What follows belongs to an exercise in optimizing a design on an open flow for a short achievable clock period and few clock cycles; a production flow would make more cautious choices. Function was checked by simulation only, so behaviour that the tests miss may differ from the original. Not every run is shown, and edits may drop behaviour that the tests do not exercise. Power figures rest on the tool's default switching activity, not on a simulated workload.

File: config.mk
export PLATFORM = sky130hd
export DESIGN_NAME = minirv_pipe
export DESIGN_NICKNAME = minirv_pipe
export VERILOG_FILES = /design/flow/design.v
export SDC_FILE = /design/flow/constraint.sdc
export NUM_CORES = 4
export LEC_CHECK = 0
export CAP_MARGIN = 20
export CORE_MARGIN = 2
export CORE_UTILIZATION = 40
export SLEW_MARGIN = 20
File: constraint.sdc
create_clock -name core_clock -period 11.0 [get_ports {clk}]
set_input_delay 2.2000 -clock core_clock [delete_from_list [all_inputs] [get_ports {clk}]]
set_output_delay 2.2000 -clock core_clock [all_outputs]
set_load 0.01 [all_outputs]
File: design.v
module minirv_pipe(
input         clk,
input         rst_n,
output [31:0] imem_addr,
input  [31:0] imem_rdata,
output [31:0] dmem_addr,
output        dmem_we,
output [31:0] dmem_wdata,
input  [31:0] dmem_rdata,
output        debug_wb_have_inst,
output [31:0] debug_wb_pc,
output        debug_wb_ena,
output [4:0]  debug_wb_reg,
output [31:0] debug_wb_value
);
reg  [31:0] pc;
reg         id_valid;
reg  [31:0] id_inst;
reg  [31:0] id_pc;
reg         ex_valid;
reg  [31:0] ex_pc;
reg  [31:0] ex_rs1v, ex_rs2v;
reg  [31:0] ex_imm;
reg  [31:0] ex_pres;       
reg  [31:0] ex_btarget;    
reg  [4:0]  ex_rd;
reg         ex_wen, ex_fwen;
reg         ex_is_load, ex_is_store, ex_is_sbsh, ex_is_br, ex_is_jalr, ex_pred;
reg  [2:0]  ex_f3;
reg         ex_bsel_imm;
reg         ex_sel_add, ex_sub, ex_sel_sll, ex_sel_slt, ex_sel_sltu, ex_sel_xor,
            ex_sel_sr, ex_sra, ex_sel_or, ex_sel_and, ex_sel_pres;
reg         ex_f1_mem, ex_f1_wb, ex_f2_mem, ex_f2_wb;
reg         mem_valid;
reg  [31:0] mem_pc;
reg  [31:0] mem_result;    
reg  [31:0] mem_sdata;
reg  [4:0]  mem_rd;
reg         mem_wen, mem_fwen;
reg         mem_is_load, mem_is_sw, mem_is_sbsh;
reg  [2:0]  mem_f3;
reg         wb_valid;
reg  [31:0] wb_pc;
reg  [31:0] wb_result;     
reg  [31:0] wb_addr;
reg  [4:0]  wb_rd;
reg         wb_wen, wb_fwen, wb_is_sbsh;
reg  [32*32-1:32] rf;
wire [32*32-1:0] rf_all = {rf, 32'b0};
genvar gi;
generate
    for (gi = 1; gi < 32; gi = gi + 1) begin : g_rf
        always @(posedge clk or negedge rst_n) begin
            if (~rst_n)
                rf[gi*32 +: 32] <= 32'b0;
            else if (wb_valid && wb_fwen && wb_rd == gi)
                rf[gi*32 +: 32] <= wb_result;
        end
    end
endgenerate
wire [6:0] id_op   = id_inst[6:0];
wire [4:0] id_rd   = id_inst[11:7];
wire [2:0] id_f3   = id_inst[14:12];
wire [4:0] id_rs1  = id_inst[19:15];
wire [4:0] id_rs2  = id_inst[24:20];
wire id_lui   = id_op == 7'b0110111;
wire id_auipc = id_op == 7'b0010111;
wire id_jal   = id_op == 7'b1101111;
wire id_jalr  = id_op == 7'b1100111;
wire id_br    = id_op == 7'b1100011;
wire id_load  = id_op == 7'b0000011;
wire id_store = id_op == 7'b0100011;
wire id_opimm = id_op == 7'b0010011;
wire id_opr   = id_op == 7'b0110011;
wire id_wen   = id_lui | id_auipc | id_jal | id_jalr | id_load | id_opimm | id_opr;
wire id_fwen  = id_wen & (|id_rd);
wire id_use1  = id_jalr | id_br | id_load | id_store | id_opimm | id_opr;
wire id_use2  = id_br | id_store | id_opr;
wire [31:0] imm_i = {{20{id_inst[31]}}, id_inst[31:20]};
wire [31:0] imm_s = {{20{id_inst[31]}}, id_inst[31:25], id_inst[11:7]};
wire [31:0] imm_b = {{19{id_inst[31]}}, id_inst[31], id_inst[7], id_inst[30:25], id_inst[11:8], 1'b0};
wire [31:0] imm_u = {id_inst[31:12], 12'b0};
wire [31:0] imm_j = {{11{id_inst[31]}}, id_inst[31], id_inst[19:12], id_inst[20], id_inst[30:21], 1'b0};
wire [31:0] id_imm   = id_store ? imm_s : (id_lui | id_auipc) ? imm_u : imm_i;
wire [31:0] id_pcimm_off = id_jal ? imm_j : id_br ? imm_b : imm_u;
wire [31:0] id_pcimm = id_pc + id_pcimm_off;
wire [31:0] id_pc4   = id_pc + 32'd4;
wire [31:0] id_pres  = id_lui ? imm_u : id_auipc ? id_pcimm : id_pc4;
wire        id_pred  = id_br & id_inst[31];
wire [31:0] rf_r1 = rf_all[id_rs1*32 +: 32];
wire [31:0] rf_r2 = rf_all[id_rs2*32 +: 32];
wire        byp1  = wb_valid & wb_fwen & (wb_rd == id_rs1);
wire        byp2  = wb_valid & wb_fwen & (wb_rd == id_rs2);
wire [31:0] id_r1 = byp1 ? wb_result : rf_r1;
wire [31:0] id_r2 = byp2 ? wb_result : rf_r2;
wire f1_mem = ex_valid & ex_fwen & (ex_rd == id_rs1);
wire f2_mem = ex_valid & ex_fwen & (ex_rd == id_rs2);
wire f1_wb  = mem_valid & mem_fwen & (mem_rd == id_rs1) & ~f1_mem;
wire f2_wb  = mem_valid & mem_fwen & (mem_rd == id_rs2) & ~f2_mem;
wire load_use = id_valid & ex_valid & ex_is_load & (|ex_rd) &
                ((id_use1 & (ex_rd == id_rs1)) | (id_use2 & (ex_rd == id_rs2)));
wire stall_ex = mem_valid & mem_is_sbsh & ex_valid & (ex_is_load | ex_is_store);
wire stall_id = stall_ex | load_use;
wire id_redirect = id_valid & (id_jal | id_pred);
wire [31:0] a  = ex_f1_mem ? mem_result : ex_f1_wb ? wb_result : ex_rs1v;
wire [31:0] r2 = ex_f2_mem ? mem_result : ex_f2_wb ? wb_result : ex_rs2v;
wire [31:0] b  = ex_bsel_imm ? ex_imm : r2;
wire [31:0] sum   = a + (ex_sub ? ~b : b) + {31'b0, ex_sub};
wire        slt   = (a[31] ^ b[31]) ? a[31] : (a[30:0] < b[30:0]);
wire        sltu  = a < b;
wire [31:0] sll_r = a << b[4:0];
wire [63:0] sr_x  = {{32{ex_sra & a[31]}}, a} >> b[4:0];
wire [31:0] sr_r  = sr_x[31:0];
wire [31:0] ex_res =
      ({32{ex_sel_add }} & sum)
    | ({32{ex_sel_sll }} & sll_r)
    | ({32{ex_sel_slt }} & {31'b0, slt})
    | ({32{ex_sel_sltu}} & {31'b0, sltu})
    | ({32{ex_sel_xor }} & (a ^ b))
    | ({32{ex_sel_sr  }} & sr_r)
    | ({32{ex_sel_or  }} & (a | b))
    | ({32{ex_sel_and }} & (a & b))
    | ({32{ex_sel_pres}} & ex_pres);
wire br_eq  = a == r2;
wire br_lt  = (a[31] ^ r2[31]) ? a[31] : (a[30:0] < r2[30:0]);
wire br_ltu = a < r2;
reg  br_taken;
always @(*) begin
    case (ex_f3)
        3'b000:  br_taken = br_eq;
        3'b001:  br_taken = ~br_eq;
        3'b100:  br_taken = br_lt;
        3'b101:  br_taken = ~br_lt;
        3'b110:  br_taken = br_ltu;
        default: br_taken = ~br_ltu;
    endcase
end
wire [31:0] jalr_sum    = a + ex_imm;
wire        ex_redirect = ex_valid & (ex_is_jalr | (ex_is_br & (br_taken ^ ex_pred)));
wire [31:0] ex_target   = ex_is_jalr ? {jalr_sum[31:1], 1'b0} : (ex_pred ? ex_pres : ex_btarget);
wire [1:0]  ma = mem_result[1:0];
wire [31:0] rdata = dmem_rdata;
wire [7:0]  ld_b = ma[1] ? (ma[0] ? rdata[31:24] : rdata[23:16]) : (ma[0] ? rdata[15:8] : rdata[7:0]);
wire [15:0] ld_h = ma[1] ? rdata[31:16] : rdata[15:0];
reg  [31:0] ld_val;
always @(*) begin
    case (mem_f3)
        3'b000:  ld_val = {{24{ld_b[7]}}, ld_b};
        3'b100:  ld_val = {24'b0, ld_b};
        3'b001:  ld_val = {{16{ld_h[15]}}, ld_h};
        3'b101:  ld_val = {16'b0, ld_h};
        default: ld_val = rdata;
    endcase
end
wire [31:0] st_merged;
assign st_merged[7:0]   = (mem_f3[0] ? ~ma[1] : ma == 2'd0) ? mem_sdata[7:0]  : rdata[7:0];
assign st_merged[15:8]  = (mem_f3[0] ? ~ma[1] : ma == 2'd1) ? (mem_f3[0] ? mem_sdata[15:8] : mem_sdata[7:0]) : rdata[15:8];
assign st_merged[23:16] = (mem_f3[0] ?  ma[1] : ma == 2'd2) ? mem_sdata[7:0]  : rdata[23:16];
assign st_merged[31:24] = (mem_f3[0] ?  ma[1] : ma == 2'd3) ? (mem_f3[0] ? mem_sdata[15:8] : mem_sdata[7:0]) : rdata[31:24];
wire wb_pend = wb_valid & wb_is_sbsh;
assign dmem_addr  = wb_pend ? wb_addr : mem_result;
assign dmem_we    = wb_pend | (mem_valid & mem_is_sw);
assign dmem_wdata = wb_pend ? wb_result : mem_sdata;
assign imem_addr = pc;
assign debug_wb_have_inst = wb_valid;
assign debug_wb_pc        = wb_pc;
assign debug_wb_ena       = wb_wen;
assign debug_wb_reg       = wb_rd;
assign debug_wb_value     = wb_result;
always @(posedge clk or negedge rst_n) begin
    if (~rst_n) begin
        pc        <= 32'b0;
        id_valid  <= 1'b0;
        ex_valid  <= 1'b0;
        mem_valid <= 1'b0;
        wb_valid  <= 1'b0;
    end else begin
        if (ex_redirect)      pc <= ex_target;
        else if (stall_id)    pc <= pc;
        else if (id_redirect) pc <= id_pcimm;
        else                  pc <= pc + 32'd4;
        if (ex_redirect)      id_valid <= 1'b0;
        else if (stall_id)    id_valid <= id_valid;
        else                  id_valid <= ~id_redirect;
        if (stall_ex)         ex_valid <= ex_valid;
        else                  ex_valid <= id_valid & ~ex_redirect & ~load_use;
        mem_valid <= ex_valid & ~stall_ex;
        wb_valid  <= mem_valid;
    end
end
always @(posedge clk) begin
    if (~stall_id) begin
        id_inst <= imem_rdata;
        id_pc   <= pc;
    end
end
always @(posedge clk) begin
    if (stall_ex) begin
        ex_rs1v   <= a;
        ex_rs2v   <= r2;
        ex_f1_mem <= 1'b0;
        ex_f1_wb  <= 1'b0;
        ex_f2_mem <= 1'b0;
        ex_f2_wb  <= 1'b0;
    end else begin
        ex_pc       <= id_pc;
        ex_rs1v     <= id_r1;
        ex_rs2v     <= id_r2;
        ex_imm      <= id_imm;
        ex_pres     <= id_pres;
        ex_btarget  <= id_pcimm;
        ex_rd       <= id_rd;
        ex_wen      <= id_wen;
        ex_fwen     <= id_fwen;
        ex_is_load  <= id_load;
        ex_is_store <= id_store;
        ex_is_sbsh  <= id_store & ~id_f3[1];
        ex_is_br    <= id_br;
        ex_is_jalr  <= id_jalr;
        ex_pred     <= id_pred;
        ex_f3       <= id_f3;
        ex_bsel_imm <= ~(id_opr | id_br);
        ex_sel_add  <= id_load | id_store | ((id_opr | id_opimm) & id_f3 == 3'b000);
        ex_sub      <= id_opr & id_inst[30];
        ex_sel_sll  <= (id_opr | id_opimm) & id_f3 == 3'b001;
        ex_sel_slt  <= (id_opr | id_opimm) & id_f3 == 3'b010;
        ex_sel_sltu <= (id_opr | id_opimm) & id_f3 == 3'b011;
        ex_sel_xor  <= (id_opr | id_opimm) & id_f3 == 3'b100;
        ex_sel_sr   <= (id_opr | id_opimm) & id_f3 == 3'b101;
        ex_sra      <= id_inst[30];
        ex_sel_or   <= (id_opr | id_opimm) & id_f3 == 3'b110;
        ex_sel_and  <= (id_opr | id_opimm) & id_f3 == 3'b111;
        ex_sel_pres <= id_lui | id_auipc | id_jal | id_jalr;
        ex_f1_mem   <= f1_mem;
        ex_f1_wb    <= f1_wb;
        ex_f2_mem   <= f2_mem;
        ex_f2_wb    <= f2_wb;
    end
end
always @(posedge clk) begin
    mem_pc      <= ex_pc;
    mem_result  <= ex_res;
    mem_sdata   <= r2;
    mem_rd      <= ex_rd;
    mem_wen     <= ex_wen;
    mem_fwen    <= ex_fwen;
    mem_is_load <= ex_is_load;
    mem_is_sw   <= ex_is_store & ~ex_is_sbsh;
    mem_is_sbsh <= ex_is_sbsh;
    mem_f3      <= ex_f3;
end
always @(posedge clk) begin
    wb_pc      <= mem_pc;
    wb_result  <= mem_is_load ? ld_val : mem_is_sbsh ? st_merged : mem_result;
    wb_addr    <= mem_result;
    wb_rd      <= mem_rd;
    wb_wen     <= mem_wen;
    wb_fwen    <= mem_fwen;
    wb_is_sbsh <= mem_is_sbsh;
end
endmodule
File: run.sh
#!/bin/bash
# synth_recipe.tcl (not shown) runs the flow's synth.tcl, then flattens the netlist and writes it again
# the make line also repeats each setting of config.mk as NAME=value (left out here)
make -C /OpenROAD-flow-scripts/flow DESIGN_CONFIG=/design/flow/config.mk WORK_HOME=/design/flow/orfs CLKGATE_MAP_FILE= SYNTH_SCRIPT=/design/flow/synth_recipe.tcl finish
run_1/route_heat.png
Scale bar: 100 µm. The die is cut into 24 by 24 equal tiles; black is low, pale yellow is high, scaled to the fullest tile. Values are wire area over tile area, all layers added.
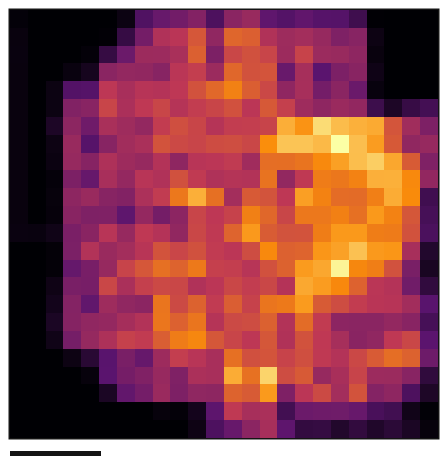
densest ninth of the die: east
tiles over half the peak: 36%
mean over tiles: 0.25

run_1/util_map.png
The die is cut into 24 by 24 equal tiles; black is low, pale yellow is high, 0 to 100% covered.
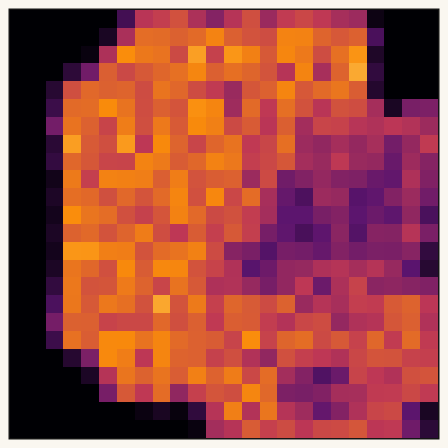
densest ninth of the die: north
fullest tile: 81%
nearly empty tiles: 16%

run_1/gates.png
Scale bar: 100 µm.
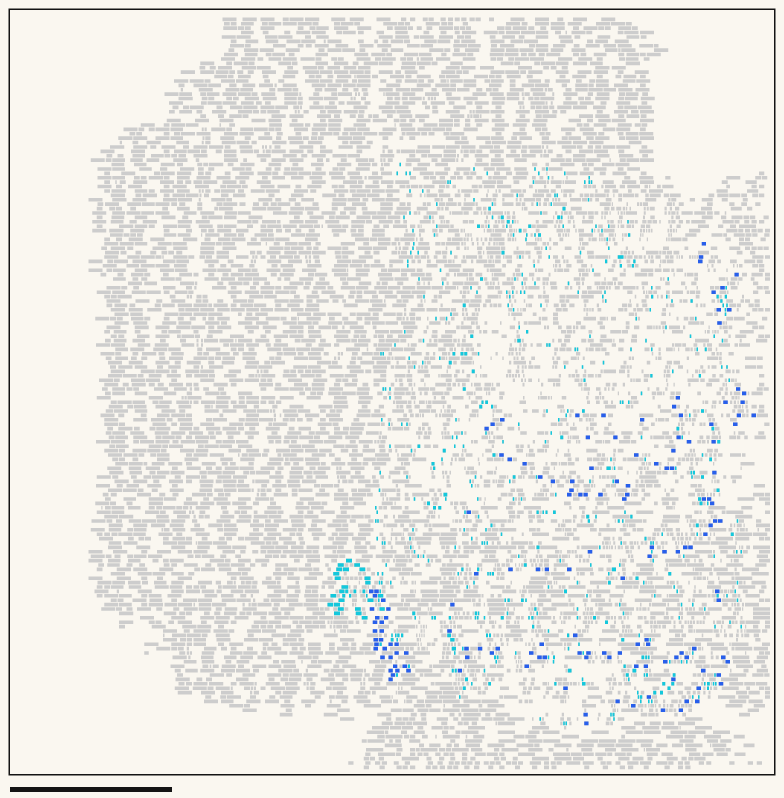
[nor cells] cyan | cells: 493
[xor and xnor cells] blue | cells: 153
multi-input combinational area share: 47.6%
Layout Cells excl Fill: 10105
most common cell after layout, fill and taps aside: mux2_2

==> run summary, run 1 <==
- Status: complete, no violations
- FF/Latch Area: 37900 µm²
- Max reg flops: 992
- Post-CTS setup buffers: 0
- Fmax: 0.167 GHz
- Synth Warn #: 1
- Setup ws final: 5.03 ns
- CTS clock-pin slew for the worst setup and hold paths: 0.06 ns
- CTS tree: built
- Synth top area share: 29.3%
- Multi-input logic area: 46900 µm²
- Flop2flop setup slack: 5.03 ns
- Vias in the first global route: 63573
- Worst VDD drop: 171 µV
- Yosys top cell by area: dfrtp_1
- Post-DP HPWL: 218000 µm
- Reg2Reg Depth: 18
- Vias/cell: 6.37
- Post-synth EDFFs: 219
- CP arrival: 6.73 ns
- DRT antenna net count: 0
- Crit Path Class: flip-flop to flip-flop
- Fin Setup TNS: 0 ns
- Cts bufs inserted: 172
- Leakage: 43.1 nW
- Drt first pass iters: 7
- Synth top cells by count: mux2_2 (1103), dfrtp_1 (1028), mux4_2 (590), a21oi_1 (531), clkbuf_1 (459)
- Core area: 218000 µm²
- Initial antenna violation count: 13
- Dpl cell area: 93000 µm²
- Initial core utilization: 40.3%
- Syn Area/Cell: 12.3 µm²
- Root Buffer: clkbuf_16
- Post-layout net count: 7408
- Worst hold path type: flip-flop to flip-flop
- Final Wtd Congestion: 1.02
- PwrDens: 150 nW/µm²
- Slew Limit Fails: 0
- Req. time, crit path: 11.75 ns
- Setup crit end kind: flip-flop
- Async SR Flop Fraction: 67.3%
- Largest net degree at the start of global routing: 183
- First-pass GRT wire length: 470000 µm
- Area grow syn2layout: 12.5%
- # rows: 171
- Synthesized cell area: 87700 µm²
- Synth top area cells: dfrtp_1 (29%), mux4_2 (15%), mux2_2 (14%)
- H-tree Lvls: 4
- Place WS: 5.21 ns
- Number of gates given a new drive strength after cts: 0
- Unique masters post-synth: 86
- Syn_nets: 7440
- Placed Cells: 9794
- Worst hold slack: 0.315 ns
- Register area share after synthesis: 43.2%
- Worst-Skew Late Latency: 0.89 ns
- Max-cap viol count: 0
- Final hold violation count: 0
- Final Cell Area: 98700 µm²
- Synthesized instance count: 7146
- Main combinational cell family by area after synthesis: multiplexers
- Top reg by flops: rf
- Hold_buf cts: 0
- Mux share of post-synthesis cell area: 33.1%
- Synth Area in Adders: 3.28%
- Synth Area in XOR/XNOR: 1.53%
- Worst Path Max Fanout: 33
- Most common cell in the netlist: mux2_2
- Drt initial violations: 7142
- Total power: 14.8 mW
- Fin util: 45.4%
- Worst Setup SP: ex_f2_wb
- Tmin final: 5.97 ns
- CP Launch Type: flip-flop
- Max-slew headroom: 25.3%
- Primary FF master, synth: dfrtp_1
- RSZ-0062 raised after global routing: false
- Top Ports: 234
- Layout cells sized above 1: 30.7%
- Vias: 64338
- Reg-to-Reg Start: ex_f2_wb
- Die X: 472 µm
- Synth Register Bits: 1528
- Number of remaining DRC errors: 0
- GRT Util Overall: 29.1%
- Chip height: 472 µm
- Reg2Reg Capture Point: mem_result[28]
- Synth Area in Compound Gates: 9.56%
- Synth Area in Simple Gates: 5.74%
- Filler cells: 19611
- Worst-case clock buffer depth: 3
- Port bufs: 233
- Drt total wl: 329000 µm
- Die ar.: 223000 µm²
- GRT overflow: 0
- CTS Sinks: 1528
- Tcrit/Tclk final: 54.3%
- CP Capture Point: mem_result[28]
- Final setup viols: 0
- Final clock skew: 0.0626 ns
- Wire per inst: 32.6 µm
- Worst Max-Slew Pin Slew: 1.12 ns
Testbench counts for the RTL of run 1, summed over its fixed seeds: cycles 216,643.
-- run 1: cell families after synthesis --
family,after synthesis
buffers and inverters,805
flip-flops,1528
AO/OA/AOI/OAI,1328
AND/OR/NAND/NOR,1077
XOR/XNOR,153
multiplexers,2027
adder cells (fa/ha/maj),228
-- run 1: where the power goes --
group          leakage [nW]  total (mW)  internal (mW)  switching (mW)
clock network          2.77        5.82           3.35            2.47
registers              19.0        6.73           6.25           0.478
logic                  21.4        2.28          0.934            1.35
-- run 1: per-layer routing --
metal / vias to the layer above / share of wire [%] / track usage, %
met3: 704 / 8.4 / 6.01
met5: - / 0.023 / 0
li1: 26908 / - / -
met1: 33659 / 41 / 39.2
met2: 3055 / 45 / 44.8
met4: 12 / 5.2 / 13.6
-- run 1: how the worst min path moves through the flow --
stage                     slack, ns         to        from  depth (start not counted)
after floorplan                0.31   wb_pc[0]   mem_pc[0]                          0
after CTS                      0.31  mem_pc[5]    ex_pc[5]                          0
after detailed placement       0.31  wb_pc[29]  mem_pc[29]                          0
after global placement         0.31   wb_pc[8]   mem_pc[8]                          0
after global routing           0.33  wb_pc[22]  mem_pc[22]                          0
final                          0.31  mem_pc[5]    ex_pc[5]                          0
-- run 1: cell type report --
type	count	area share, %
antenna	6	0.0152
clock inverter	57	0.664
timing repair buffer	428	3.98
clock buffer	248	5.06
sequential	1528	38.4
tap	2854	3.62
multi-input combinational	4813	47.6
inverter	171	0.657
-- run 1: critical path, cell delays in order (launching register included) --
cell	delay (ns)
dfxtp_2	0.31
buf_4	0.49
mux2_2	0.42
o211ai_1	0.51
and2_2	0.71
inv_2	0.05
buf_4	0.32
nand2_1	0.19
nand2_1	0.11
fa_1	0.48
a21o_1	0.19
a21oi_1	0.37
o31a_1	0.25
a21oi_1	0.14
nand4_1	0.17
nand4_1	0.21
a311oi_1	0.39
xnor2_1	0.11
a221o_1	0.36
-- run 1: placed cells by master (no fill, tap or decap), types with 32 or more instances in the layout --
| cell | synthesis | final |
|---|---|---|
| mux2_2 | 1103 | 1103 |
| dfrtp_1 | 1028 | 1028 |
| mux4_2 | 590 | 590 |
| a21oi_1 | 531 | 531 |
| mux2i_1 | 334 | 334 |
| nor2_1 | 347 | 327 |
| nand2_1 | 284 | 280 |
| dfxtp_1 | 281 | 274 |
| clkdlybuf4s50_1 | 0 | 232 |
| ha_1 | 225 | 225 |
| edfxtp_1 | 219 | 219 |
| o21ai_0 | 194 | 193 |
| buf_4 | 1 | 184 |
| clkbuf_16 | 0 | 176 |
| inv_1 | 165 | 161 |
| a211oi_1 | 130 | 128 |
| xnor2_1 | 110 | 110 |
| nand3_1 | 108 | 104 |
| a21o_1 | 79 | 79 |
| nor2b_1 | 60 | 60 |
| nor3_1 | 62 | 58 |
| xor2_1 | 43 | 43 |
| o21a_1 | 44 | 42 |
| nand2b_1 | 40 | 40 |
| clkbuf_1 | 459 | 40 |
| nand4_1 | 37 | 37 |
| o211ai_1 | 36 | 36 |
| a31oi_1 | 32 | 32 |
| clkbuf_8 | 0 | 32 |
==> run 2: changes to the inputs <==
==> flow/run.sh (new file) <==
#!/bin/bash
# Standard synthesis and layout; only the setup margin that repair_timing aims for is raised.
set -euo pipefail
bash standard.sh synth > synth.log 2>&1
bash standard.sh SETUP_SLACK_MARGIN=7 finish > layout.log 2>&1
==> standard.sh (new file) <==
#!/bin/bash
# synth_recipe.tcl (not shown) runs the flow's synth.tcl, then flattens the netlist and writes it again
# the make line also repeats each setting of config.mk as NAME=value (left out here)
make -C /OpenROAD-flow-scripts/flow DESIGN_CONFIG=/design/flow/config.mk WORK_HOME=/design/flow/orfs CLKGATE_MAP_FILE= SYNTH_SCRIPT=/design/flow/synth_recipe.tcl "${@:-finish}"
removed: run.sh
run_2/util_map.png
The die is cut into 24 by 24 equal tiles; black is low, pale yellow is high, 0 to 100% covered.
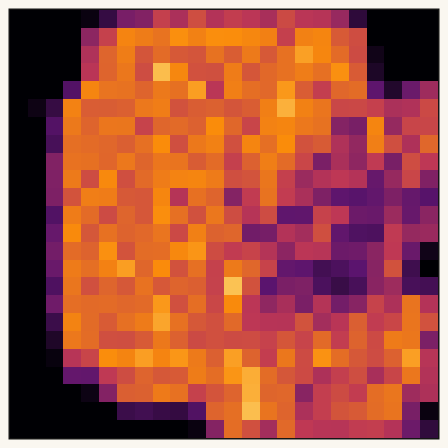
fullest tile: 87%
nearly empty tiles: 15%
densest ninth of the die: north

run_2/gates.png
Scale bar: 100 µm.
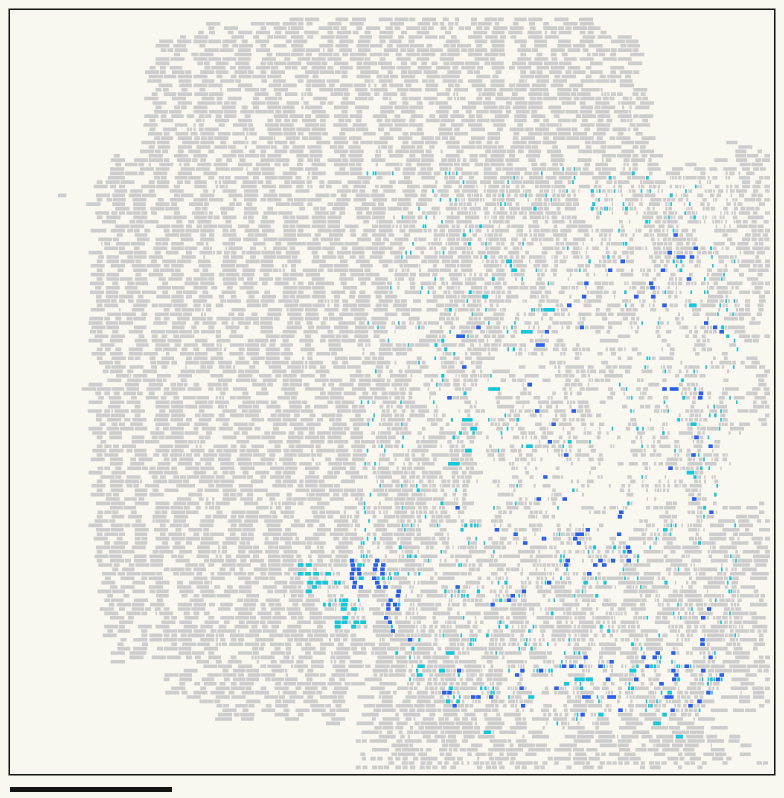
[xor and xnor cells] blue | cells: 153
[nor cells] cyan | cells: 494

==> run summary, run 2 <==
- Wire per inst: 34.8 µm (+6.9%)
- Req. time, crit path: 8.80 ns (-2.95 ns)
- CP arrival: 2.41 ns (-4.32 ns)
- Synth Area in Simple Gates: 5.74% (unchanged)
- Synthesized instance count: 7146 (unchanged)
- Placed Cells: 9771 (-0.23%)
- Yosys top cell by area: dfrtp_1
- Fin util: 48.9% (+3.5 points)
- CP Launch Type: flip-flop
- Multi-input logic area: 49400 µm² (+5.3%)
- Unique masters post-synth: 86 (unchanged)
- Most frequent cells in the layout: mux2_2 (1044), dfrtp_1 (999), mux4_2 (590)
- Synth Warn #: 1 (unchanged)
- Vias in the first global route: 65792 (+3.5%)
- Final Cell Area: 106000 µm² (+7.8%)
- Most common cell after layout, fill and taps aside: mux2_2
- Primary FF master, synth: dfrtp_1
- Max-cap viol count: 0 (unchanged)
- Post-synth EDFFs: 219 (unchanged)
- Vias: 67477 (+4.9%)
- Async SR Flop Fraction: 67.3% (unchanged)
- Leakage: 46.6 nW (+8.0%)
- Setup crit end kind: output port
- Die ar.: 223000 µm² (unchanged)
- GRT Util Overall: 31.8% (+2.8 points)
- PwrDens: 147 nW/µm² (-2.4%)
- Status: complete, no violations
- CTS Sinks: 1528 (unchanged)
- Final hold violation count: 0 (unchanged)
- Fmax: 0.217 GHz (+30%)
- Synth Area in Adders: 3.28% (unchanged)
- RSZ-0062 raised after global routing: true
- Tcrit/Tclk final: 41.9% (-12 points)
- Worst hold path type: flip-flop to flip-flop
- Port bufs: 233 (unchanged)
- Core area: 218000 µm² (unchanged)
- Synth Area in Compound Gates: 9.56% (unchanged)
- H-tree Lvls: 4 (unchanged)
- Final clock skew: 0.0662 ns (+0.00362 ns)
- Synth Area in XOR/XNOR: 1.53% (unchanged)
- Crit Path Class: flip-flop to output port
- Synth top area cells: dfrtp_1 (29%), mux4_2 (15%), mux2_2 (14%)
- Top reg by flops: rf
- Drt first pass iters: 6 (-1)
- Max-slew headroom: 22.7% (-2.6 points)
- Initial core utilization: 40.3% (unchanged)
- Synth top cells by count: mux2_2 (1103), dfrtp_1 (1028), mux4_2 (590), a21oi_1 (531), clkbuf_1 (459)
- Worst VDD drop: 167 µV (-2.4%)
- Final setup viols: 0 (unchanged)
- Number of remaining DRC errors: 0 (unchanged)
- CTS clock-pin slew for the worst setup and hold paths: 0.06 ns (about the same)
- GRT overflow: 0 (unchanged)
- Chip height: 472 µm (unchanged)
- # rows: 171 (unchanged)
- Worst Max-Slew Pin Slew: 1.15 ns (+0.0290 ns)
- Max reg flops: 992 (unchanged)
- Root Buffer: clkbuf_16
- Initial antenna violation count: 23 (+10)
- Post-layout net count: 7732 (+4.4%)
- Mux share of post-synthesis cell area: 33.1% (unchanged)
- Main combinational cell family by area after synthesis: multiplexers
- Most common cell in the netlist: mux2_2
- FF/Latch Area: 38100 µm² (+0.38%)
- Area grow syn2layout: 21.3%
- Synth Register Bits: 1528 (unchanged)
- Register area share after synthesis: 43.2% (unchanged)
- DRT antenna net count: 0 (unchanged)
- Fin Setup TNS: 0 ns (unchanged)
- Total power: 15.6 mW (+5.2%)
- Setup ws final: 6.39 ns (+1.37 ns)
- Worst hold slack: 0.325 ns (+0.0103 ns)
- Flop2flop setup slack: 6.61 ns (+1.58 ns)
- Layout Cells excl Fill: 10455 (+3.5%)
- Cts bufs inserted: 170 (-1.2%)
- Syn Area/Cell: 12.3 µm² (unchanged)
## run 2: cell counts after synthesis
No cell type changed its count.
## run 2: critical path: stages (launching register included)
cell	delay, ns
dfrtp_2	0.45
nand2_8	0.10
buf_12	0.15
buf_12	0.14
buf_16	0.14
mux2_4	0.39
buf_6	0.15
## run 2: worst paths after layout
check,from,endpoint,cells after the start
min reg2reg,mem_pc[12],wb_pc[12],0
max,wb_valid,dmem_wdata[0],6
max in group asynchronous,rst_n,pc[2],3
min in group asynchronous,rst_n,rf[961],1
min,mem_pc[12],wb_pc[12],0
max reg2reg,id_inst[5],pc[29],18
## run 2: metal layers
layer	part of all wire, %	vias to the layer above	global-route usage, %
li1	-	27644	-
met1	40	35364	41.7
met2	45	3588	48.3
met3	9.1	863	7.21
met4	6.6	18	18.6
met5	0.028	-	0
## run 2: kinds of logic after synthesis
group	after synthesis
multiplexers	2027
flip-flops	1528
AO/OA/AOI/OAI	1328
AND/OR/NAND/NOR	1077
buffers and inverters	805
adder cells (fa/ha/maj)	228
XOR/XNOR	153
## run 2: area by class of cell
class | instances | area share (%)
Antenna cell | 13 | 0.0306
Clock buffer | 240 | 4.67
Clock inverter | 82 | 0.973
Inverter | 171 | 0.677
Multi-Input combinational cell | 4817 | 46.4
Sequential cell | 1528 | 35.8
Tap cell | 2854 | 3.36
Timing Repair Buffer | 749 | 8.06
Timing Repair inverter | 1 | 0.00823
## run 2: where the power goes
part	switching [mW]	internal (mW)
Clock	2.55	3.55
Sequential	0.479	6.26
Combinational	1.58	1.18
Total	4.61	11.0
## run 2: repair_timing
| item | in CTS | in global routing |
|---|---|---|
| setup buffers | 223 | 69 |
| pin swaps | 82 | 89 |
| resized for setup | 1071 | 247 |
| hold buffers | 0 | 0 |
| gates cloned | 49 | 7 |
| endpoints found under the setup margin | 355 | 479 |
==> run 3: changes to the inputs <==
--- a/design.v
+++ b/design.v
@@ -18,4 +18,6 @@
 reg  [31:0] id_inst;
 reg  [31:0] id_pc;
+reg  [31:0] id_relimm;     
+reg         id_is_jal, id_is_br, id_off4, id_off8;
 reg         ex_valid;
 reg  [31:0] ex_pc;
@@ -32,4 +34,6 @@
             ex_sel_sr, ex_sra, ex_sel_or, ex_sel_and, ex_sel_pres;
 reg         ex_f1_mem, ex_f1_wb, ex_f2_mem, ex_f2_wb;
+reg         ex_skip8;      
+reg  [31:0] ex_jexp;       
 reg         mem_valid;
 reg  [31:0] mem_pc;
@@ -83,9 +87,9 @@
 wire [31:0] imm_j = {{11{id_inst[31]}}, id_inst[31], id_inst[19:12], id_inst[20], id_inst[30:21], 1'b0};
 wire [31:0] id_imm   = id_store ? imm_s : (id_lui | id_auipc) ? imm_u : imm_i;
-wire [31:0] id_pcimm_off = id_jal ? imm_j : id_br ? imm_b : imm_u;
-wire [31:0] id_pcimm = id_pc + id_pcimm_off;
+wire [31:0] id_pcimm = id_pc + id_relimm;
 wire [31:0] id_pc4   = id_pc + 32'd4;
 wire [31:0] id_pres  = id_lui ? imm_u : id_auipc ? id_pcimm : id_pc4;
-wire        id_pred  = id_br & id_inst[31];
+wire        id_pred  = id_is_br & id_inst[31];
+wire [31:0] id_jexp  = id_pc + 32'd8 - imm_i;
 wire [31:0] rf_r1 = rf_all[id_rs1*32 +: 32];
 wire [31:0] rf_r2 = rf_all[id_rs2*32 +: 32];
@@ -102,5 +106,5 @@
 wire stall_ex = mem_valid & mem_is_sbsh & ex_valid & (ex_is_load | ex_is_store);
 wire stall_id = stall_ex | load_use;
-wire id_redirect = id_valid & (id_jal | id_pred);
+wire id_redirect = id_valid & ((id_is_jal & ~id_off4) | id_pred);
 wire [31:0] a  = ex_f1_mem ? mem_result : ex_f1_wb ? wb_result : ex_rs1v;
 wire [31:0] r2 = ex_f2_mem ? mem_result : ex_f2_wb ? wb_result : ex_rs2v;
@@ -137,5 +141,7 @@
 end
 wire [31:0] jalr_sum    = a + ex_imm;
-wire        ex_redirect = ex_valid & (ex_is_jalr | (ex_is_br & (br_taken ^ ex_pred)));
+wire        jalr_skip   = a == ex_jexp;
+wire        ex_skip     = ex_valid & ((ex_is_jalr & jalr_skip) | (ex_is_br & ex_skip8 & br_taken));
+wire        ex_redirect = ex_valid & ((ex_is_jalr & ~jalr_skip) | (ex_is_br & ~ex_skip8 & (br_taken ^ ex_pred)));
 wire [31:0] ex_target   = ex_is_jalr ? {jalr_sum[31:1], 1'b0} : (ex_pred ? ex_pres : ex_btarget);
 wire [1:0]  ma = mem_result[1:0];
@@ -168,4 +174,10 @@
 assign debug_wb_reg       = wb_rd;
 assign debug_wb_value     = wb_result;
+wire [31:0] fi = imem_rdata;
+wire        if_jal = fi[6:0] == 7'b1101111;
+wire        if_br  = fi[6:0] == 7'b1100011;
+wire [31:0] if_relimm = if_jal ? {{11{fi[31]}}, fi[31], fi[19:12], fi[20], fi[30:21], 1'b0} :
+                        if_br  ? {{19{fi[31]}}, fi[31], fi[7], fi[30:25], fi[11:8], 1'b0} :
+                                 {fi[31:12], 12'b0};
 always @(posedge clk or negedge rst_n) begin
     if (~rst_n) begin
@@ -184,5 +196,5 @@
         else                  id_valid <= ~id_redirect;
         if (stall_ex)         ex_valid <= ex_valid;
-        else                  ex_valid <= id_valid & ~ex_redirect & ~load_use;
+        else                  ex_valid <= id_valid & ~ex_redirect & ~ex_skip & ~load_use;
         mem_valid <= ex_valid & ~stall_ex;
         wb_valid  <= mem_valid;
@@ -191,6 +203,11 @@
 always @(posedge clk) begin
     if (~stall_id) begin
-        id_inst <= imem_rdata;
-        id_pc   <= pc;
+        id_inst   <= imem_rdata;
+        id_pc     <= pc;
+        id_relimm <= if_relimm;
+        id_is_jal <= if_jal;
+        id_is_br  <= if_br;
+        id_off4   <= if_relimm == 32'd4;
+        id_off8   <= if_relimm == 32'd8;
     end
 end
@@ -216,5 +233,7 @@
         ex_is_store <= id_store;
         ex_is_sbsh  <= id_store & ~id_f3[1];
-        ex_is_br    <= id_br;
+        ex_is_br    <= id_is_br & ~id_off4;
+        ex_skip8    <= id_off8;
+        ex_jexp     <= id_jexp;
         ex_is_jalr  <= id_jalr;
         ex_pred     <= id_pred;
==> flow/run.sh (replaced) <==
#!/bin/bash
# Standard synthesis and layout; only the setup margin that repair_timing aims for is raised.
set -euo pipefail
bash standard.sh synth > synth.log 2>&1
bash standard.sh SETUP_SLACK_MARGIN=8.5 finish > layout.log 2>&1
run_3/closeup.png
Window x 228 to 253, y 228 to 253 µm. Cells in grey, sequential cells in the stronger grey; small squares are vias.
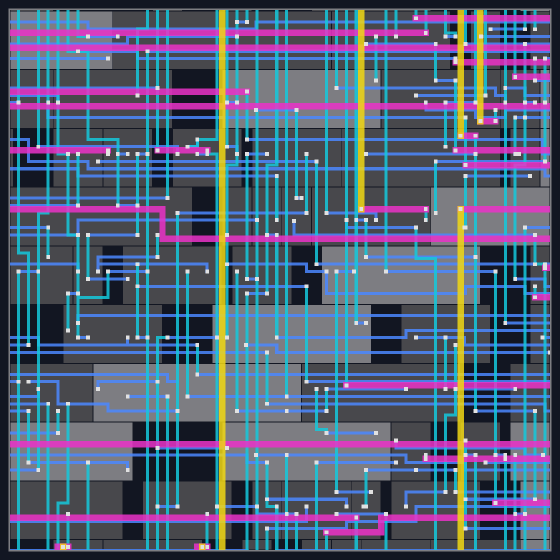
[M4] yellow
[M2] cyan
[M3] magenta
[M1] blue
cells with their middle in the window: 41
netlist names of flops here include: mem_sdata (4)
sequential cells in the window: 8
most frequent: inv_1 (5), dfxtp_1 (5), buf_6 (4)

run_3/route_heat.png
Scale bar: 100 µm. The die is cut into 24 by 24 equal tiles; black is low, pale yellow is high, scaled to the fullest tile. Values are wire area over tile area, all layers added.
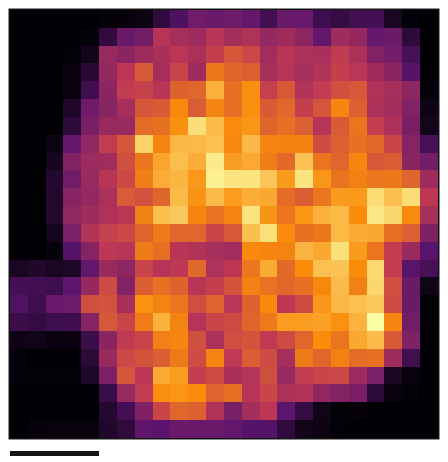
mean over tiles: 0.33
fullest tile: 0.75
nearly empty tiles: 16%

==> run summary, run 3 <==
- Status: complete, no violations
- Area grow syn2layout: 35.3%
- Port bufs: 233 (unchanged)
- Tcrit/Tclk final: 41.8% (-0.072 points)
- CP max stage delay: 0.44 ns (about the same)
- Post-synth EDFFs: 286 (+31%)
- CP max-delay cell: dfrtp_2
- Most frequent cells in the layout: mux2_2 (1039), dfrtp_1 (999), buf_4 (599)
- Worst path top cell family by delay: buffers and inverters
- Critical Path Most Common Cell: buf_12
- Syn Area/Cell: 12.2 µm² (-0.69%)
- Worst-Skew Late Latency: 0.89 ns
- Flop2flop setup slack: 6.75 ns (+0.14 ns)
- WHS Path Cells: 0 (unchanged)
- Die ar.: 232000 µm² (+4.1%)
- Top reg by flops: rf
- GRT Util Overall: 35.3% (+3.4 points)
- CP Launch Type: flip-flop
- CP cell instances: nand2_8, buf_12, buf_16, buf_12, mux2_4, buf_6
- Most common cell after layout, fill and taps aside: mux2_2
- WP buf/inv: 4 (unchanged)
- Vias in the first global route: 72490 (+10%)
- NetSw: 5.85 mW (+27%)
- Max-slew headroom: 19.0% (-3.7 points)
- DRT antenna net count: 0 (unchanged)
- Hold path endpoint: wb_pc[17]
- Synth top cells by count: mux2_2 (1106), dfrtp_1 (1028), mux4_2 (576), a21oi_1 (508)
- H-tree Lvls: 4 (unchanged)
- Sw Share: 31.7% (+2.1 points)
- Reg2Reg Depth: 21 (+3)
- Worst Max-Slew Pin Slew: 1.22 ns (+0.0668 ns)
- Core area: 227000 µm² (+4.5%)
- Worst hold slack: 0.304 ns (-0.0210 ns)
- Setup crit end kind: output port
- Final hold violation count: 0 (unchanged)
- Register area share after synthesis: 43.7% (+0.49 points)
- Chip height: 482 µm (+2.0%)
- Post-layout net count: 8807 (+14%)
- Fin util: 54.4% (+5.5 points)
- PwrDens: 150 nW/µm² (+2.0%)
- Crit Path Class: flip-flop to output port
- Leakage: 54.3 nW (+17%)
- Combinational share of power: 25.3% (+7.6 points)
- Setup ws final: 6.40 ns (+0.00791 ns)
- GRT overflow: 0 (unchanged)
- Wire per inst: 36.7 µm (+5.3%)
- Fin Setup TNS: 0 ns (unchanged)
- CTS clock-pin slew for the worst setup and hold paths: 0.06 ns (about the same)
- Synth top area cells: dfrtp_1 (28%), mux4_2 (14%), mux2_2 (14%)
- Internal Power: 12.6 mW (+15%)
- Max reg flops: 992 (unchanged)
- Number of remaining DRC errors: 0 (unchanged)
- Reg power frac: 39.1% (-4.1 points)
- Synth Register Bits: 1595 (+4.4%)
- Reg-to-Reg Start: ex_f1_wb
- CTS Sinks: 1595 (+4.4%)
- Fmax: 0.218 GHz (+0.17%)
- Clock power frac: 35.6% (-3.5 points)
- Req. time, crit path: 8.80 ns (about the same)
- Vias: 76466 (+13%)
- Root Buffer: clkbuf_16
- Final clock skew: 0.0738 ns (+0.00755 ns)
- CP arrival: 2.40 ns (about the same)
- Worst hold path type: flip-flop to flip-flop
- Hold_buf cts: 0 (unchanged)
- Drt initial violations: 10944
- Reg2Reg Capture Point: pc[26]
- Initial core utilization: 40.2% (-0.13 points)
- Final Cell Area: 124000 µm² (+16%)
- Unique masters post-synth: 94 (+9.3%)
- Synthesized instance count: 7492 (+4.8%)
- RSZ-0062 raised after global routing: true
- Hold Path Origin: mem_pc[17]
- Most common cell in the netlist: mux2_2
- Drt first pass iters: 8 (+2)
- Final setup viols: 0 (unchanged)
Testbench counts for the RTL of run 3, summed over its fixed seeds: cycles 207,790.
==> run 3: cell types whose count changed after synthesis, moves of 45 or more <==
| cell | delta |
|---|---|
| nor2_1 | +109 |
| edfxtp_1 | +67 |
| ha_1 | +61 |
| nand2_1 | +71 |
| xnor2_1 | +45 |
| mux2i_1 | -50 |
==> run 3: area by class of cell <==
cell class	count	area, µm²
Timing Repair Buffer	1394	18100
Clock inverter	91	1270
Sequential cell	1595	40200
Antenna cell	17	42.5
Clock buffer	243	5190
Fill cell	18143	104000
Timing Repair inverter	5	47.5
Inverter	197	907
Tap cell	3009	3760
Multi-Input combinational cell	5080	54100
==> run 3: per-layer routing <==
metal / global-route usage (%) / part of all wire (%)
met1: 47.1 / 38
met2: 49.5 / 41
met3: 11.3 / 13
met4: 21.9 / 7.7
met5: 0 / 0.086
==> run 3: logic make-up (layout without fill, tap and decap cells) <==
family	Yosys count	after routing	synth area share, %
compound gates	1372	1372	9.52
xor+xnor	218	218	2.09
fa+ha+maj	290	290	4.01
buf+inv	821	1930	3.46
flops	1595	1595	43.7
mux	1982	1982	31.2
other cells	0	17	0
simple gates	1214	1218	5.99
==> run 3: per-stage QoR <==
| step | instances | power, mW |
|---|---|---|
| finish | 11631 | 18.5 |
| global placement | 10277 | 10.4 |
| detailed placement | 10277 | 10.4 |
| CTS | 11339 | 18.0 |
| global route | 11615 | 19.0 |
| floorplan | 7492 | 8.94 |
==> run 3: worst max-delay path by stage <==
stage / start / to / cells past startpoint
global placement: ex_f2_wb / mem_result[4] / 14
global route: wb_valid / dmem_wdata[16] / 6
finish: wb_valid / dmem_wdata[16] / 6
floorplan: ex_f2_wb / mem_result[16] / 21
detailed placement: ex_f2_wb / mem_result[28] / 19
CTS: wb_valid / dmem_wdata[16] / 6
==> run 3: timing repair <==
action	in CTS	in global routing
resized for setup	2075	480
buffers inserted	609	234
gates cloned	119	40
hold endpoints to repair	0	0
pin swaps	276	267
setup endpoints to repair	2308	1752
==> run 3: power groups by stage <==
| stage | clock [mW] | sequential [mW] | combinational (mW) |
|---|---|---|---|
| 6_report | 6.59 | 7.22 | 4.68 |
| 2_1_floorplan | 0 | 7.08 | 1.86 |
| 3_5_place_dp | 0 | 7.49 | 2.90 |
| 5_1_grt | 6.86 | 7.24 | 4.89 |
| 3_3_place_gp | 0 | 7.49 | 2.88 |
| 4_1_cts | 6.62 | 7.21 | 4.16 |
==> run 4: changes to the inputs <==
==> flow/run.sh (replaced) <==
#!/bin/bash
# Standard synthesis and layout; only the setup margin that repair_timing aims for is raised.
set -euo pipefail
bash standard.sh synth > synth.log 2>&1
bash standard.sh SETUP_SLACK_MARGIN=7 finish > layout.log 2>&1
run_4/top_view.png
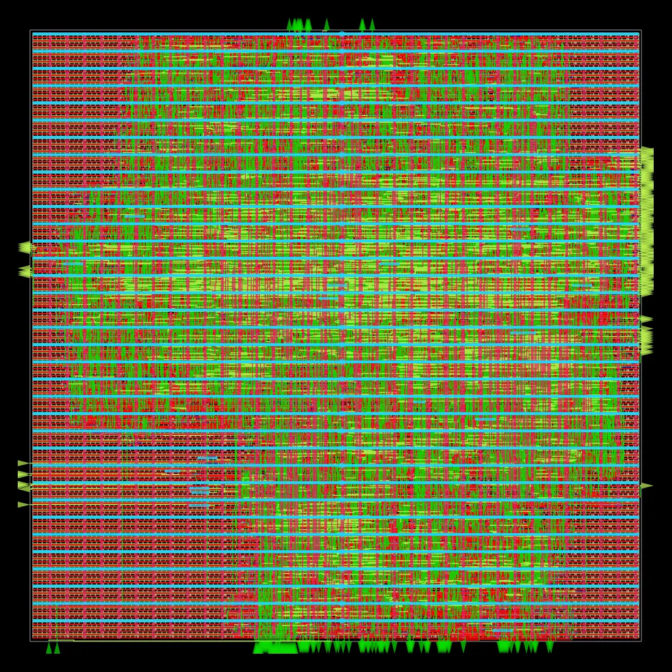
chip height: 482 µm
Die X: 482 µm
Die ar.: 232000 µm²

run_4/gates.png
Scale bar: 100 µm.
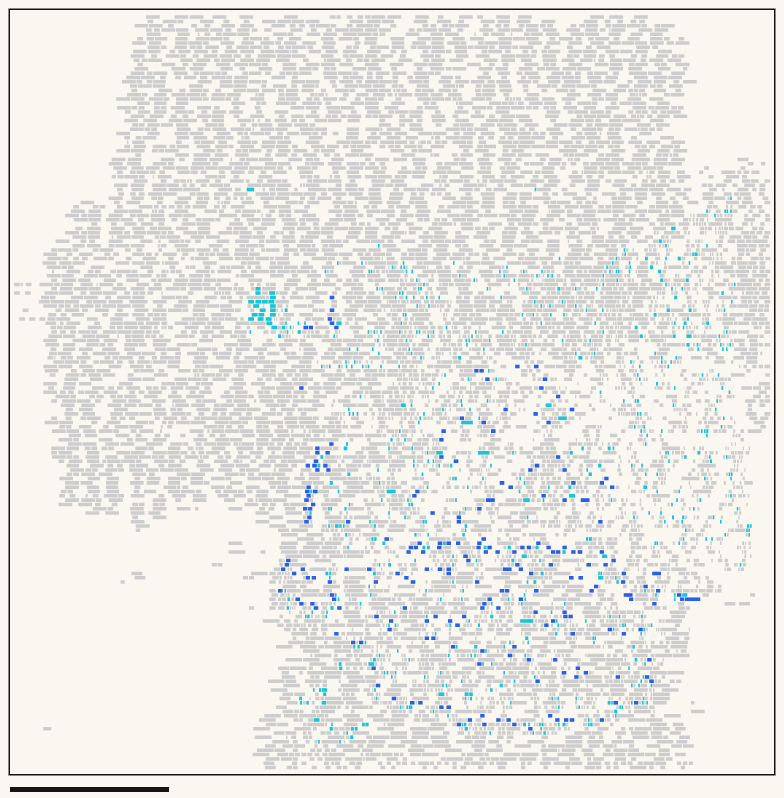
[nor cells] cyan | cells: 593
[xor and xnor cells] blue | cells: 218
multi-input combinational area share: 45.7%
Layout Cells excl Fill: 11003

==> run summary, run 4 <==
- Area grow syn2layout: 20.3%
- Register area share after synthesis: 43.7% (unchanged)
- Met2 Wirelength: 163000 µm (-7.3%)
- Synth Register Bits: 1595 (unchanged)
- Syn Area/Cell: 12.2 µm² (unchanged)
- Final setup viols: 0 (unchanged)
- Final Wtd Congestion: 1.01
- Status: complete, no violations
- Synth top area share: 28.2%
- Most common cell after layout, fill and taps aside: mux2_2
- Leakage: 48.7 nW (-10%)
- Vias/cell: 6.37
- Synth Warn #: 1
- Largest net degree at the start of global routing: 192
- Number of remaining DRC errors: 0 (unchanged)
- Final clock skew: 0.0870 ns (+0.0132 ns)
- Max reg flops: 992 (unchanged)
- Vias: 70139 (-8.3%)
- GRT Util Overall: 31.6% (-3.7 points)
- Max-cap viol count: 0
- Post-layout net count: 8191 (-7.0%)
- Synthesized instance count: 7492 (unchanged)
- Cts bufs inserted: 178
- Drt first pass iters: 8 (unchanged)
- Top Ports: 234
- Worst hold path type: flip-flop to flip-flop
- Primary FF master, synth: dfrtp_1
- Most common cell in the netlist: mux2_2
- DRT antenna net count: 0 (unchanged)
- Req. time, crit path: 8.80 ns (about the same)
- Core area: 227000 µm² (unchanged)
- Post-synth EDFFs: 286 (unchanged)
- Max-slew headroom: 18.4% (-0.52 points)
- CTS tree: built
- Setup ws final: 6.31 ns (-0.0875 ns)
- Fmax: 0.213 GHz (-1.9%)
- PwrDens: 152 nW/µm² (+1.5%)
- Post-Route M1 WL: 149000 µm (-7.1%)
- CP arrival: 2.49 ns (+0.09 ns)
- Place WS: 5.38 ns
- Dpl cell area: 96900 µm²
- GRT overflow: 0 (unchanged)
- RSZ-0062 raised after global routing: true
- Synth top area cells: dfrtp_1 (28%), mux4_2 (14%), mux2_2 (14%)
- Tcrit/Tclk final: 42.6% (+0.80 points)
- Final Cell Area: 110000 µm² (-11%)
- Worst Max-Slew Pin Slew: 1.22 ns (+0.00620 ns)
- Worst Path Max Fanout: 6
- Drt total wl: 374000 µm
- Worst-Skew Late Latency: 0.88 ns (about the same)
- Post-DP HPWL: 230000 µm
- Placed Cells: 10303 (+0.25%)
- H-tree Lvls: 4 (unchanged)
- Synthesized cell area: 91300 µm²
- Initial antenna violation count: 27
- Tmin final: 4.69 ns
- Vias in the first global route: 67932 (-6.3%)
- Worst-case clock buffer depth: 3
- Worst VDD drop: 129 µV
- Fin Setup TNS: 0 ns (unchanged)
- CTS clock-pin slew for the worst setup and hold paths: 0.06 ns (about the same)
- Unique masters post-synth: 94 (unchanged)
- # rows: 175
- Slew Limit Fails: 0
- Hold_buf cts: 0 (unchanged)
- First-pass GRT wire length: 521000 µm
- Async SR Flop Fraction: 64.5%
- Yosys top cell by area: dfrtp_1
- Root Buffer: clkbuf_16
- Drt initial violations: 8776 (-20%)
- CTS Sinks: 1595 (unchanged)
- Syn_nets: 7848
- Final hold violation count: 0 (unchanged)
- DR WL met3: 39500 µm (-31%)
- Initial core utilization: 40.2% (unchanged)
- Setup crit end kind: output port
- Top layer used by detailed routing: met5
- Most frequent cells in the layout: mux2_2 (1045), dfrtp_1 (1004), mux4_2 (576)
- Port bufs: 233 (unchanged)
- Wire per inst: 34.0 µm (-7.5%)
- Layout cells sized above 1: 37.4%
- CP Launch Type: flip-flop
- Filler cells: 19947 (+9.9%)
- Crit Path Class: flip-flop to output port
- Top reg by flops: rf
- Synth top cells by count: mux2_2 (1106), dfrtp_1 (1028), mux4_2 (576), a21oi_1 (508)
## run 4: cell counts after synthesis
No cell type changed its count.
## run 4: final timing paths
path / from / to / slack, ns / depth (start not counted)
setup / recovery: wb_valid / dmem_addr[28] / 6.31 / 7
hold / removal: mem_pc[28] / wb_pc[28] / 0.28 / 0
setup reg to reg: ex_f2_wb / pc[23] / 6.70 / 21
hold reg to reg: mem_pc[28] / wb_pc[28] / 0.28 / 0
max in group asynchronous: rst_n / rf[297] / 7.49 / 4
min in group asynchronous: rst_n / rf[561] / 1.41 / 1
## run 4: final cells by class
| type | instances | area, µm² | share of cell area, % |
|---|---|---|---|
| multi-input cells | 5080 | 50200 | 45.7 |
| flip-flops and latches | 1595 | 40100 | 36.5 |
| repair buffers | 782 | 8830 | 8.04 |
| clock buffers | 252 | 5120 | 4.66 |
| well taps | 3009 | 3760 | 3.43 |
| clock inverters | 77 | 1040 | 0.950 |
| inverters | 197 | 837 | 0.762 |
| diodes | 10 | 25.0 | 0.0228 |
| repair inverters | 1 | 5.00 | 0.00455 |
## run 4: logic make-up (layout without fill, tap and decap cells)
kind of cell	Yosys count	count (layout)	share of synthesized area (%)
muxes	1982	1982	31.2
adders and majority gates	290	290	4.01
AOI/OAI and AO/OA	1372	1374	9.52
buffers and inverters	821	1309	3.46
other	0	10	0
xor gates and xnor gates	218	218	2.09
and+or+nand+nor	1214	1216	5.99
DFF	1595	1595	43.7
## run 4: metal layers
metal | global-route usage (%) | vias up
li1 | - | 28855
met1 | 42.6 | 36489
met2 | 46.4 | 3844
met3 | 8.72 | 919
met4 | 16.2 | 32
met5 | 0 | -
## run 4: critical path, cell delays in order (launching register included)
cell	delay, ns
dfrtp_2	0.49
nand2_8	0.13
buf_12	0.16
buf_12	0.13
buf_12	0.13
buf_16	0.14
mux2_4	0.30
buf_6	0.12
## run 4: metrics by stage
step	hold WS, ns	util (%)	power, mW
floorplan	0.310	-	8.79
global placement	0.310	42.6	10.1
detailed placement	0.312	42.6	10.1
CTS	0.284	47.6	16.6
global route	0.287	48.3	17.3
finish	0.278	48.4	16.7
## run 4: what timing repair did
action | in CTS | in global routing
pin swaps | 42 | 105
gates cloned | 47 | 4
hold endpoints to repair | 0 | 0
setup endpoints to repair | 355 | 469
buffers inserted | 235 | 73
resized for setup | 928 | 226
## run 4: where the power goes
group	switching, mW	internal [mW]	total, mW
clock network	2.69	3.61	6.30
logic	1.84	1.31	3.16
registers	0.584	6.65	7.24
--- run 5 (changed files replaced; the others as in run 4) ---
==> design.v <==
module minirv_pipe(
input         clk,
input         rst_n,
output [31:0] imem_addr,
input  [31:0] imem_rdata,
output [31:0] dmem_addr,
output        dmem_we,
output [31:0] dmem_wdata,
input  [31:0] dmem_rdata,
output        debug_wb_have_inst,
output [31:0] debug_wb_pc,
output        debug_wb_ena,
output [4:0]  debug_wb_reg,
output [31:0] debug_wb_value
);
reg  [31:0] pc;
reg         id_valid;
reg  [31:0] id_inst;
reg  [31:0] id_pc;
reg  [31:0] id_target;     
reg  [31:0] id_pc4;
reg         id_is_br, id_off4, id_off8;
reg         id_pred;       
reg         ex_valid;
reg  [31:0] ex_pc;
reg  [31:0] ex_rs1v, ex_rs2v;
reg  [31:0] ex_imm;
reg  [31:0] ex_pres;       
reg  [31:0] ex_btarget;    
reg  [4:0]  ex_rd;
reg         ex_wen, ex_fwen;
reg         ex_is_load, ex_is_store, ex_is_sbsh, ex_is_br, ex_is_jalr, ex_pred;
reg  [2:0]  ex_f3;
reg         ex_bsel_imm;
reg         ex_sel_add, ex_sub, ex_sel_sll, ex_sel_slt, ex_sel_sltu, ex_sel_xor,
            ex_sel_sr, ex_sra, ex_sel_or, ex_sel_and, ex_sel_pres;
reg         ex_skip8;      
reg  [31:0] ex_jexp;       
reg         mem_valid;
reg  [31:0] mem_pc;
reg  [31:0] mem_result;    
reg  [31:0] mem_sdata;
reg  [4:0]  mem_rd;
reg         mem_wen, mem_fwen;
reg         mem_is_load, mem_is_sbsh;
reg  [2:0]  mem_f3;
reg         wb_we;         
reg  [31:0] wb_pc;
reg  [31:0] wb_result;     
reg  [4:0]  wb_rd;
reg         wb_wen;
reg  [31:0] dm_addr;
reg  [31:0] dm_wdata;
reg         dm_we;
reg  [32*32-1:32] rf;
wire [32*32-1:0] rf_all = {rf, 32'b0};
genvar gi;
generate
    for (gi = 1; gi < 32; gi = gi + 1) begin : g_rf
        always @(posedge clk or negedge rst_n) begin
            if (~rst_n)
                rf[gi*32 +: 32] <= 32'b0;
            else if (wb_we && wb_rd == gi)
                rf[gi*32 +: 32] <= wb_result;
        end
    end
endgenerate
wire [6:0] id_op   = id_inst[6:0];
wire [4:0] id_rd   = id_inst[11:7];
wire [2:0] id_f3   = id_inst[14:12];
wire [4:0] id_rs1  = id_inst[19:15];
wire [4:0] id_rs2  = id_inst[24:20];
wire id_lui   = id_op == 7'b0110111;
wire id_auipc = id_op == 7'b0010111;
wire id_jal   = id_op == 7'b1101111;
wire id_jalr  = id_op == 7'b1100111;
wire id_br    = id_op == 7'b1100011;
wire id_load  = id_op == 7'b0000011;
wire id_store = id_op == 7'b0100011;
wire id_opimm = id_op == 7'b0010011;
wire id_opr   = id_op == 7'b0110011;
wire id_wen   = id_lui | id_auipc | id_jal | id_jalr | id_load | id_opimm | id_opr;
wire id_fwen  = id_wen & (|id_rd);
wire id_use1  = id_jalr | id_br | id_load | id_store | id_opimm | id_opr;
wire id_use2  = id_br | id_store | id_opr;
wire [31:0] imm_i = {{20{id_inst[31]}}, id_inst[31:20]};
wire [31:0] imm_s = {{20{id_inst[31]}}, id_inst[31:25], id_inst[11:7]};
wire [31:0] imm_b = {{19{id_inst[31]}}, id_inst[31], id_inst[7], id_inst[30:25], id_inst[11:8], 1'b0};
wire [31:0] imm_u = {id_inst[31:12], 12'b0};
wire [31:0] imm_j = {{11{id_inst[31]}}, id_inst[31], id_inst[19:12], id_inst[20], id_inst[30:21], 1'b0};
wire [31:0] id_imm   = id_store ? imm_s : (id_lui | id_auipc) ? imm_u : imm_i;
wire [31:0] id_pres  = id_lui ? imm_u : id_auipc ? id_target : id_pc4;
wire [31:0] id_jexp  = id_pc + 32'd8 - imm_i;
wire [31:0] rf_r1 = rf_all[id_rs1*32 +: 32];
wire [31:0] rf_r2 = rf_all[id_rs2*32 +: 32];
wire        byp1  = wb_we & (wb_rd == id_rs1);
wire        byp2  = wb_we & (wb_rd == id_rs2);
wire [31:0] id_r1 = byp1 ? wb_result : rf_r1;
wire [31:0] id_r2 = byp2 ? wb_result : rf_r2;
wire f1_mem = ex_valid & ex_fwen & (ex_rd == id_rs1);
wire f2_mem = ex_valid & ex_fwen & (ex_rd == id_rs2);
wire f1_wb  = mem_valid & mem_fwen & (mem_rd == id_rs1) & ~f1_mem;
wire f2_wb  = mem_valid & mem_fwen & (mem_rd == id_rs2) & ~f2_mem;
wire load_use = id_valid & ex_valid & ex_is_load & (|ex_rd) &
                ((id_use1 & (ex_rd == id_rs1)) | (id_use2 & (ex_rd == id_rs2)));
wire stall_ex = mem_valid & mem_is_sbsh & ex_valid & (ex_is_load | ex_is_store);
wire stall_id = stall_ex | load_use;
wire [31:0] a  = ex_rs1v;
wire [31:0] r2 = ex_rs2v;
wire [31:0] b  = ex_bsel_imm ? ex_imm : r2;
wire [31:0] sum   = a + (ex_sub ? ~b : b) + {31'b0, ex_sub};
wire        slt   = (a[31] ^ b[31]) ? a[31] : (a[30:0] < b[30:0]);
wire        sltu  = a < b;
wire [31:0] sll_r = a << b[4:0];
wire [63:0] sr_x  = {{32{ex_sra & a[31]}}, a} >> b[4:0];
wire [31:0] sr_r  = sr_x[31:0];
wire [31:0] ex_res =
      ({32{ex_sel_add }} & sum)
    | ({32{ex_sel_sll }} & sll_r)
    | ({32{ex_sel_slt }} & {31'b0, slt})
    | ({32{ex_sel_sltu}} & {31'b0, sltu})
    | ({32{ex_sel_xor }} & (a ^ b))
    | ({32{ex_sel_sr  }} & sr_r)
    | ({32{ex_sel_or  }} & (a | b))
    | ({32{ex_sel_and }} & (a & b))
    | ({32{ex_sel_pres}} & ex_pres);
wire br_eq  = a == r2;
wire br_lt  = (a[31] ^ r2[31]) ? a[31] : (a[30:0] < r2[30:0]);
wire br_ltu = a < r2;
reg  br_taken;
always @(*) begin
    case (ex_f3)
        3'b000:  br_taken = br_eq;
        3'b001:  br_taken = ~br_eq;
        3'b100:  br_taken = br_lt;
        3'b101:  br_taken = ~br_lt;
        3'b110:  br_taken = br_ltu;
        default: br_taken = ~br_ltu;
    endcase
end
wire [31:0] agu         = a + ex_imm;    
wire [31:0] jalr_sum    = agu;
wire        jalr_skip   = a == ex_jexp;
wire        if_seq      = ~id_pred;
wire        ex_skip     = ex_valid & if_seq & ((ex_is_jalr & jalr_skip) | (ex_is_br & ex_skip8 & br_taken));
wire        ex_redirect = ex_valid & ((ex_is_jalr & ~(jalr_skip & if_seq)) | (ex_is_br & ~(ex_skip8 & if_seq) & (br_taken ^ ex_pred)));
wire [31:0] ex_target   = ex_is_jalr ? {jalr_sum[31:1], 1'b0} : (ex_pred ? ex_pres : ex_btarget);
wire [1:0]  ma = mem_result[1:0];
wire [31:0] rdata = dmem_rdata;
wire [7:0]  ld_b = ma[1] ? (ma[0] ? rdata[31:24] : rdata[23:16]) : (ma[0] ? rdata[15:8] : rdata[7:0]);
wire [15:0] ld_h = ma[1] ? rdata[31:16] : rdata[15:0];
reg  [31:0] ld_val;
always @(*) begin
    case (mem_f3)
        3'b000:  ld_val = {{24{ld_b[7]}}, ld_b};
        3'b100:  ld_val = {24'b0, ld_b};
        3'b001:  ld_val = {{16{ld_h[15]}}, ld_h};
        3'b101:  ld_val = {16'b0, ld_h};
        default: ld_val = rdata;
    endcase
end
wire [31:0] st_merged;
assign st_merged[7:0]   = (mem_f3[0] ? ~ma[1] : ma == 2'd0) ? mem_sdata[7:0]  : rdata[7:0];
assign st_merged[15:8]  = (mem_f3[0] ? ~ma[1] : ma == 2'd1) ? (mem_f3[0] ? mem_sdata[15:8] : mem_sdata[7:0]) : rdata[15:8];
assign st_merged[23:16] = (mem_f3[0] ?  ma[1] : ma == 2'd2) ? mem_sdata[7:0]  : rdata[23:16];
assign st_merged[31:24] = (mem_f3[0] ?  ma[1] : ma == 2'd3) ? (mem_f3[0] ? mem_sdata[15:8] : mem_sdata[7:0]) : rdata[31:24];
wire        pend_next = mem_valid & mem_is_sbsh;
wire [31:0] mem_fwd   = mem_is_load ? ld_val : mem_result;
always @(posedge clk) begin
    dm_addr  <= pend_next ? mem_result : agu;
    dm_wdata <= pend_next ? st_merged : r2;
end
always @(posedge clk or negedge rst_n) begin
    if (~rst_n) dm_we <= 1'b0;
    else        dm_we <= pend_next | (ex_valid & ~stall_ex & ex_is_store & ~ex_is_sbsh);
end
assign dmem_addr  = dm_addr;
assign dmem_we    = dm_we;
assign dmem_wdata = dm_wdata;
assign imem_addr = pc;
reg         dbg_have;
reg  [4:0]  dbg_reg;
reg  [31:0] dbg_value;
always @(posedge clk or negedge rst_n) begin
    if (~rst_n) dbg_have <= 1'b0;
    else        dbg_have <= mem_valid;
end
always @(posedge clk) begin
    if (mem_valid) begin
        dbg_reg   <= mem_rd;
        dbg_value <= mem_fwd;
    end
end
assign debug_wb_have_inst = dbg_have;
assign debug_wb_pc        = wb_pc;
assign debug_wb_ena       = wb_wen;
assign debug_wb_reg       = dbg_reg;
assign debug_wb_value     = dbg_value;
wire [31:0] fi = imem_rdata;
wire        if_jal = fi[6:0] == 7'b1101111;
wire        if_br  = fi[6:0] == 7'b1100011;
wire [31:0] if_relimm = if_jal ? {{11{fi[31]}}, fi[31], fi[19:12], fi[20], fi[30:21], 1'b0} :
                        if_br  ? {{19{fi[31]}}, fi[31], fi[7], fi[30:25], fi[11:8], 1'b0} :
                                 {fi[31:12], 12'b0};
wire        if_off4   = if_relimm == 32'd4;
wire        if_off8   = if_relimm == 32'd8;
wire        if_same   = fi[19:15] == fi[24:20];
wire        if_always = fi[14:12] == 3'b000 || fi[14:12] == 3'b101 || fi[14:12] == 3'b111;
wire        if_bpred  = if_br & (if_same ? if_always : fi[31]);
wire        if_taken  = (if_jal | if_bpred) & ~if_off4;
wire [31:0] if_target = pc + if_relimm;
wire [31:0] if_pc4    = pc + 32'd4;
always @(posedge clk or negedge rst_n) begin
    if (~rst_n) begin
        pc        <= 32'b0;
        id_valid  <= 1'b0;
        ex_valid  <= 1'b0;
        mem_valid <= 1'b0;
        wb_we     <= 1'b0;
    end else begin
        if (ex_redirect)      pc <= ex_target;
        else if (stall_id)    pc <= pc;
        else if (if_taken)    pc <= if_target;
        else                  pc <= if_pc4;
        if (ex_redirect)      id_valid <= 1'b0;
        else if (stall_id)    id_valid <= id_valid;
        else                  id_valid <= 1'b1;
        if (stall_ex)         ex_valid <= ex_valid;
        else                  ex_valid <= id_valid & ~ex_redirect & ~ex_skip & ~load_use;
        mem_valid <= ex_valid & ~stall_ex;
        wb_we     <= mem_valid & mem_fwen;
    end
end
always @(posedge clk) begin
    if (~stall_id) begin
        id_inst   <= imem_rdata;
        id_pc     <= pc;
        id_target <= if_target;
        id_pc4    <= if_pc4;
        id_is_br  <= if_br;
        id_off4   <= if_off4;
        id_off8   <= if_off8;
        id_pred   <= if_taken;
    end
end
always @(posedge clk) begin
    if (~stall_ex) begin
        ex_pc       <= id_pc;
        ex_rs1v     <= f1_mem ? ex_res : f1_wb ? mem_fwd : id_r1;
        ex_rs2v     <= f2_mem ? ex_res : f2_wb ? mem_fwd : id_r2;
        ex_imm      <= id_imm;
        ex_pres     <= id_pres;
        ex_btarget  <= id_target;
        ex_rd       <= id_rd;
        ex_wen      <= id_wen;
        ex_fwen     <= id_fwen;
        ex_is_load  <= id_load;
        ex_is_store <= id_store;
        ex_is_sbsh  <= id_store & ~id_f3[1];
        ex_is_br    <= id_is_br & ~id_off4;
        ex_skip8    <= id_off8 & ~id_pred;
        ex_jexp     <= id_jexp;
        ex_is_jalr  <= id_jalr;
        ex_pred     <= id_pred & id_is_br;
        ex_f3       <= id_f3;
        ex_bsel_imm <= ~(id_opr | id_br);
        ex_sel_add  <= id_load | id_store | ((id_opr | id_opimm) & id_f3 == 3'b000);
        ex_sub      <= id_opr & id_inst[30];
        ex_sel_sll  <= (id_opr | id_opimm) & id_f3 == 3'b001;
        ex_sel_slt  <= (id_opr | id_opimm) & id_f3 == 3'b010;
        ex_sel_sltu <= (id_opr | id_opimm) & id_f3 == 3'b011;
        ex_sel_xor  <= (id_opr | id_opimm) & id_f3 == 3'b100;
        ex_sel_sr   <= (id_opr | id_opimm) & id_f3 == 3'b101;
        ex_sra      <= id_inst[30];
        ex_sel_or   <= (id_opr | id_opimm) & id_f3 == 3'b110;
        ex_sel_and  <= (id_opr | id_opimm) & id_f3 == 3'b111;
        ex_sel_pres <= id_lui | id_auipc | id_jal | id_jalr;
    end
end
always @(posedge clk) begin
    mem_pc      <= ex_pc;
    mem_result  <= ex_res;
    mem_sdata   <= r2;
    mem_rd      <= ex_rd;
    mem_wen     <= ex_wen;
    mem_fwen    <= ex_fwen;
    mem_is_load <= ex_is_load;
    mem_is_sbsh <= ex_is_sbsh;
    mem_f3      <= ex_f3;
end
always @(posedge clk) begin
    wb_pc      <= mem_pc;
    wb_result  <= mem_fwd;
    wb_rd      <= mem_rd;
    wb_wen     <= mem_wen;
end
endmodule
==> flow/run.sh <==
#!/bin/bash
# Standard synthesis and layout; only the setup margin that repair_timing aims for is raised.
set -euo pipefail
bash standard.sh synth > synth.log 2>&1
bash standard.sh SETUP_SLACK_MARGIN=8 finish > layout.log 2>&1
run_5/util_map.png
The die is cut into 24 by 24 equal tiles; black is low, pale yellow is high, 0 to 100% covered.
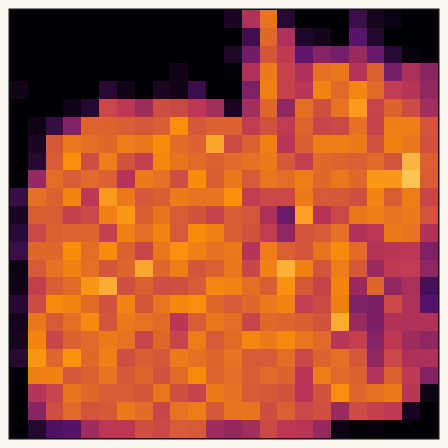
tiles over 75% full: 4.2%
fullest tile: 87%
mean over tiles: 48%
nearly empty tiles: 15%

run_5/gates.png
Scale bar: 100 µm.
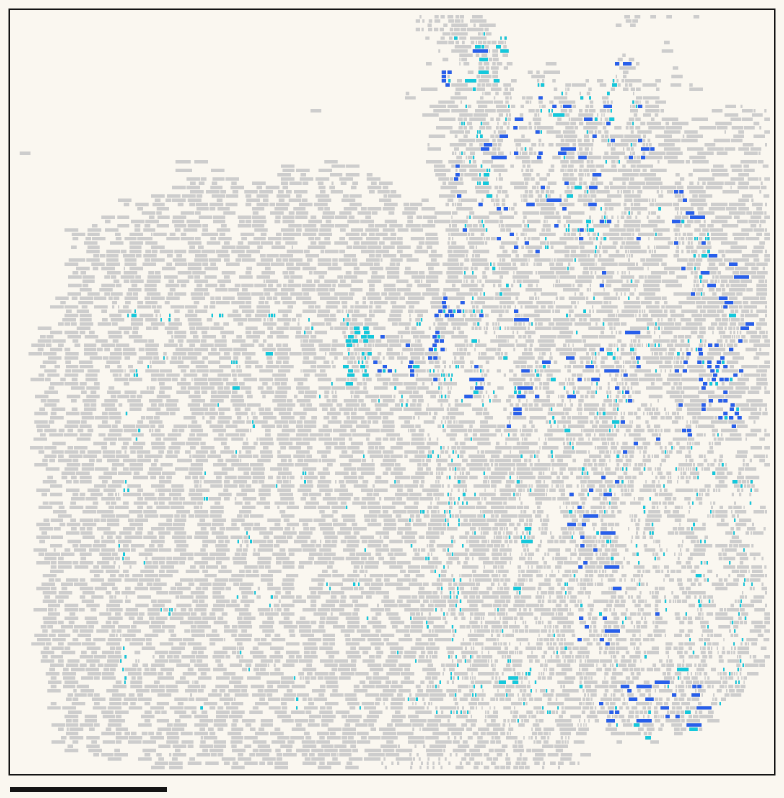
[xor and xnor cells] blue | cells: 237
[nor cells] cyan | cells: 569
multi-input combinational area share: 44.7%
Layout Cells excl Fill: 11200

==> run summary, run 5 <==
- Cts bufs inserted: 184 (+3.4%)
- Core area: 232000 µm² (+2.2%)
- Worst Setup SP: imem_rdata[2]
- Worst-Skew Late Latency: 0.87 ns (about the same)
- Initial antenna violation count: 20 (-26%)
- Most frequent cells in the layout: mux2_2 (1043), dfrtp_1 (999), mux4_2 (591)
- GRT overflow: 0 (unchanged)
- Vias: 70600 (+0.66%)
- Unique masters post-synth: 92 (-2.1%)
- CP Launch Type: input pin
- Req. time, crit path: 11.71 ns (+2.91 ns)
- Synthesized instance count: 7447 (-0.60%)
- Slew Limit Fails: 0 (unchanged)
- Synthesized cell area: 93400 µm² (+2.2%)
- Port bufs: 233 (unchanged)
- Syn_nets: 7830 (-0.23%)
- Reg2Reg Depth: 20 (-4.8%)
- Worst hold slack: 0.325 ns (+0.0475 ns)
- Worst hold path type: flip-flop to flip-flop
- Top Ports: 234 (unchanged)
- Worst Path Max Fanout: 5 (-1)
- Tcrit/Tclk final: 42.9% (+0.35 points)
- Largest net degree at the start of global routing: 123 (-36%)
- Syn Area/Cell: 12.5 µm² (+2.9%)
- DR WL met3: 31200 µm (-21%)
- H-tree Lvls: 4 (unchanged)
- Tmin final: 4.72 ns (+0.0380 ns)
- Final hold violation count: 0 (unchanged)
- Layout cells sized above 1: 44.7% (+7.2 points)
- Drt first pass iters: 6 (-2)
- Crit Path Class: input pin to flip-flop
- Number of remaining DRC errors: 0 (unchanged)
- Synth Register Bits: 1674 (+5.0%)
- Initial core utilization: 40.2% (about the same)
- # rows: 177 (+1.1%)
- Vias in the first global route: 69223 (+1.9%)
- GRT Util Overall: 31.3% (-0.28 points)
- Root Buffer: clkbuf_16
- Post-layout net count: 8380 (+2.3%)
- Final Wtd Congestion: 0.986 (-2.3%)
- Filler cells: 19977 (+0.15%)
- Worst-case clock buffer depth: 3 (unchanged)
- Top layer used by detailed routing: met5
- Setup crit end kind: flip-flop
- Die ar.: 237000 µm² (+2.2%)
- Worst VDD drop: 184 µV (+43%)
- Most common cell in the netlist: mux2_2
- Status: complete, no violations
- Vias/cell: 6.30 (-1.1%)
- Max-cap viol count: 0 (unchanged)
- Max reg flops: 992 (unchanged)
- Total power: 18.8 mW (+13%)
- Fin Setup TNS: 0 ns (unchanged)
- Most common cell after layout, fill and taps aside: mux2_2
- Placed Cells: 10311 (+0.078%)
- Wire per inst: 33.9 µm (-0.22%)
- Max-slew headroom: 19.8% (+1.4 points)
- Chip height: 487 µm (+1.1%)
- Synth top area share: 27.6% (-0.56 points)
- Register area share after synthesis: 45.9% (+2.2 points)
- Synth Warn #: 1 (unchanged)
- Drt total wl: 379000 µm (+1.6%)
- Area grow syn2layout: 25.2%
- Final setup viols: 0 (unchanged)
- DRT antenna net count: 0 (unchanged)
- Top reg by flops: rf
- First-pass GRT wire length: 529000 µm (+1.4%)
- Hold Path Origin: mem_pc[14]
- Primary FF master, synth: dfrtp_1
- Post-DP HPWL: 233000 µm (+1.4%)
- CTS Sinks: 1674 (+5.0%)
- Leakage: 51.6 nW (+5.9%)
- Yosys top cell by area: dfrtp_1
- WHS Path Cells: 0 (unchanged)
- Final clock skew: 0.0640 ns (-0.0230 ns)
- Drt initial violations: 8232 (-6.2%)
- Synth top cells by count: mux2_2 (1057), dfrtp_1 (1030), mux4_2 (590), nand2_1 (473), nor2_1 (439)
- Reg-to-Reg Start: ex_bsel_imm
- Async SR Flop Fraction: 61.5% (-2.9 points)
- CP arrival: 5.43 ns (+2.94 ns)
- Synth top area cells: dfrtp_1 (28%), mux4_2 (14%), edfxtp_1 (13%)
- Die X: 487 µm (+1.1%)
- Worst Max-Slew Pin Slew: 1.20 ns (-0.0194 ns)
- RSZ-0062 raised after global routing: true
- CTS tree: built
- PwrDens: 161 nW/µm² (+6.1%)
- Post-Route M1 WL: 146000 µm (-2.2%)
- CTS clock-pin slew for the worst setup and hold paths: 0.06 ns (about the same)
- Met2 Wirelength: 172000 µm (+5.8%)
- Fmax: 0.212 GHz (-0.80%)
- Post-synth EDFFs: 418 (+46%)
Testbench counts for the RTL of run 5, summed over its fixed seeds: cycles 195,676.
==> run 5: cell types whose count changed in the layout (fill, tap and decap cells not counted), sizes merged, moves of 27 or more <==
cell / previous run / this run
a211oi: 89 / 47
a21oi: 508 / 374
buf: 591 / 855
clkdlybuf4s50: 90 / 27
dfxtp: 281 / 226
dlygate4sd2: 66 / 19
edfxtp: 286 / 418
ha: 286 / 313
inv: 181 / 214
mux2: 1111 / 1058
nand2: 358 / 473
nand3: 100 / 70
o21ai: 254 / 291
xor2: 63 / 102
==> run 5: worst paths after layout <==
| path | to | slack, ns |
|---|---|---|
| setup / recovery | pc[19] | 6.28 |
| hold / removal | wb_pc[14] | 0.33 |
| setup reg to reg | ex_rs1v[31] | 6.62 |
| hold reg to reg | wb_pc[14] | 0.33 |
| max in group asynchronous | rf[137] | 8.17 |
| min in group asynchronous | rf[989] | 1.34 |
==> run 5: timing repair <==
| item | CTS | global route |
|---|---|---|
| resized for setup | 1795 | 357 |
| buffers inserted | 369 | 121 |
| gates cloned | 51 | 2 |
| pin swaps | 216 | 186 |
| hold buffers | 0 | 0 |
| setup endpoints to repair | 1611 | 969 |
==> run 5: through the flow <==
stage	cell area, µm²	worst slack, ns	utilization [%]
2_1_floorplan	94400	5.62	-
6_report	117000	6.28	50.3
5_1_grt	117000	6.17	50.3
3_3_place_gp	99700	4.07	42.9
3_5_place_dp	99700	4.09	42.9
4_1_cts	114000	6.32	49.2
==> run 5: cells by family (layout without fill, tap and decap cells) <==
logic type | Yosys count | count (layout) | share of synthesized area, %
mux | 1944 | 1944 | 30.2
fa+ha+maj | 317 | 317 | 4.28
compound gates | 1195 | 1196 | 8.09
simple gates | 1284 | 1285 | 6.04
xor+xnor | 237 | 237 | 2.22
buf+inv | 796 | 1496 | 3.27
other cells | 0 | 8 | 0
flops | 1674 | 1674 | 45.9
==> run 5: area by class of cell <==
class	instances	area [µm²]	area share [%]
Sequential cell	1674	43000	36.8
Timing Repair inverter	10	91.3	0.0781
Inverter	216	988	0.846
Clock buffer	260	5370	4.59
Timing Repair Buffer	932	10300	8.83
Tap cell	3043	3810	3.26
Clock inverter	78	1060	0.906
Antenna cell	8	20.0	0.0171
Multi-Input combinational cell	4979	52200	44.7
==> run 5: where the power goes <==
part | internal (mW) | switching, mW | total, mW
Sequential | 7.20 | 0.620 | 7.83
Clock | 3.82 | 2.76 | 6.58
Combinational | 1.96 | 2.48 | 4.43
==> run 5: per-layer routing <==
layer	vias to the layer above	GRT usage, %
li1	29001	-
met1	36820	40.2
met2	3686	48.6
met3	1079	5.98
met4	14	19.9
met5	-	0
==> run 5: worst max-delay path, cell delays in order <==
cell,delay (ns)
buf_8,0.10
or2_4,0.26
nor3_4,0.20
nor3b_4,0.27
buf_12,0.15
buf_12,0.11
nor2_4,0.04
ha_4,0.26
and3_4,0.20
buf_4,0.13
buf_4,0.12
a31oi_1,0.26
o21ai_4,0.12
buf_6,0.14
a21o_1,0.15
a21oi_2,0.17
xnor2_2,0.11
o211a_1,0.22
a21oi_2,0.12
mux2i_1,0.09
--- run 6 (changed files replaced; the others as in run 5) ---
==> design.v <==
module minirv_pipe(
input         clk,
input         rst_n,
output [31:0] imem_addr,
input  [31:0] imem_rdata,
output [31:0] dmem_addr,
output        dmem_we,
output [31:0] dmem_wdata,
input  [31:0] dmem_rdata,
output        debug_wb_have_inst,
output [31:0] debug_wb_pc,
output        debug_wb_ena,
output [4:0]  debug_wb_reg,
output [31:0] debug_wb_value
);
reg  [31:0] pc;            
reg  [31:0] pc_n;          
wire [31:0] pci = ~pc_n;
reg         id_valid;
reg  [31:0] id_inst;
reg  [31:0] id_pc;
reg  [31:0] id_target;     
reg  [31:0] id_pc4;
reg  [31:0] id_pc8;
reg         id_is_br, id_off4, id_off8;
reg         id_pred;       
reg  [31:0] id_recv;       
reg         rec_valid;     
reg  [4:0]  rec_rd;
reg  [31:0] rec_val;
reg         ex_valid;
reg  [31:0] ex_pc;
reg  [31:0] ex_rs1v, ex_rs2v;
reg  [31:0] ex_imm;
reg  [31:0] ex_pres;       
reg  [31:0] ex_btarget;    
reg  [4:0]  ex_rd;
reg         ex_wen, ex_fwen;
reg         ex_is_load, ex_is_store, ex_is_sbsh, ex_is_br, ex_is_jalr, ex_pred;
reg  [2:0]  ex_f3;
reg  [31:0] ex_opb;        
reg  [31:0] ex_opbx;       
reg         ex_sel_add, ex_sub, ex_sel_sll, ex_sel_slt, ex_sel_sltu, ex_sel_xor,
            ex_sel_sr, ex_sra, ex_sel_or, ex_sel_and, ex_sel_pres;
reg         ex_skip8;      
reg         ex_is_addi;
reg  [31:0] ex_nimm;       
reg  [31:0] ex_jexp;       
reg         ex_jpred;      
reg         mem_valid;
reg  [31:0] mem_pc;
reg  [31:0] mem_result;    
reg  [31:0] mem_sdata;
reg  [4:0]  mem_rd;
reg         mem_wen, mem_fwen;
reg         mem_is_load, mem_is_sbsh;
reg  [2:0]  mem_f3;
reg         wb_we;         
reg  [31:0] wb_pc;
reg  [31:0] wb_result;     
reg  [4:0]  wb_rd;
reg         wb_wen;
reg  [31:0] dm_addr;
reg  [31:0] dm_wdata;
reg         dm_we;
reg         dm_drain;      
reg         sb_valid;
reg  [29:0] sb_addr;       
reg  [31:0] sb_data;
reg  [32*32-1:32] rf;
wire [32*32-1:0] rf_all = {rf, 32'b0};
genvar gi;
generate
    for (gi = 1; gi < 32; gi = gi + 1) begin : g_rf
        always @(posedge clk or negedge rst_n) begin
            if (~rst_n)
                rf[gi*32 +: 32] <= 32'b0;
            else if (wb_we && wb_rd == gi)
                rf[gi*32 +: 32] <= wb_result;
        end
    end
endgenerate
wire [6:0] id_op   = id_inst[6:0];
wire [4:0] id_rd   = id_inst[11:7];
wire [2:0] id_f3   = id_inst[14:12];
wire [4:0] id_rs1  = id_inst[19:15];
wire [4:0] id_rs2  = id_inst[24:20];
wire id_lui   = id_op == 7'b0110111;
wire id_auipc = id_op == 7'b0010111;
wire id_jal   = id_op == 7'b1101111;
wire id_jalr  = id_op == 7'b1100111;
wire id_br    = id_op == 7'b1100011;
wire id_load  = id_op == 7'b0000011;
wire id_store = id_op == 7'b0100011;
wire id_opimm = id_op == 7'b0010011;
wire id_opr   = id_op == 7'b0110011;
wire id_wen   = id_lui | id_auipc | id_jal | id_jalr | id_load | id_opimm | id_opr;
wire id_fwen  = id_wen & (|id_rd);
wire id_use1  = id_jalr | id_br | id_load | id_store | id_opimm | id_opr;
wire id_use2  = id_br | id_store | id_opr;
wire [31:0] imm_i = {{20{id_inst[31]}}, id_inst[31:20]};
wire [31:0] imm_s = {{20{id_inst[31]}}, id_inst[31:25], id_inst[11:7]};
wire [31:0] imm_b = {{19{id_inst[31]}}, id_inst[31], id_inst[7], id_inst[30:25], id_inst[11:8], 1'b0};
wire [31:0] imm_u = {id_inst[31:12], 12'b0};
wire [31:0] imm_j = {{11{id_inst[31]}}, id_inst[31], id_inst[19:12], id_inst[20], id_inst[30:21], 1'b0};
wire [31:0] id_imm   = id_store ? imm_s : (id_lui | id_auipc) ? imm_u : imm_i;
wire [31:0] id_pres  = id_lui ? imm_u : id_auipc ? id_pc + imm_u : id_pc4;
wire [31:0] id_jexp  = id_pc8 - imm_i;
wire [31:0] rf_r1 = rf_all[id_rs1*32 +: 32];
wire [31:0] rf_r2 = rf_all[id_rs2*32 +: 32];
wire        byp1  = wb_we & (wb_rd == id_rs1);
wire        byp2  = wb_we & (wb_rd == id_rs2);
wire [31:0] id_r1 = byp1 ? wb_result : rf_r1;
wire [31:0] id_r2 = byp2 ? wb_result : rf_r2;
wire f1_mem = ex_valid & ex_fwen & (ex_rd == id_rs1);
wire f2_mem = ex_valid & ex_fwen & (ex_rd == id_rs2);
wire f1_wb  = mem_valid & mem_fwen & (mem_rd == id_rs1) & ~f1_mem;
wire f2_wb  = mem_valid & mem_fwen & (mem_rd == id_rs2) & ~f2_mem;
wire load_use = id_valid & ex_valid & ex_is_load & (|ex_rd) &
                ((id_use1 & (ex_rd == id_rs1)) | (id_use2 & (ex_rd == id_rs2)));
wire sb_ins   = mem_valid & mem_is_sbsh;             
wire sb_vnext = sb_ins | (sb_valid & ~dm_drain);     
wire stall_ex = ex_valid & ex_is_store & sb_vnext;
wire stall_id = stall_ex | load_use;
wire id_zdep = ex_valid & ex_is_addi & ex_fwen & id_is_br & ~id_off4 & (id_f3[2:1] == 2'b00) &
               (((ex_rd == id_rs1) & (id_rs2 == 5'd0)) | ((ex_rd == id_rs2) & (id_rs1 == 5'd0)));
wire id_zero = ex_rs1v == ex_nimm;
wire id_ztaken = id_zero ^ id_f3[0];
wire id_redirect = id_valid & id_zdep & (id_ztaken ^ id_pred);
wire [31:0] id_rtarget = id_ztaken ? id_target : id_pc4;
wire [31:0] a  = ex_rs1v;
wire [31:0] r2 = ex_rs2v;
wire [31:0] b  = ex_opb;
wire [31:0] sum   = a + ex_opbx + {31'b0, ex_sub};
wire        slt   = (a[31] ^ b[31]) ? a[31] : (a[30:0] < b[30:0]);
wire        sltu  = a < b;
wire [31:0] sll_r = a << b[4:0];
wire [63:0] sr_x  = {{32{ex_sra & a[31]}}, a} >> b[4:0];
wire [31:0] sr_r  = sr_x[31:0];
wire [31:0] ex_res =
      ({32{ex_sel_add }} & sum)
    | ({32{ex_sel_sll }} & sll_r)
    | ({32{ex_sel_slt }} & {31'b0, slt})
    | ({32{ex_sel_sltu}} & {31'b0, sltu})
    | ({32{ex_sel_xor }} & (a ^ b))
    | ({32{ex_sel_sr  }} & sr_r)
    | ({32{ex_sel_or  }} & (a | b))
    | ({32{ex_sel_and }} & (a & b))
    | ({32{ex_sel_pres}} & ex_pres);
wire br_eq  = a == r2;
wire br_lt  = (a[31] ^ r2[31]) ? a[31] : (a[30:0] < r2[30:0]);
wire br_ltu = a < r2;
reg  br_taken;
always @(*) begin
    case (ex_f3)
        3'b000:  br_taken = br_eq;
        3'b001:  br_taken = ~br_eq;
        3'b100:  br_taken = br_lt;
        3'b101:  br_taken = ~br_lt;
        3'b110:  br_taken = br_ltu;
        default: br_taken = ~br_ltu;
    endcase
end
wire [31:0] agu         = a + ex_imm;    
wire [31:0] jalr_sum    = agu;
wire        jalr_ok     = a == ex_jexp;
wire        if_seq      = ~id_pred;
wire        ex_skip     = ex_valid & if_seq & ((ex_is_jalr & ~ex_jpred & jalr_ok) | (ex_is_br & ex_skip8 & br_taken));
wire        ex_redirect = ex_valid & ((ex_is_jalr & ~(jalr_ok & (ex_jpred | if_seq))) | (ex_is_br & ~(ex_skip8 & if_seq) & (br_taken ^ ex_pred)));
wire [31:0] ex_target   = ex_is_jalr ? {jalr_sum[31:1], 1'b0} : (ex_pred ? ex_pres : ex_btarget);
wire [1:0]  ma = mem_result[1:0];
wire        sb_hit = sb_valid & (sb_addr == mem_result[31:2]);
wire [31:0] rdata = sb_hit ? sb_data : dmem_rdata;
wire [7:0]  ld_b = ma[1] ? (ma[0] ? rdata[31:24] : rdata[23:16]) : (ma[0] ? rdata[15:8] : rdata[7:0]);
wire [15:0] ld_h = ma[1] ? rdata[31:16] : rdata[15:0];
reg  [31:0] ld_val;
always @(*) begin
    case (mem_f3)
        3'b000:  ld_val = {{24{ld_b[7]}}, ld_b};
        3'b100:  ld_val = {24'b0, ld_b};
        3'b001:  ld_val = {{16{ld_h[15]}}, ld_h};
        3'b101:  ld_val = {16'b0, ld_h};
        default: ld_val = rdata;
    endcase
end
wire [31:0] st_merged;
assign st_merged[7:0]   = (mem_f3[0] ? ~ma[1] : ma == 2'd0) ? mem_sdata[7:0]  : rdata[7:0];
assign st_merged[15:8]  = (mem_f3[0] ? ~ma[1] : ma == 2'd1) ? (mem_f3[0] ? mem_sdata[15:8] : mem_sdata[7:0]) : rdata[15:8];
assign st_merged[23:16] = (mem_f3[0] ?  ma[1] : ma == 2'd2) ? mem_sdata[7:0]  : rdata[23:16];
assign st_merged[31:24] = (mem_f3[0] ?  ma[1] : ma == 2'd3) ? (mem_f3[0] ? mem_sdata[15:8] : mem_sdata[7:0]) : rdata[31:24];
wire        ex_adv_mem = ex_valid & (ex_is_load | ex_is_store) & ~stall_ex;
wire        drain_next = sb_vnext & ~ex_adv_mem;
wire [31:0] mem_fwd   = mem_is_load ? ld_val : mem_result;
always @(posedge clk) begin
    dm_addr  <= ex_adv_mem ? agu : sb_ins ? mem_result : {sb_addr, 2'b00};
    dm_wdata <= ex_adv_mem ? r2  : sb_ins ? st_merged  : sb_data;
    if (sb_ins) begin
        sb_addr <= mem_result[31:2];
        sb_data <= st_merged;
    end
end
always @(posedge clk or negedge rst_n) begin
    if (~rst_n) begin
        dm_we    <= 1'b0;
        dm_drain <= 1'b0;
        sb_valid <= 1'b0;
    end else begin
        dm_we    <= ex_adv_mem ? (ex_is_store & ~ex_is_sbsh) : drain_next;
        dm_drain <= drain_next;
        sb_valid <= sb_vnext;
    end
end
assign dmem_addr  = dm_addr;
assign dmem_we    = dm_we;
assign dmem_wdata = dm_wdata;
assign imem_addr = pc;
reg         dbg_have;
reg  [4:0]  dbg_reg;
reg  [31:0] dbg_value;
always @(posedge clk or negedge rst_n) begin
    if (~rst_n) dbg_have <= 1'b0;
    else        dbg_have <= mem_valid;
end
always @(posedge clk) begin
    if (mem_valid) begin
        dbg_reg   <= mem_rd;
        dbg_value <= mem_fwd;
    end
end
assign debug_wb_have_inst = dbg_have;
assign debug_wb_pc        = wb_pc;
assign debug_wb_ena       = wb_wen;
assign debug_wb_reg       = dbg_reg;
assign debug_wb_value     = dbg_value;
wire [31:0] fi = imem_rdata;
wire        if_jal = fi[6:0] == 7'b1101111;
wire        if_br  = fi[6:0] == 7'b1100011;
wire [31:0] if_imm_j  = {{11{fi[31]}}, fi[31], fi[19:12], fi[20], fi[30:21], 1'b0};
wire [31:0] if_imm_b  = {{19{fi[31]}}, fi[31], fi[7], fi[30:25], fi[11:8], 1'b0};
wire        if_off4   = if_jal ? if_imm_j == 32'd4 : if_imm_b == 32'd4;
wire        if_off8   = if_jal ? if_imm_j == 32'd8 : if_imm_b == 32'd8;
wire        if_same   = fi[19:15] == fi[24:20];
wire        if_always = fi[14:12] == 3'b000 || fi[14:12] == 3'b101 || fi[14:12] == 3'b111;
wire        if_z2     = fi[24:20] == 5'd0;
wire        if_z1     = fi[19:15] == 5'd0;
wire        if_zpred  = (fi[14:12] == 3'b001) | (fi[14:12] == (if_z2 ? 3'b111 : 3'b110));
wire        if_zknown = fi[14:12] != 3'b100 && fi[14:12] != 3'b101;
wire        if_bpred  = if_br & (if_same ? if_always :
                                 ((if_z1 | if_z2) & if_zknown) ? if_zpred : fi[31]);
wire        if_jalr   = fi[6:0] == 7'b1100111;
wire        if_jpred  = if_jalr & rec_valid & (fi[19:15] == rec_rd);
wire        if_taken  = ((if_jal | if_bpred) & ~if_off4) | if_jpred;
wire [31:0] if_tgt_j  = pci + if_imm_j;
wire [31:0] if_tgt_b  = pci + if_imm_b;
wire [31:0] if_tgt_r  = rec_val + {{20{fi[31]}}, fi[31:20]};
wire [31:0] if_target = if_jal ? if_tgt_j : if_jalr ? {if_tgt_r[31:1], 1'b0} : if_tgt_b;
wire        if_auipc  = fi[6:0] == 7'b0010111;
wire        if_writes = if_auipc | if_jal | if_jalr | (fi[6:0] == 7'b0110111) | (fi[6:0] == 7'b0000011) |
                        (fi[6:0] == 7'b0010011) | (fi[6:0] == 7'b0110011);
always @(posedge clk or negedge rst_n) begin
    if (~rst_n)
        rec_valid <= 1'b0;
    else if (~stall_id) begin
        if (if_auipc & (|fi[11:7]))                 rec_valid <= 1'b1;
        else if (if_writes & (fi[11:7] == rec_rd))  rec_valid <= 1'b0;
    end
end
always @(posedge clk) begin
    if (~stall_id & if_auipc) begin
        rec_rd  <= fi[11:7];
        rec_val <= pci + {fi[31:12], 12'b0};
    end
end
wire [31:0] if_pc4    = pci + 32'd4;
wire        pc_take_if = if_taken & ~ex_redirect & ~id_redirect & ~stall_id;
wire [31:0] pc_other   = ex_redirect ? ex_target : id_redirect ? id_rtarget : stall_id ? pci : if_pc4;
wire [31:0] pc_next    = pc_take_if ? if_target : pc_other;
wire        id_bsel_imm = ~(id_opr | id_br);
wire        id_sub   = id_opr & id_inst[30];
wire [31:0] id_b_fwd = f2_mem ? ex_res : f2_wb ? mem_fwd : id_r2;
wire [31:0] id_opb   = id_bsel_imm ? id_imm : id_b_fwd;
always @(posedge clk or negedge rst_n) begin
    if (~rst_n) begin
        pc        <= 32'b0;
        pc_n      <= 32'hffffffff;
        id_valid  <= 1'b0;
        ex_valid  <= 1'b0;
        mem_valid <= 1'b0;
        wb_we     <= 1'b0;
    end else begin
        pc   <= pc_next;
        pc_n <= ~pc_next;
        if (ex_redirect)      id_valid <= 1'b0;
        else if (id_redirect) id_valid <= 1'b0;
        else if (stall_id)    id_valid <= id_valid;
        else                  id_valid <= 1'b1;
        if (stall_ex)         ex_valid <= ex_valid;
        else                  ex_valid <= id_valid & ~ex_redirect & ~ex_skip & ~load_use;
        mem_valid <= ex_valid & ~stall_ex;
        wb_we     <= mem_valid & mem_fwen;
    end
end
always @(posedge clk) begin
    if (~stall_id) begin
        id_inst   <= imem_rdata;
        id_pc     <= pci;
        id_target <= if_target;
        id_pc4    <= if_pc4;
        id_pc8    <= pci + 32'd8;
        id_is_br  <= if_br;
        id_off4   <= if_off4;
        id_off8   <= if_off8;
        id_pred   <= if_taken;
        id_recv   <= rec_val;
    end
end
always @(posedge clk) begin
    if (~stall_ex) begin
        ex_pc       <= id_pc;
        ex_rs1v     <= f1_mem ? ex_res : f1_wb ? mem_fwd : id_r1;
        ex_rs2v     <= id_b_fwd;
        ex_opb      <= id_opb;
        ex_opbx     <= id_sub ? ~id_b_fwd : id_opb;
        ex_imm      <= id_imm;
        ex_pres     <= id_pres;
        ex_btarget  <= id_target;
        ex_rd       <= id_rd;
        ex_wen      <= id_wen;
        ex_fwen     <= id_fwen;
        ex_is_load  <= id_load;
        ex_is_store <= id_store;
        ex_is_sbsh  <= id_store & ~id_f3[1];
        ex_is_br    <= id_is_br & ~id_off4 & ~id_zdep;
        ex_is_addi  <= id_opimm & (id_f3 == 3'b000);
        ex_nimm     <= 32'd0 - imm_i;
        ex_skip8    <= id_off8 & ~id_pred;
        ex_jexp     <= id_pred ? id_recv : id_jexp;
        ex_jpred    <= id_pred & id_jalr;
        ex_is_jalr  <= id_jalr;
        ex_pred     <= id_pred & id_is_br;
        ex_f3       <= id_f3;
        ex_sel_add  <= id_load | id_store | ((id_opr | id_opimm) & id_f3 == 3'b000);
        ex_sub      <= id_sub;
        ex_sel_sll  <= (id_opr | id_opimm) & id_f3 == 3'b001;
        ex_sel_slt  <= (id_opr | id_opimm) & id_f3 == 3'b010;
        ex_sel_sltu <= (id_opr | id_opimm) & id_f3 == 3'b011;
        ex_sel_xor  <= (id_opr | id_opimm) & id_f3 == 3'b100;
        ex_sel_sr   <= (id_opr | id_opimm) & id_f3 == 3'b101;
        ex_sra      <= id_inst[30];
        ex_sel_or   <= (id_opr | id_opimm) & id_f3 == 3'b110;
        ex_sel_and  <= (id_opr | id_opimm) & id_f3 == 3'b111;
        ex_sel_pres <= id_lui | id_auipc | id_jal | id_jalr;
    end
end
always @(posedge clk) begin
    mem_pc      <= ex_pc;
    mem_result  <= ex_res;
    mem_sdata   <= r2;
    mem_rd      <= ex_rd;
    mem_wen     <= ex_wen;
    mem_fwen    <= ex_fwen;
    mem_is_load <= ex_is_load;
    mem_is_sbsh <= ex_is_sbsh;
    mem_f3      <= ex_f3;
end
always @(posedge clk) begin
    wb_pc      <= mem_pc;
    wb_result  <= mem_fwd;
    wb_rd      <= mem_rd;
    wb_wen     <= mem_wen;
end
endmodule
run_6/gates.png
Scale bar: 200 µm.
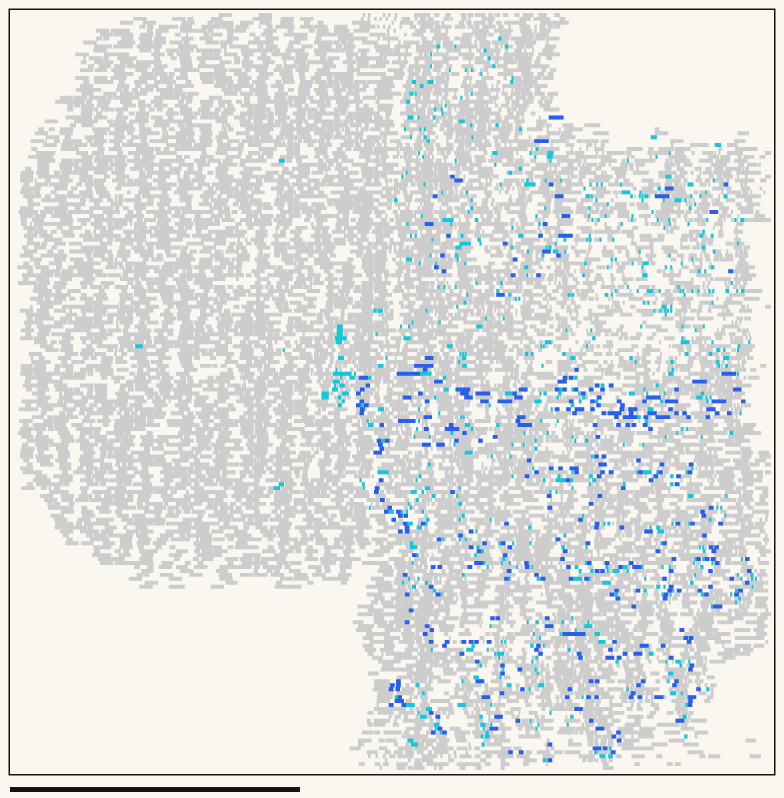
[xor and xnor cells] blue | cells: 375
[nor cells] cyan | cells: 670
Layout Cells excl Fill: 13485
multi-input combinational area share: 44.6%

run_6/util_map.png
The die is cut into 26 by 26 equal tiles; black is low, pale yellow is high, 0 to 100% covered.
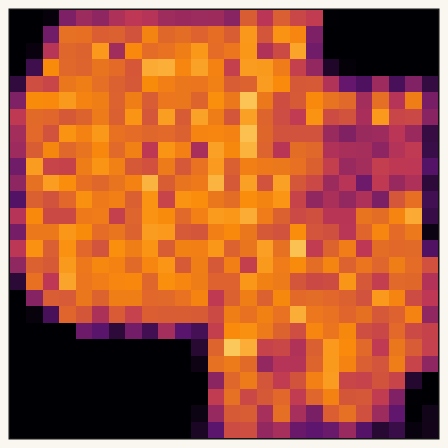
mean over tiles: 49%
tiles over 75% full: 11%
fullest tile: 88%
nearly empty tiles: 17%
emptiest ninth of the die: south-west
core area: 273000 µm²
fin util: 51.6%
initial core utilization: 40.1%

==> run summary, run 6 <==
- Status: complete, no violations
- Syn Area/Cell: 12.3 µm² (-2.3%)
- CP arrival: 5.08 ns (-0.35 ns)
- Synth Register Bits: 1949 (+16%)
- Reg2Reg Capture Point: pc[31]
- Crit Path Class: flip-flop to flip-flop
- Most common cell in the netlist: mux2_2
- Drt total wl: 472000 µm (+24%)
- Reg-to-Reg Start: ex_rs2v[29]
- Flop2flop setup slack: 6.72 ns (+0.10 ns)
- H-tree Lvls: 4 (unchanged)
- Total power: 23.8 mW (+26%)
- Leakage: 59.7 nW (+16%)
- Area grow syn2layout: 28.8%
- Worst Max-Slew Pin Slew: 1.18 ns (-0.0208 ns)
- Root Buffer: clkbuf_16
- CTS tree: built
- Layout cells sized above 1: 45.4% (+0.71 points)
- Hold_buf cts: 0 (unchanged)
- Top reg by flops: rf
- Final hold violation count: 0 (unchanged)
- Vias/cell: 6.39 (+1.4%)
- Worst Path Max Fanout: 5 (unchanged)
- Hold path endpoint: wb_pc[25]
- Final clock skew: 0.116 ns (+0.0517 ns)
- RSZ-0062 raised after global routing: true
- Tmin final: 4.28 ns (-0.444 ns)
- Sw Share: 32.9% (+1.8 points)
- Vias in the first global route: 84599 (+22%)
- Top Ports: 234 (unchanged)
- Synthesized cell area: 109000 µm² (+17%)
- Synth top cells by count: mux2_2 (1093), dfrtp_1 (1033), mux4_2 (638), edfxtp_1 (626), nand2_1 (620)
- Max-cap viol count: 0 (unchanged)
- Post-DP HPWL: 294000 µm (+26%)
- Syn_nets: 9332 (+19%)
- Setup ws final: 6.72 ns (+0.444 ns)
- NetSw: 7.82 mW (+34%)
- Place WS: 4.54 ns (+0.444 ns)
- Async SR Flop Fraction: 54.6% (-6.9 points)
- Die X: 527 µm (+8.2%)
- Clock power frac: 32.7% (-2.2 points)
- Final Wtd Congestion: 0.980 (-0.59%)
- Post-layout net count: 10088 (+20%)
- Fin Setup TNS: 0 ns (unchanged)
- # rows: 192 (+8.5%)
- Multi-input logic area: 62900 µm² (+20%)
- Post-synth EDFFs: 626 (+50%)
- Worst hold path type: flip-flop to flip-flop
- Top layer used by detailed routing: met5
- Number of remaining DRC errors: 0 (unchanged)
- Initial antenna violation count: 27 (+35%)
- Most common cell after layout, fill and taps aside: mux2_2
- Worst hold slack: 0.290 ns (-0.0356 ns)
- Most frequent cells in the layout: mux2_2 (1061), dfrtp_1 (1016), mux4_2 (638)
- Wire per inst: 35.0 µm (+3.2%)
- Reg2Reg Depth: 16 (-20%)
- Max-slew headroom: 21.0% (+1.1 points)
- CTS Sinks: 1949 (+16%)
- Port bufs: 233 (unchanged)
- CTS clock-pin slew for the worst setup and hold paths: 0.06 ns (about the same)
- Combinational share of power: 27.6% (+4.1 points)
- Die ar.: 278000 µm² (+17%)
- Yosys top cell by area: dfrtp_1
- Synth Warn #: 1 (unchanged)
- Synthesized instance count: 8929 (+20%)
- Met2 Wirelength: 208000 µm (+21%)
- Drt initial violations: 10778 (+31%)
- Filler cells: 23038 (+15%)
- DRT antenna net count: 0 (unchanged)
- Req. time, crit path: 11.80 ns (+0.09 ns)
- First-pass GRT wire length: 653000 µm (+23%)
- Synth top area cells: dfrtp_1 (24%), edfxtp_1 (17%), mux4_2 (13%)
- PwrDens: 169 nW/µm² (+4.7%)
- Max reg flops: 992 (unchanged)
- Worst-Skew Late Latency: 0.98 ns (+0.11 ns)
- WHS Path Cells: 0 (unchanged)
- Internal Power: 15.9 mW (+23%)
Testbench counts for the RTL of run 6, summed over its fixed seeds: cycles 188,256.
-- run 6: area by class of cell --
| type | instances | share of cell area (%) |
|---|---|---|
| clock buffer | 335 | 4.81 |
| inverter | 290 | 0.862 |
| clock inverter | 79 | 0.609 |
| multi-input combinational | 6019 | 44.6 |
| timing repair buffer | 1201 | 9.75 |
| tap | 3589 | 3.19 |
| antenna | 20 | 0.0355 |
| timing repair inverter | 3 | 0.0151 |
| sequential | 1949 | 36.1 |
-- run 6: layer usage --
| metal | up-vias | global-route usage, % |
|---|---|---|
| met5 | - | 0 |
| met1 | 44502 | 42.3 |
| met4 | 12 | 22.2 |
| met3 | 1360 | 7.19 |
| met2 | 5145 | 49.9 |
| li1 | 35157 | - |
-- run 6: critical path: stages, from the launching register on --
cell       delay, ns
edfxtp_1        0.58
inv_2           0.11
ha_4            0.28
nand4_1         0.09
buf_6           0.16
or4_4           0.53
a31oi_1         0.15
o211ai_1        0.16
mux2_4          0.35
or3_4           0.46
a2111oi_4       0.32
buf_4           0.20
nand3_4         0.11
buf_6           0.15
buf_12          0.13
a31o_1          0.23
a21o_1          0.16
-- run 6: timing repair --
item                       4_1_cts  5_1_grt
resized for setup             2382      537
pin swaps                      343      338
setup endpoints to repair     1753      853
buffers inserted               461      214
gates cloned                    69        6
-- run 6: worst max-delay path by stage --
stage | from | to | slack [ns] | depth (start not counted)
2_1_floorplan | mem_valid | dm_wdata[0] | 4.13 | 8
3_3_place_gp | imem_rdata[21] | pc[31] | 4.44 | 12
3_5_place_dp | imem_rdata[21] | pc[31] | 4.54 | 12
4_1_cts | imem_rdata[14] | rec_val[31] | 6.79 | 14
5_1_grt | ex_rs1v[0] | ex_opbx[20] | 6.73 | 17
6_report | ex_rs2v[29] | pc[31] | 6.72 | 16
-- run 6: metrics by stage --
step	instances	cell area, µm²
after floorplan	8929	111000
after global placement	12300	117000
after detailed placement	12300	117000
after CTS	13244	137000
after global routing	13478	141000
final	13485	141000
-- run 6: power groups by stage --
stage	Sequential, mW	Clock (mW)	Combinational [mW]
floorplan	9.02	0	3.16
global placement	9.49	0	4.89
detailed placement	9.49	0	4.94
finish	9.42	7.78	6.56
CTS	9.40	7.84	5.97
global route	9.46	8.14	6.89
-- run 6: cells by family after synthesis --
family,Yosys count,synth area share [%]
buffers and inverters,966,3.37
multiplexers,2029,27.1
AO/OA/AOI/OAI,1621,9.46
AND/OR/NAND/NOR,1652,6.85
adder cells (fa/ha/maj),337,3.92
XOR/XNOR,375,3.00
flip-flops,1949,46.3
==> run 7: changes to the inputs <==
--- a/design.v
+++ b/design.v
@@ -28,5 +28,8 @@
 reg         rec_valid;     
 reg  [4:0]  rec_rd;
-reg  [31:0] rec_val;
+reg  [31:0] rec_any;       
+reg         rec_new;       
+reg  [31:0] rec_old;       
+wire [31:0] rec_val = rec_new ? rec_any : rec_old;
 reg         ex_valid;
 reg  [31:0] ex_pc;
@@ -56,8 +59,7 @@
 reg         mem_is_load, mem_is_sbsh;
 reg  [2:0]  mem_f3;
-reg         wb_we;         
 reg  [31:0] wb_pc;
 reg  [31:0] wb_result;     
-reg  [4:0]  wb_rd;
+reg  [4:0]  wb_rd;         
 reg         wb_wen;
 reg  [31:0] dm_addr;
@@ -76,5 +78,5 @@
             if (~rst_n)
                 rf[gi*32 +: 32] <= 32'b0;
-            else if (wb_we && wb_rd == gi)
+            else if (wb_rd == gi)
                 rf[gi*32 +: 32] <= wb_result;
         end
@@ -109,6 +111,6 @@
 wire [31:0] rf_r1 = rf_all[id_rs1*32 +: 32];
 wire [31:0] rf_r2 = rf_all[id_rs2*32 +: 32];
-wire        byp1  = wb_we & (wb_rd == id_rs1);
-wire        byp2  = wb_we & (wb_rd == id_rs2);
+wire        byp1  = (|wb_rd) & (wb_rd == id_rs1);
+wire        byp2  = (|wb_rd) & (wb_rd == id_rs2);
 wire [31:0] id_r1 = byp1 ? wb_result : rf_r1;
 wire [31:0] id_r2 = byp2 ? wb_result : rf_r2;
@@ -121,12 +123,14 @@
 wire sb_ins   = mem_valid & mem_is_sbsh;             
 wire sb_vnext = sb_ins | (sb_valid & ~dm_drain);     
-wire stall_ex = ex_valid & ex_is_store & sb_vnext;
-wire stall_id = stall_ex | load_use;
+wire ex_mem_op = ex_valid & (ex_is_load | ex_is_store);
+wire st_wait  = id_valid & id_store & ((ex_valid & ex_is_sbsh) | (sb_vnext & ex_mem_op));
+wire stall_id = st_wait | load_use;
 wire id_zdep = ex_valid & ex_is_addi & ex_fwen & id_is_br & ~id_off4 & (id_f3[2:1] == 2'b00) &
                (((ex_rd == id_rs1) & (id_rs2 == 5'd0)) | ((ex_rd == id_rs2) & (id_rs1 == 5'd0)));
 wire id_zero = ex_rs1v == ex_nimm;
 wire id_ztaken = id_zero ^ id_f3[0];
-wire id_redirect = id_valid & id_zdep & (id_ztaken ^ id_pred);
-wire [31:0] id_rtarget = id_ztaken ? id_target : id_pc4;
+wire id_jfar     = id_jal & ~id_pred & ~id_off4;    
+wire id_redirect = id_valid & ((id_zdep & (id_ztaken ^ id_pred)) | id_jfar) & ~ex_skip;
+wire [31:0] id_rtarget = id_jfar ? id_pc + imm_j : id_ztaken ? id_target : id_pc4;
 wire [31:0] a  = ex_rs1v;
 wire [31:0] r2 = ex_rs2v;
@@ -189,5 +193,5 @@
 assign st_merged[23:16] = (mem_f3[0] ?  ma[1] : ma == 2'd2) ? mem_sdata[7:0]  : rdata[23:16];
 assign st_merged[31:24] = (mem_f3[0] ?  ma[1] : ma == 2'd3) ? (mem_f3[0] ? mem_sdata[15:8] : mem_sdata[7:0]) : rdata[31:24];
-wire        ex_adv_mem = ex_valid & (ex_is_load | ex_is_store) & ~stall_ex;
+wire        ex_adv_mem = ex_mem_op;
 wire        drain_next = sb_vnext & ~ex_adv_mem;
 wire [31:0] mem_fwd   = mem_is_load ? ld_val : mem_result;
@@ -223,8 +227,6 @@
 end
 always @(posedge clk) begin
-    if (mem_valid) begin
-        dbg_reg   <= mem_rd;
-        dbg_value <= mem_fwd;
-    end
+    dbg_reg   <= mem_rd;
+    dbg_value <= mem_fwd;
 end
 assign debug_wb_have_inst = dbg_have;
@@ -250,9 +252,23 @@
 wire        if_jalr   = fi[6:0] == 7'b1100111;
 wire        if_jpred  = if_jalr & rec_valid & (fi[19:15] == rec_rd);
-wire        if_taken  = ((if_jal | if_bpred) & ~if_off4) | if_jpred;
-wire [31:0] if_tgt_j  = pci + if_imm_j;
-wire [31:0] if_tgt_b  = pci + if_imm_b;
-wire [31:0] if_tgt_r  = rec_val + {{20{fi[31]}}, fi[31:20]};
-wire [31:0] if_target = if_jal ? if_tgt_j : if_jalr ? {if_tgt_r[31:1], 1'b0} : if_tgt_b;
+wire        if_jnear  = if_jal & (fi[19:12] == {8{fi[31]}});
+wire        if_taken  = ((if_jnear | if_bpred) & ~if_off4) | if_jpred;
+wire [13:0] if_lo_b   = {1'b0, pci[12:0]} + {1'b0, if_imm_b[12:0]};
+wire [18:0] if_hb     = pci[31:13];
+wire [18:0] if_hb_p   = if_hb + 19'd1;
+wire [18:0] if_hb_m   = if_hb - 19'd1;
+wire [18:0] if_hi_b   = fi[31] ? (if_lo_b[13] ? if_hb : if_hb_m) : (if_lo_b[13] ? if_hb_p : if_hb);
+wire [31:0] if_tgt_b  = {if_hi_b, if_lo_b[12:0]};
+wire [13:0] if_lo_j   = {1'b0, pci[12:0]} + {1'b0, if_imm_j[12:0]};
+wire [18:0] if_hi_j   = fi[31] ? (if_lo_j[13] ? if_hb : if_hb_m) : (if_lo_j[13] ? if_hb_p : if_hb);
+wire [31:0] if_tgt_j  = {if_hi_j, if_lo_j[12:0]};    
+wire [12:0] if_lo_r   = {1'b0, rec_val[11:0]} + {1'b0, fi[31:20]};
+wire [19:0] if_hr     = rec_val[31:12];
+wire [19:0] if_hr_p   = if_hr + 20'd1;
+wire [19:0] if_hr_m   = if_hr - 20'd1;
+wire [19:0] if_hi_r   = fi[31] ? (if_lo_r[12] ? if_hr : if_hr_m) : (if_lo_r[12] ? if_hr_p : if_hr);
+wire [31:0] if_tgt_r  = {if_hi_r, if_lo_r[11:0]};
+wire [31:0] if_target = ({32{if_jal}} & if_tgt_j) | ({32{if_jalr}} & {if_tgt_r[31:1], 1'b0}) |
+                        ({32{~if_jal & ~if_jalr}} & if_tgt_b);
 wire        if_auipc  = fi[6:0] == 7'b0010111;
 wire        if_writes = if_auipc | if_jal | if_jalr | (fi[6:0] == 7'b0110111) | (fi[6:0] == 7'b0000011) |
@@ -267,8 +283,9 @@
 end
 always @(posedge clk) begin
-    if (~stall_id & if_auipc) begin
+    if (~stall_id & if_auipc & (|fi[11:7]))
         rec_rd  <= fi[11:7];
-        rec_val <= pci + {fi[31:12], 12'b0};
-    end
+    rec_any <= pci + {fi[31:12], 12'b0};
+    rec_new <= ~stall_id & if_auipc & (|fi[11:7]);
+    rec_old <= rec_val;
 end
 wire [31:0] if_pc4    = pci + 32'd4;
@@ -287,5 +304,5 @@
         ex_valid  <= 1'b0;
         mem_valid <= 1'b0;
-        wb_we     <= 1'b0;
+        wb_rd     <= 5'd0;
     end else begin
         pc   <= pc_next;
@@ -295,8 +312,7 @@
         else if (stall_id)    id_valid <= id_valid;
         else                  id_valid <= 1'b1;
-        if (stall_ex)         ex_valid <= ex_valid;
-        else                  ex_valid <= id_valid & ~ex_redirect & ~ex_skip & ~load_use;
-        mem_valid <= ex_valid & ~stall_ex;
-        wb_we     <= mem_valid & mem_fwen;
+        ex_valid <= id_valid & ~ex_redirect & ~ex_skip & ~stall_id;
+        mem_valid <= ex_valid;
+        wb_rd     <= (mem_valid & mem_fwen) ? mem_rd : 5'd0;
     end
 end
@@ -316,5 +332,5 @@
 end
 always @(posedge clk) begin
-    if (~stall_ex) begin
+    begin
         ex_pc       <= id_pc;
         ex_rs1v     <= f1_mem ? ex_res : f1_wb ? mem_fwd : id_r1;
@@ -366,6 +382,6 @@
 always @(posedge clk) begin
     wb_pc      <= mem_pc;
-    wb_result  <= mem_fwd;
-    wb_rd      <= mem_rd;
+    if (mem_valid & mem_fwen)
+        wb_result <= mem_fwd;
     wb_wen     <= mem_wen;
 end
run_7/top_view.png
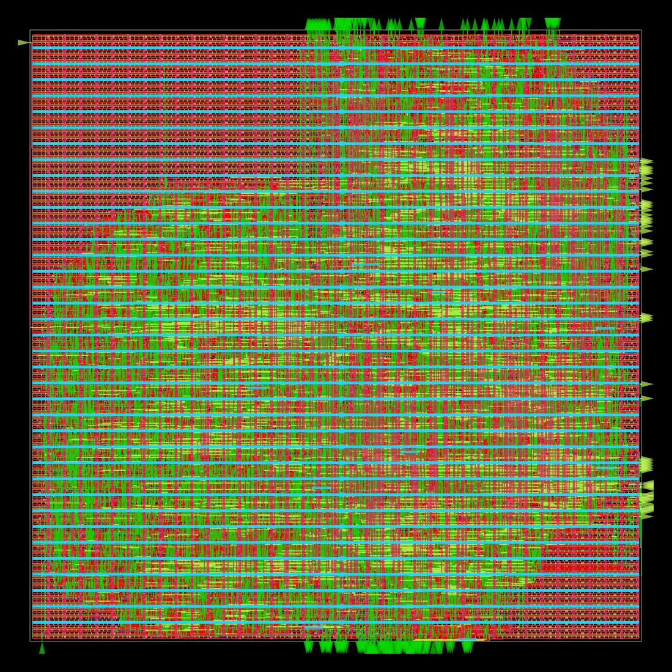
chip height: 521 µm
# rows: 189

run_7/gates.png
Scale bar: 200 µm.
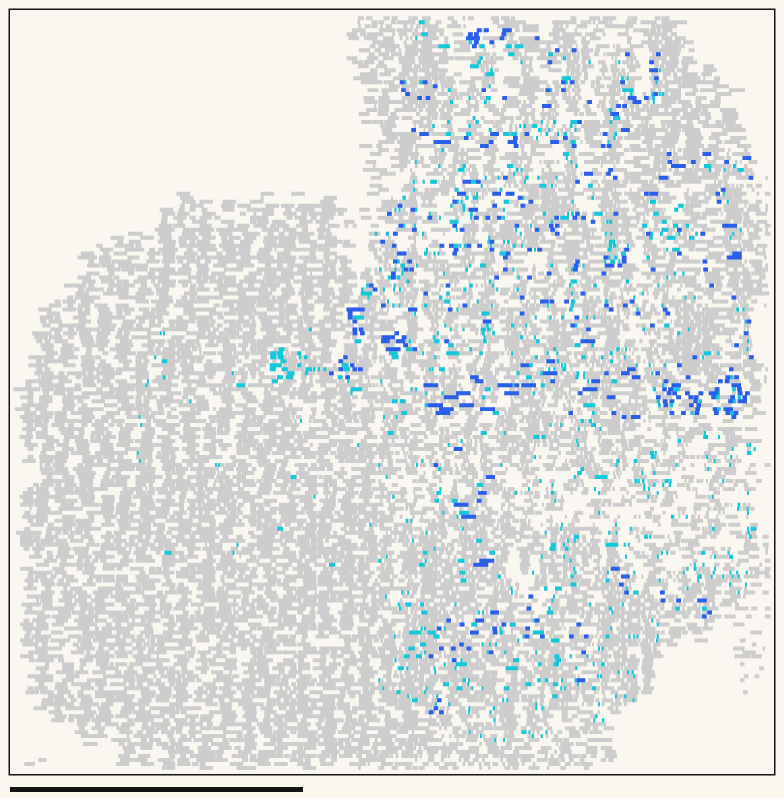
[xor and xnor cells] blue | cells: 373
[nor cells] cyan | cells: 807
multi-input combinational area share: 45.5%
Layout Cells excl Fill: 13568

==> run summary, run 7 <==
- Register area share after synthesis: 44.5%
- Area grow syn2layout: 29.1%
- Largest net degree at the start of global routing: 184
- Hold_buf cts: 0 (unchanged)
- Synth top area share: 24.3%
- Synthesized instance count: 9037 (+1.2%)
- GRT Util Overall: 33.1%
- Worst Max-Slew Pin Slew: 1.25 ns (+0.0652 ns)
- Cts bufs inserted: 221
- Port bufs: 233 (unchanged)
- CP cell instances: buf_6, buf_6, and2_4, fa_2, a211oi_4, o21ai_2, nand3_2, nand3_4, nand2_4, buf_4, and3_4, nand2_4, nor4_2, a31oi_1, xnor2_1, a221o_1, mux2_2
- Post-DP HPWL: 295000 µm (+0.48%)
- CP max stage delay: 0.37 ns (-0.21 ns)
- Final Wtd Congestion: 0.992 (+1.2%)
- Async SR Flop Fraction: 54.0% (-0.68 points)
- Filler cells: 22449 (-2.6%)
- Unique masters post-synth: 105
- Die ar.: 272000 µm² (-2.2%)
- Final Cell Area: 138000 µm² (-2.0%)
- Most common cell after layout, fill and taps aside: mux2_2
- Synth top cells by count: mux2_2 (1085), dfrtp_1 (1037), dfxtp_1 (654), mux4_2 (652), nor2_1 (556)
- Yosys top cell by area: dfrtp_1
- Worst Setup SP: imem_rdata[20]
- CTS clock-pin slew for the worst setup and hold paths: 0.06 ns (about the same)
- Vias in the first global route: 83725 (-1.0%)
- Leakage: 59.3 nW (-0.71%)
- Worst VDD drop: 138 µV
- Top reg by flops: rf
- CP arrival: 5.12 ns (+0.04 ns)
- Layout cells sized above 1: 44.9% (-0.52 points)
- Drt initial violations: 10471 (-2.8%)
- Vias: 86084
- Worst hold path type: flip-flop to flip-flop
- Fmax: 0.230 GHz
- PwrDens: 174 nW/µm² (+3.4%)
- Die X: 521 µm (-1.1%)
- Syn Area/Cell: 11.8 µm² (-3.4%)
- Fin Setup TNS: 0 ns (unchanged)
- Status: complete, no violations
- Most frequent cells in the layout: mux2_2 (1057), dfrtp_1 (1021), mux4_2 (652)
- Syn_nets: 9430 (+1.1%)
- Reg-to-Reg Start: ex_rs1v[0]
- Post-layout net count: 10226 (+1.4%)
- Total power: 24.1 mW (+1.3%)
- Synth Warn #: 1 (unchanged)
- Slew Limit Fails: 0
- CTS Sinks: 1981 (+1.6%)
- Max-cap viol count: 0 (unchanged)
- Initial antenna violation count: 35 (+30%)
- Worst Path Max Fanout: 6 (+1)
- Dpl cell area: 114000 µm² (-2.5%)
- Req. time, crit path: 11.76 ns (-0.04 ns)
- Wire per inst: 34.3 µm (-2.1%)
- Tmin final: 4.36 ns (+0.0777 ns)
- Most common cell in the netlist: mux2_2
- Multi-input logic area: 62800 µm² (-0.11%)
- CP max-delay cell: fa_2
- Final hold violation count: 0 (unchanged)
- Synthesized cell area: 107000 µm² (-2.2%)
- Root Buffer: clkbuf_16
- Vias/cell: 6.34 (-0.72%)
- Fin util: 52.0% (+0.36 points)
- RSZ-0062 raised after global routing: true
- Final clock skew: 0.127 ns (+0.0115 ns)
- Drt first pass iters: 7
- CP Capture Point: pc[25]
- Worst-Skew Late Latency: 0.97 ns (about the same)
- FF/Latch Area: 47800 µm²
- First-pass GRT wire length: 642000 µm (-1.6%)
- GRT overflow: 0
- WHS Path Cells: 0 (unchanged)
- Initial core utilization: 40.3% (+0.19 points)
- Reg2Reg Capture Point: pc[28]
- H-tree Lvls: 4 (unchanged)
- Max reg flops: 992 (unchanged)
- Tcrit/Tclk final: 39.6%
- Post-synth EDFFs: 258 (-59%)
- Max-slew headroom: 16.9% (-4.1 points)
- Reg2Reg Depth: 19 (+3)
- Core area: 266000 µm² (-2.7%)
- Flop2flop setup slack: 6.72 ns (about the same)
- Drt total wl: 465000 µm (-1.5%)
- CTS tree: built
- DRT antenna net count: 0 (unchanged)
- Top Ports: 234 (unchanged)
- Synth top area cells: dfrtp_1 (24%), mux4_2 (14%), dfxtp_1 (12%)
- Final setup viols: 0
- Crit Path Class: input pin to flip-flop
- Number of remaining DRC errors: 0 (unchanged)
- Synth Register Bits: 1981 (+1.6%)
Testbench counts for the RTL of run 7, summed over its fixed seeds: cycles 188,256.
==> run 7: report_power, final <==
group | switching [mW] | internal, mW | total (mW)
combinational | 3.89 | 3.05 | 6.94
sequential | 0.920 | 8.48 | 9.40
clock | 3.30 | 4.44 | 7.74
==> run 7: worst min path at each step <==
stage	startpoint	endpoint	slack (ns)
floorplan	ex_pc[0]	mem_pc[0]	0.31
global placement	ex_pc[10]	mem_pc[10]	0.31
detailed placement	mem_pc[26]	wb_pc[26]	0.31
CTS	mem_pc[29]	wb_pc[29]	0.32
global route	mem_pc[24]	wb_pc[24]	0.33
finish	mem_pc[29]	wb_pc[29]	0.32
==> run 7: area by class of cell <==
class / count / share of cell area, %
diodes: 17 / 0.0308
clock buffers: 307 / 4.59
flip-flops and latches: 1981 / 34.6
multi-input cells: 6101 / 45.5
clock inverters: 101 / 0.840
repair buffers: 1237 / 10.3
repair inverters: 2 / 0.0154
inverters: 289 / 0.851
well taps: 3533 / 3.20
==> run 7: critical path: cells and delay by family <==
kind / cells / cell delay [ns]
mux: 1 / 0.29
compound gates: 4 / 0.86
fa+ha+maj: 1 / 0.37
buf+inv: 3 / 0.30
xor+xnor: 1 / 0.19
simple gates: 7 / 0.91
==> run 7: layer usage <==
layer	wire length, µm	GRT usage, %	vias up
met1	178000	42.9	44446
met2	204000	49.4	4985
met5	125	0	-
li1	-	-	35315
met3	46600	7.70	1320
met4	36600	21.8	18
==> run 7: what timing repair did <==
| action | CTS | global route |
|---|---|---|
| cloned | 64 | 10 |
| setup buffers | 500 | 212 |
| gates resized for setup | 2349 | 627 |
| endpoints found under the setup margin | 1353 | 918 |
| pin swaps | 326 | 317 |
==> run 7: cell families after synthesis <==
kind of cell | Yosys count | synth area share, %
compound gates | 1623 | 9.63
xor+xnor | 373 | 3.08
fa+ha+maj | 328 | 3.90
flops | 1981 | 44.5
mux | 2020 | 27.8
buf+inv | 963 | 3.50
simple gates | 1749 | 7.55
==> run 7: stage by stage <==
step	setup WS [ns]	cells	hold WS, ns
2_1_floorplan	6.11	9037	0.310
3_3_place_gp	3.71	12335	0.310
3_5_place_dp	3.60	12337	0.312
4_1_cts	6.77	13309	0.323
5_1_grt	6.59	13557	0.326
6_report	6.64	13568	0.318
==> run 8: changes to the inputs <==
--- a/config.mk
+++ b/config.mk
@@ -8,4 +8,5 @@
 export CAP_MARGIN = 20
 export CORE_MARGIN = 2
-export CORE_UTILIZATION = 40
+export CORE_UTILIZATION = 60
+export PLACE_DENSITY = 0.72
 export SLEW_MARGIN = 20
run_8/route_heat.png
Scale bar: 100 µm. The die is cut into 21 by 21 equal tiles; black is low, pale yellow is high, scaled to the fullest tile. Values are wire area over tile area, all layers added.
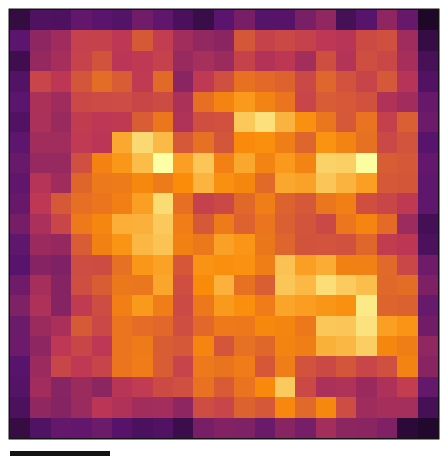
tiles over half the peak: 65%
fullest tile: 0.88
mean over tiles: 0.49
Vias: 90785
wire per inst: 38.2 µm
drt total wl: 476000 µm
GRT Util Overall: 50.7%

run_8/gates.png
Scale bar: 100 µm.
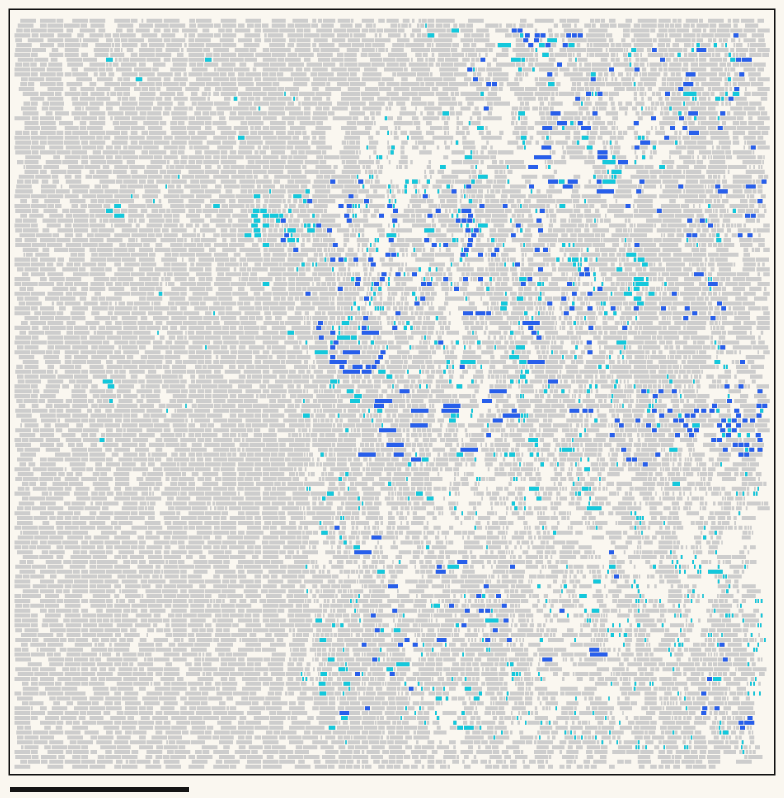
[xor and xnor cells] blue | cells: 373
[nor cells] cyan | cells: 807

==> run summary, run 8 <==
- Req. time, crit path: 11.82 ns (+0.06 ns)
- CTS clock-pin slew for the worst setup and hold paths: 0.07 ns (about the same)
- CP max stage delay: 0.43 ns (+0.06 ns)
- Largest net degree at the start of global routing: 118 (-36%)
- Most frequent cells in the layout: mux2_2 (1062), dfrtp_1 (1028), mux4_2 (652)
- Fin Setup TNS: 0 ns (unchanged)
- Synth Area in XOR/XNOR: 3.08% (unchanged)
- Die X: 426 µm (-18%)
- Worst Path Max Fanout: 4 (-2)
- Synth Area in Compound Gates: 9.63% (unchanged)
- Initial antenna violation count: 33 (-5.7%)
- Fmax: 0.231 GHz (+0.71%)
- Final setup viols: 0 (unchanged)
- Worst path top cell family by delay: simple AND/OR/NAND/NOR gates
- First-pass GRT wire length: 649000 µm (+1.1%)
- Synth top cells by count: mux2_2 (1085), dfrtp_1 (1037), dfxtp_1 (654), mux4_2 (652), nor2_1 (556)
- Status: complete, no violations
- Core area: 177000 µm² (-33%)
- Synthesized instance count: 9037 (unchanged)
- Max-cap viol count: 0 (unchanged)
- Die ar.: 182000 µm² (-33%)
- Final hold violation count: 0 (unchanged)
- Mux share of post-synthesis cell area: 27.8% (unchanged)
- Tcrit/Tclk final: 39.3% (-0.28 points)
- Root Buffer: clkbuf_16
- Post-layout net count: 10331 (+1.0%)
- Drt initial violations: 13569 (+30%)
- Vias in the first global route: 87814 (+4.9%)
- Synth Area in Simple Gates: 7.55% (unchanged)
- Worst-Skew Late Latency: 0.96 ns (about the same)
- WP buf/inv: 3 (unchanged)
- Synth Warn #: 1 (unchanged)
- CTS Sinks: 1981 (unchanged)
- CP arrival: 5.15 ns (+0.03 ns)
- Synth Area in Adders: 3.90% (unchanged)
- H-tree Lvls: 4 (unchanged)
- RSZ-0062 raised after global routing: true
- Max-slew headroom: 19.2% (+2.3 points)
- Hold_buf cts: 0 (unchanged)
- CTS tree: built
- Top reg by flops: rf
- Main combinational cell family by area after synthesis: multiplexers
- Layout cells sized above 1: 46.2% (+1.3 points)
- Syn Area/Cell: 11.8 µm² (unchanged)
- Unique masters post-synth: 105 (unchanged)
- Primary FF master, synth: dfrtp_1
- Number of remaining DRC errors: 0 (unchanged)
- Synthesized cell area: 107000 µm² (unchanged)
- Register area share after synthesis: 44.5% (unchanged)
- Synth top area share: 24.3% (unchanged)
- Initial core utilization: 60.5% (+20 points)
- CP Launch Type: input pin
- # rows: 154 (-19%)
- Yosys top cell by area: dfrtp_1
- Vias/cell: 7.28 (+15%)
- Crit Path Class: input pin to flip-flop
- Most common cell in the netlist: mux2_2
- Post-synth EDFFs: 258 (unchanged)
- GRT overflow: 0 (unchanged)
- Max reg flops: 992 (unchanged)
- Leakage: 60.1 nW (+1.4%)
- Drt first pass iters: 10 (+3)
- Port bufs: 233 (unchanged)
- Worst Max-Slew Pin Slew: 1.20 ns (-0.0428 ns)
- Cts bufs inserted: 206 (-6.8%)
- Top Ports: 234 (unchanged)
- Tmin final: 4.33 ns (-0.0308 ns)
- CP max-delay cell: or4_4
- CP cell instances: buf_12, buf_4, ha_4, o21ai_0, nand2b_1, nand3_2, nand3_4, nand2_4, buf_6, or4_4, a21oi_4, xnor2_2, o22ai_1, a211o_1, and2_4, or3_1
- Final clock skew: 0.0664 ns (-0.0608 ns)
- Async SR Flop Fraction: 54.0% (unchanged)
- Setup crit end kind: flip-flop
- Final Cell Area: 139000 µm² (+0.62%)
- Slew Limit Fails: 0 (unchanged)
- Worst VDD drop: 193 µV (+40%)
- Final Wtd Congestion: 1.04 (+5.1%)
- Area grow syn2layout: 29.9%
- Most common cell after layout, fill and taps aside: mux2_2
- Synth Register Bits: 1981 (unchanged)
- Worst hold slack: 0.319 ns (+0.000406 ns)
- Worst hold path type: flip-flop to flip-flop
- DRT antenna net count: 0 (unchanged)
- Dpl cell area: 113000 µm² (-1.3%)
- PwrDens: 174 nW/µm² (-0.49%)
- Chip height: 426 µm (-18%)
- Synth top area cells: dfrtp_1 (24%), mux4_2 (14%), dfxtp_1 (12%)
- Fin util: 78.6% (+27 points)
- Syn_nets: 9430 (unchanged)
- Worst-case clock buffer depth: 3
- Post-DP HPWL: 280000 µm (-5.2%)
[run 8: cell count changes in the layout (fill, tap and decap cells not counted), sizes merged]
cell,previous run,this run
clkbuf,319,302
nand3,101,105
clkdlybuf4s50,5,6
inv,277,287
bufbuf,31,23
buf,1172,1283
dlygate4sd2,16,15
clkdlybuf4s15,1,5
clkinvlp,19,18
nand2,550,549
clkinv,79,77
diode,17,19
[run 8: cells by family (layout without fill, tap and decap cells)]
family | count (synthesis) | in the layout
multiplexers | 2020 | 2020
other | 0 | 19
AO/OA/AOI/OAI | 1623 | 1623
adder cells (fa/ha/maj) | 328 | 328
buffers and inverters | 963 | 2033
XOR/XNOR | 373 | 373
flip-flops | 1981 | 1981
AND/OR/NAND/NOR | 1749 | 1760
[run 8: timing repair]
| item | CTS | global route |
|---|---|---|
| buffers inserted | 565 | 238 |
| cloned | 86 | 25 |
| endpoints found under the setup margin | 1336 | 919 |
| gates resized for setup | 2581 | 658 |
| pin swaps | 387 | 332 |
[run 8: per-layer routing]
layer / vias to the layer above / GRT usage [%] / part of all wire (%)
li1: 35566 / - / -
met1: 45257 / 61.8 / 33
met2: 7487 / 71.0 / 42
met3: 2445 / 18.8 / 14
met4: 30 / 43.5 / 11
met5: - / 0.820 / 0.067
[run 8: final timing paths]
kind	startpoint	end	slack (ns)	cells past startpoint
setup / recovery	imem_rdata[26]	pc[28]	6.67	16
hold / removal	mem_pc[24]	wb_pc[24]	0.32	0
setup reg to reg	id_inst[21]	ex_opbx[30]	6.67	16
hold reg to reg	mem_pc[24]	wb_pc[24]	0.32	0
max in group asynchronous	rst_n	rf[838]	8.27	3
min in group asynchronous	rst_n	rf[725]	1.24	1
[run 8: cell type report]
class / count / area (µm²)
Timing Repair Buffer: 1353 / 16200
Tap cell: 2340 / 2930
Inverter: 289 / 1210
Antenna cell: 19 / 47.5
Fill cell: 10238 / 37800
Clock buffer: 281 / 5990
Clock inverter: 107 / 1210
Timing Repair inverter: 3 / 40.0
Sequential cell: 1981 / 47800
Multi-Input combinational cell: 6104 / 63400
[run 8: metrics by stage]
stage,instances,total power [mW],setup slack [ns]
floorplan,9037,12.2,6.11
global placement,11138,14.4,3.84
detailed placement,11140,14.5,3.71
CTS,12179,23.0,6.80
global route,12461,24.6,6.63
finish,12477,24.1,6.67
[run 8: power by group]
group | internal [mW] | switching [mW]
Clock | 4.25 | 3.24
Combinational | 3.14 | 4.02
Sequential | 8.48 | 0.975

[afterwards: timing with drivers on the ports]
The flow's constraints put no driver on any port. The routed layouts listed below were extracted and timed again, unchanged, in two steps. Step 1 sets driving cells, clkbuf_16 on the clock port and buf_2 on the other inputs (assumed; they add their load-dependent delay and slew). Step 2 moves the port delays by t, midway between the first and last clock arrival at a register: inputs arrive t later, outputs are due t later. That takes back most of the time a late clock gives input paths. a / b / c = ideal ports / drivers / drivers and shift; a / b = the first two.
run	shift t [ns]	setup slack, ns	hold slack, ns
run 1	0.946	5.025 / 5.025 / 5.025	0.315 / 0.315 / 0.315
run 2	0.938	6.395 / 6.306 / 6.317	0.325 / 0.325 / 0.325
run 3	0.950	6.402 / 6.308 / 6.751	0.304 / 0.304 / 0.304
run 4	0.935	6.315 / 6.220 / 6.389	0.278 / 0.278 / 0.278
run 5	0.932	6.277 / 6.317 / 5.385	0.325 / 0.325 / 0.325
run 6	1.016	6.720 / 6.720 / 5.852	0.290 / 0.290 / 0.290
run 7	1.002	6.643 / 6.708 / 5.705	0.318 / 0.318 / 0.318
run 8	1.026	6.674 / 6.674 / 5.698	0.319 / 0.319 / 0.319
After both steps every run listed still meets setup and hold. For run 8, which loses most, drivers alone change the setup slack by 0.000 ns; drivers and shift together by -0.976 ns.
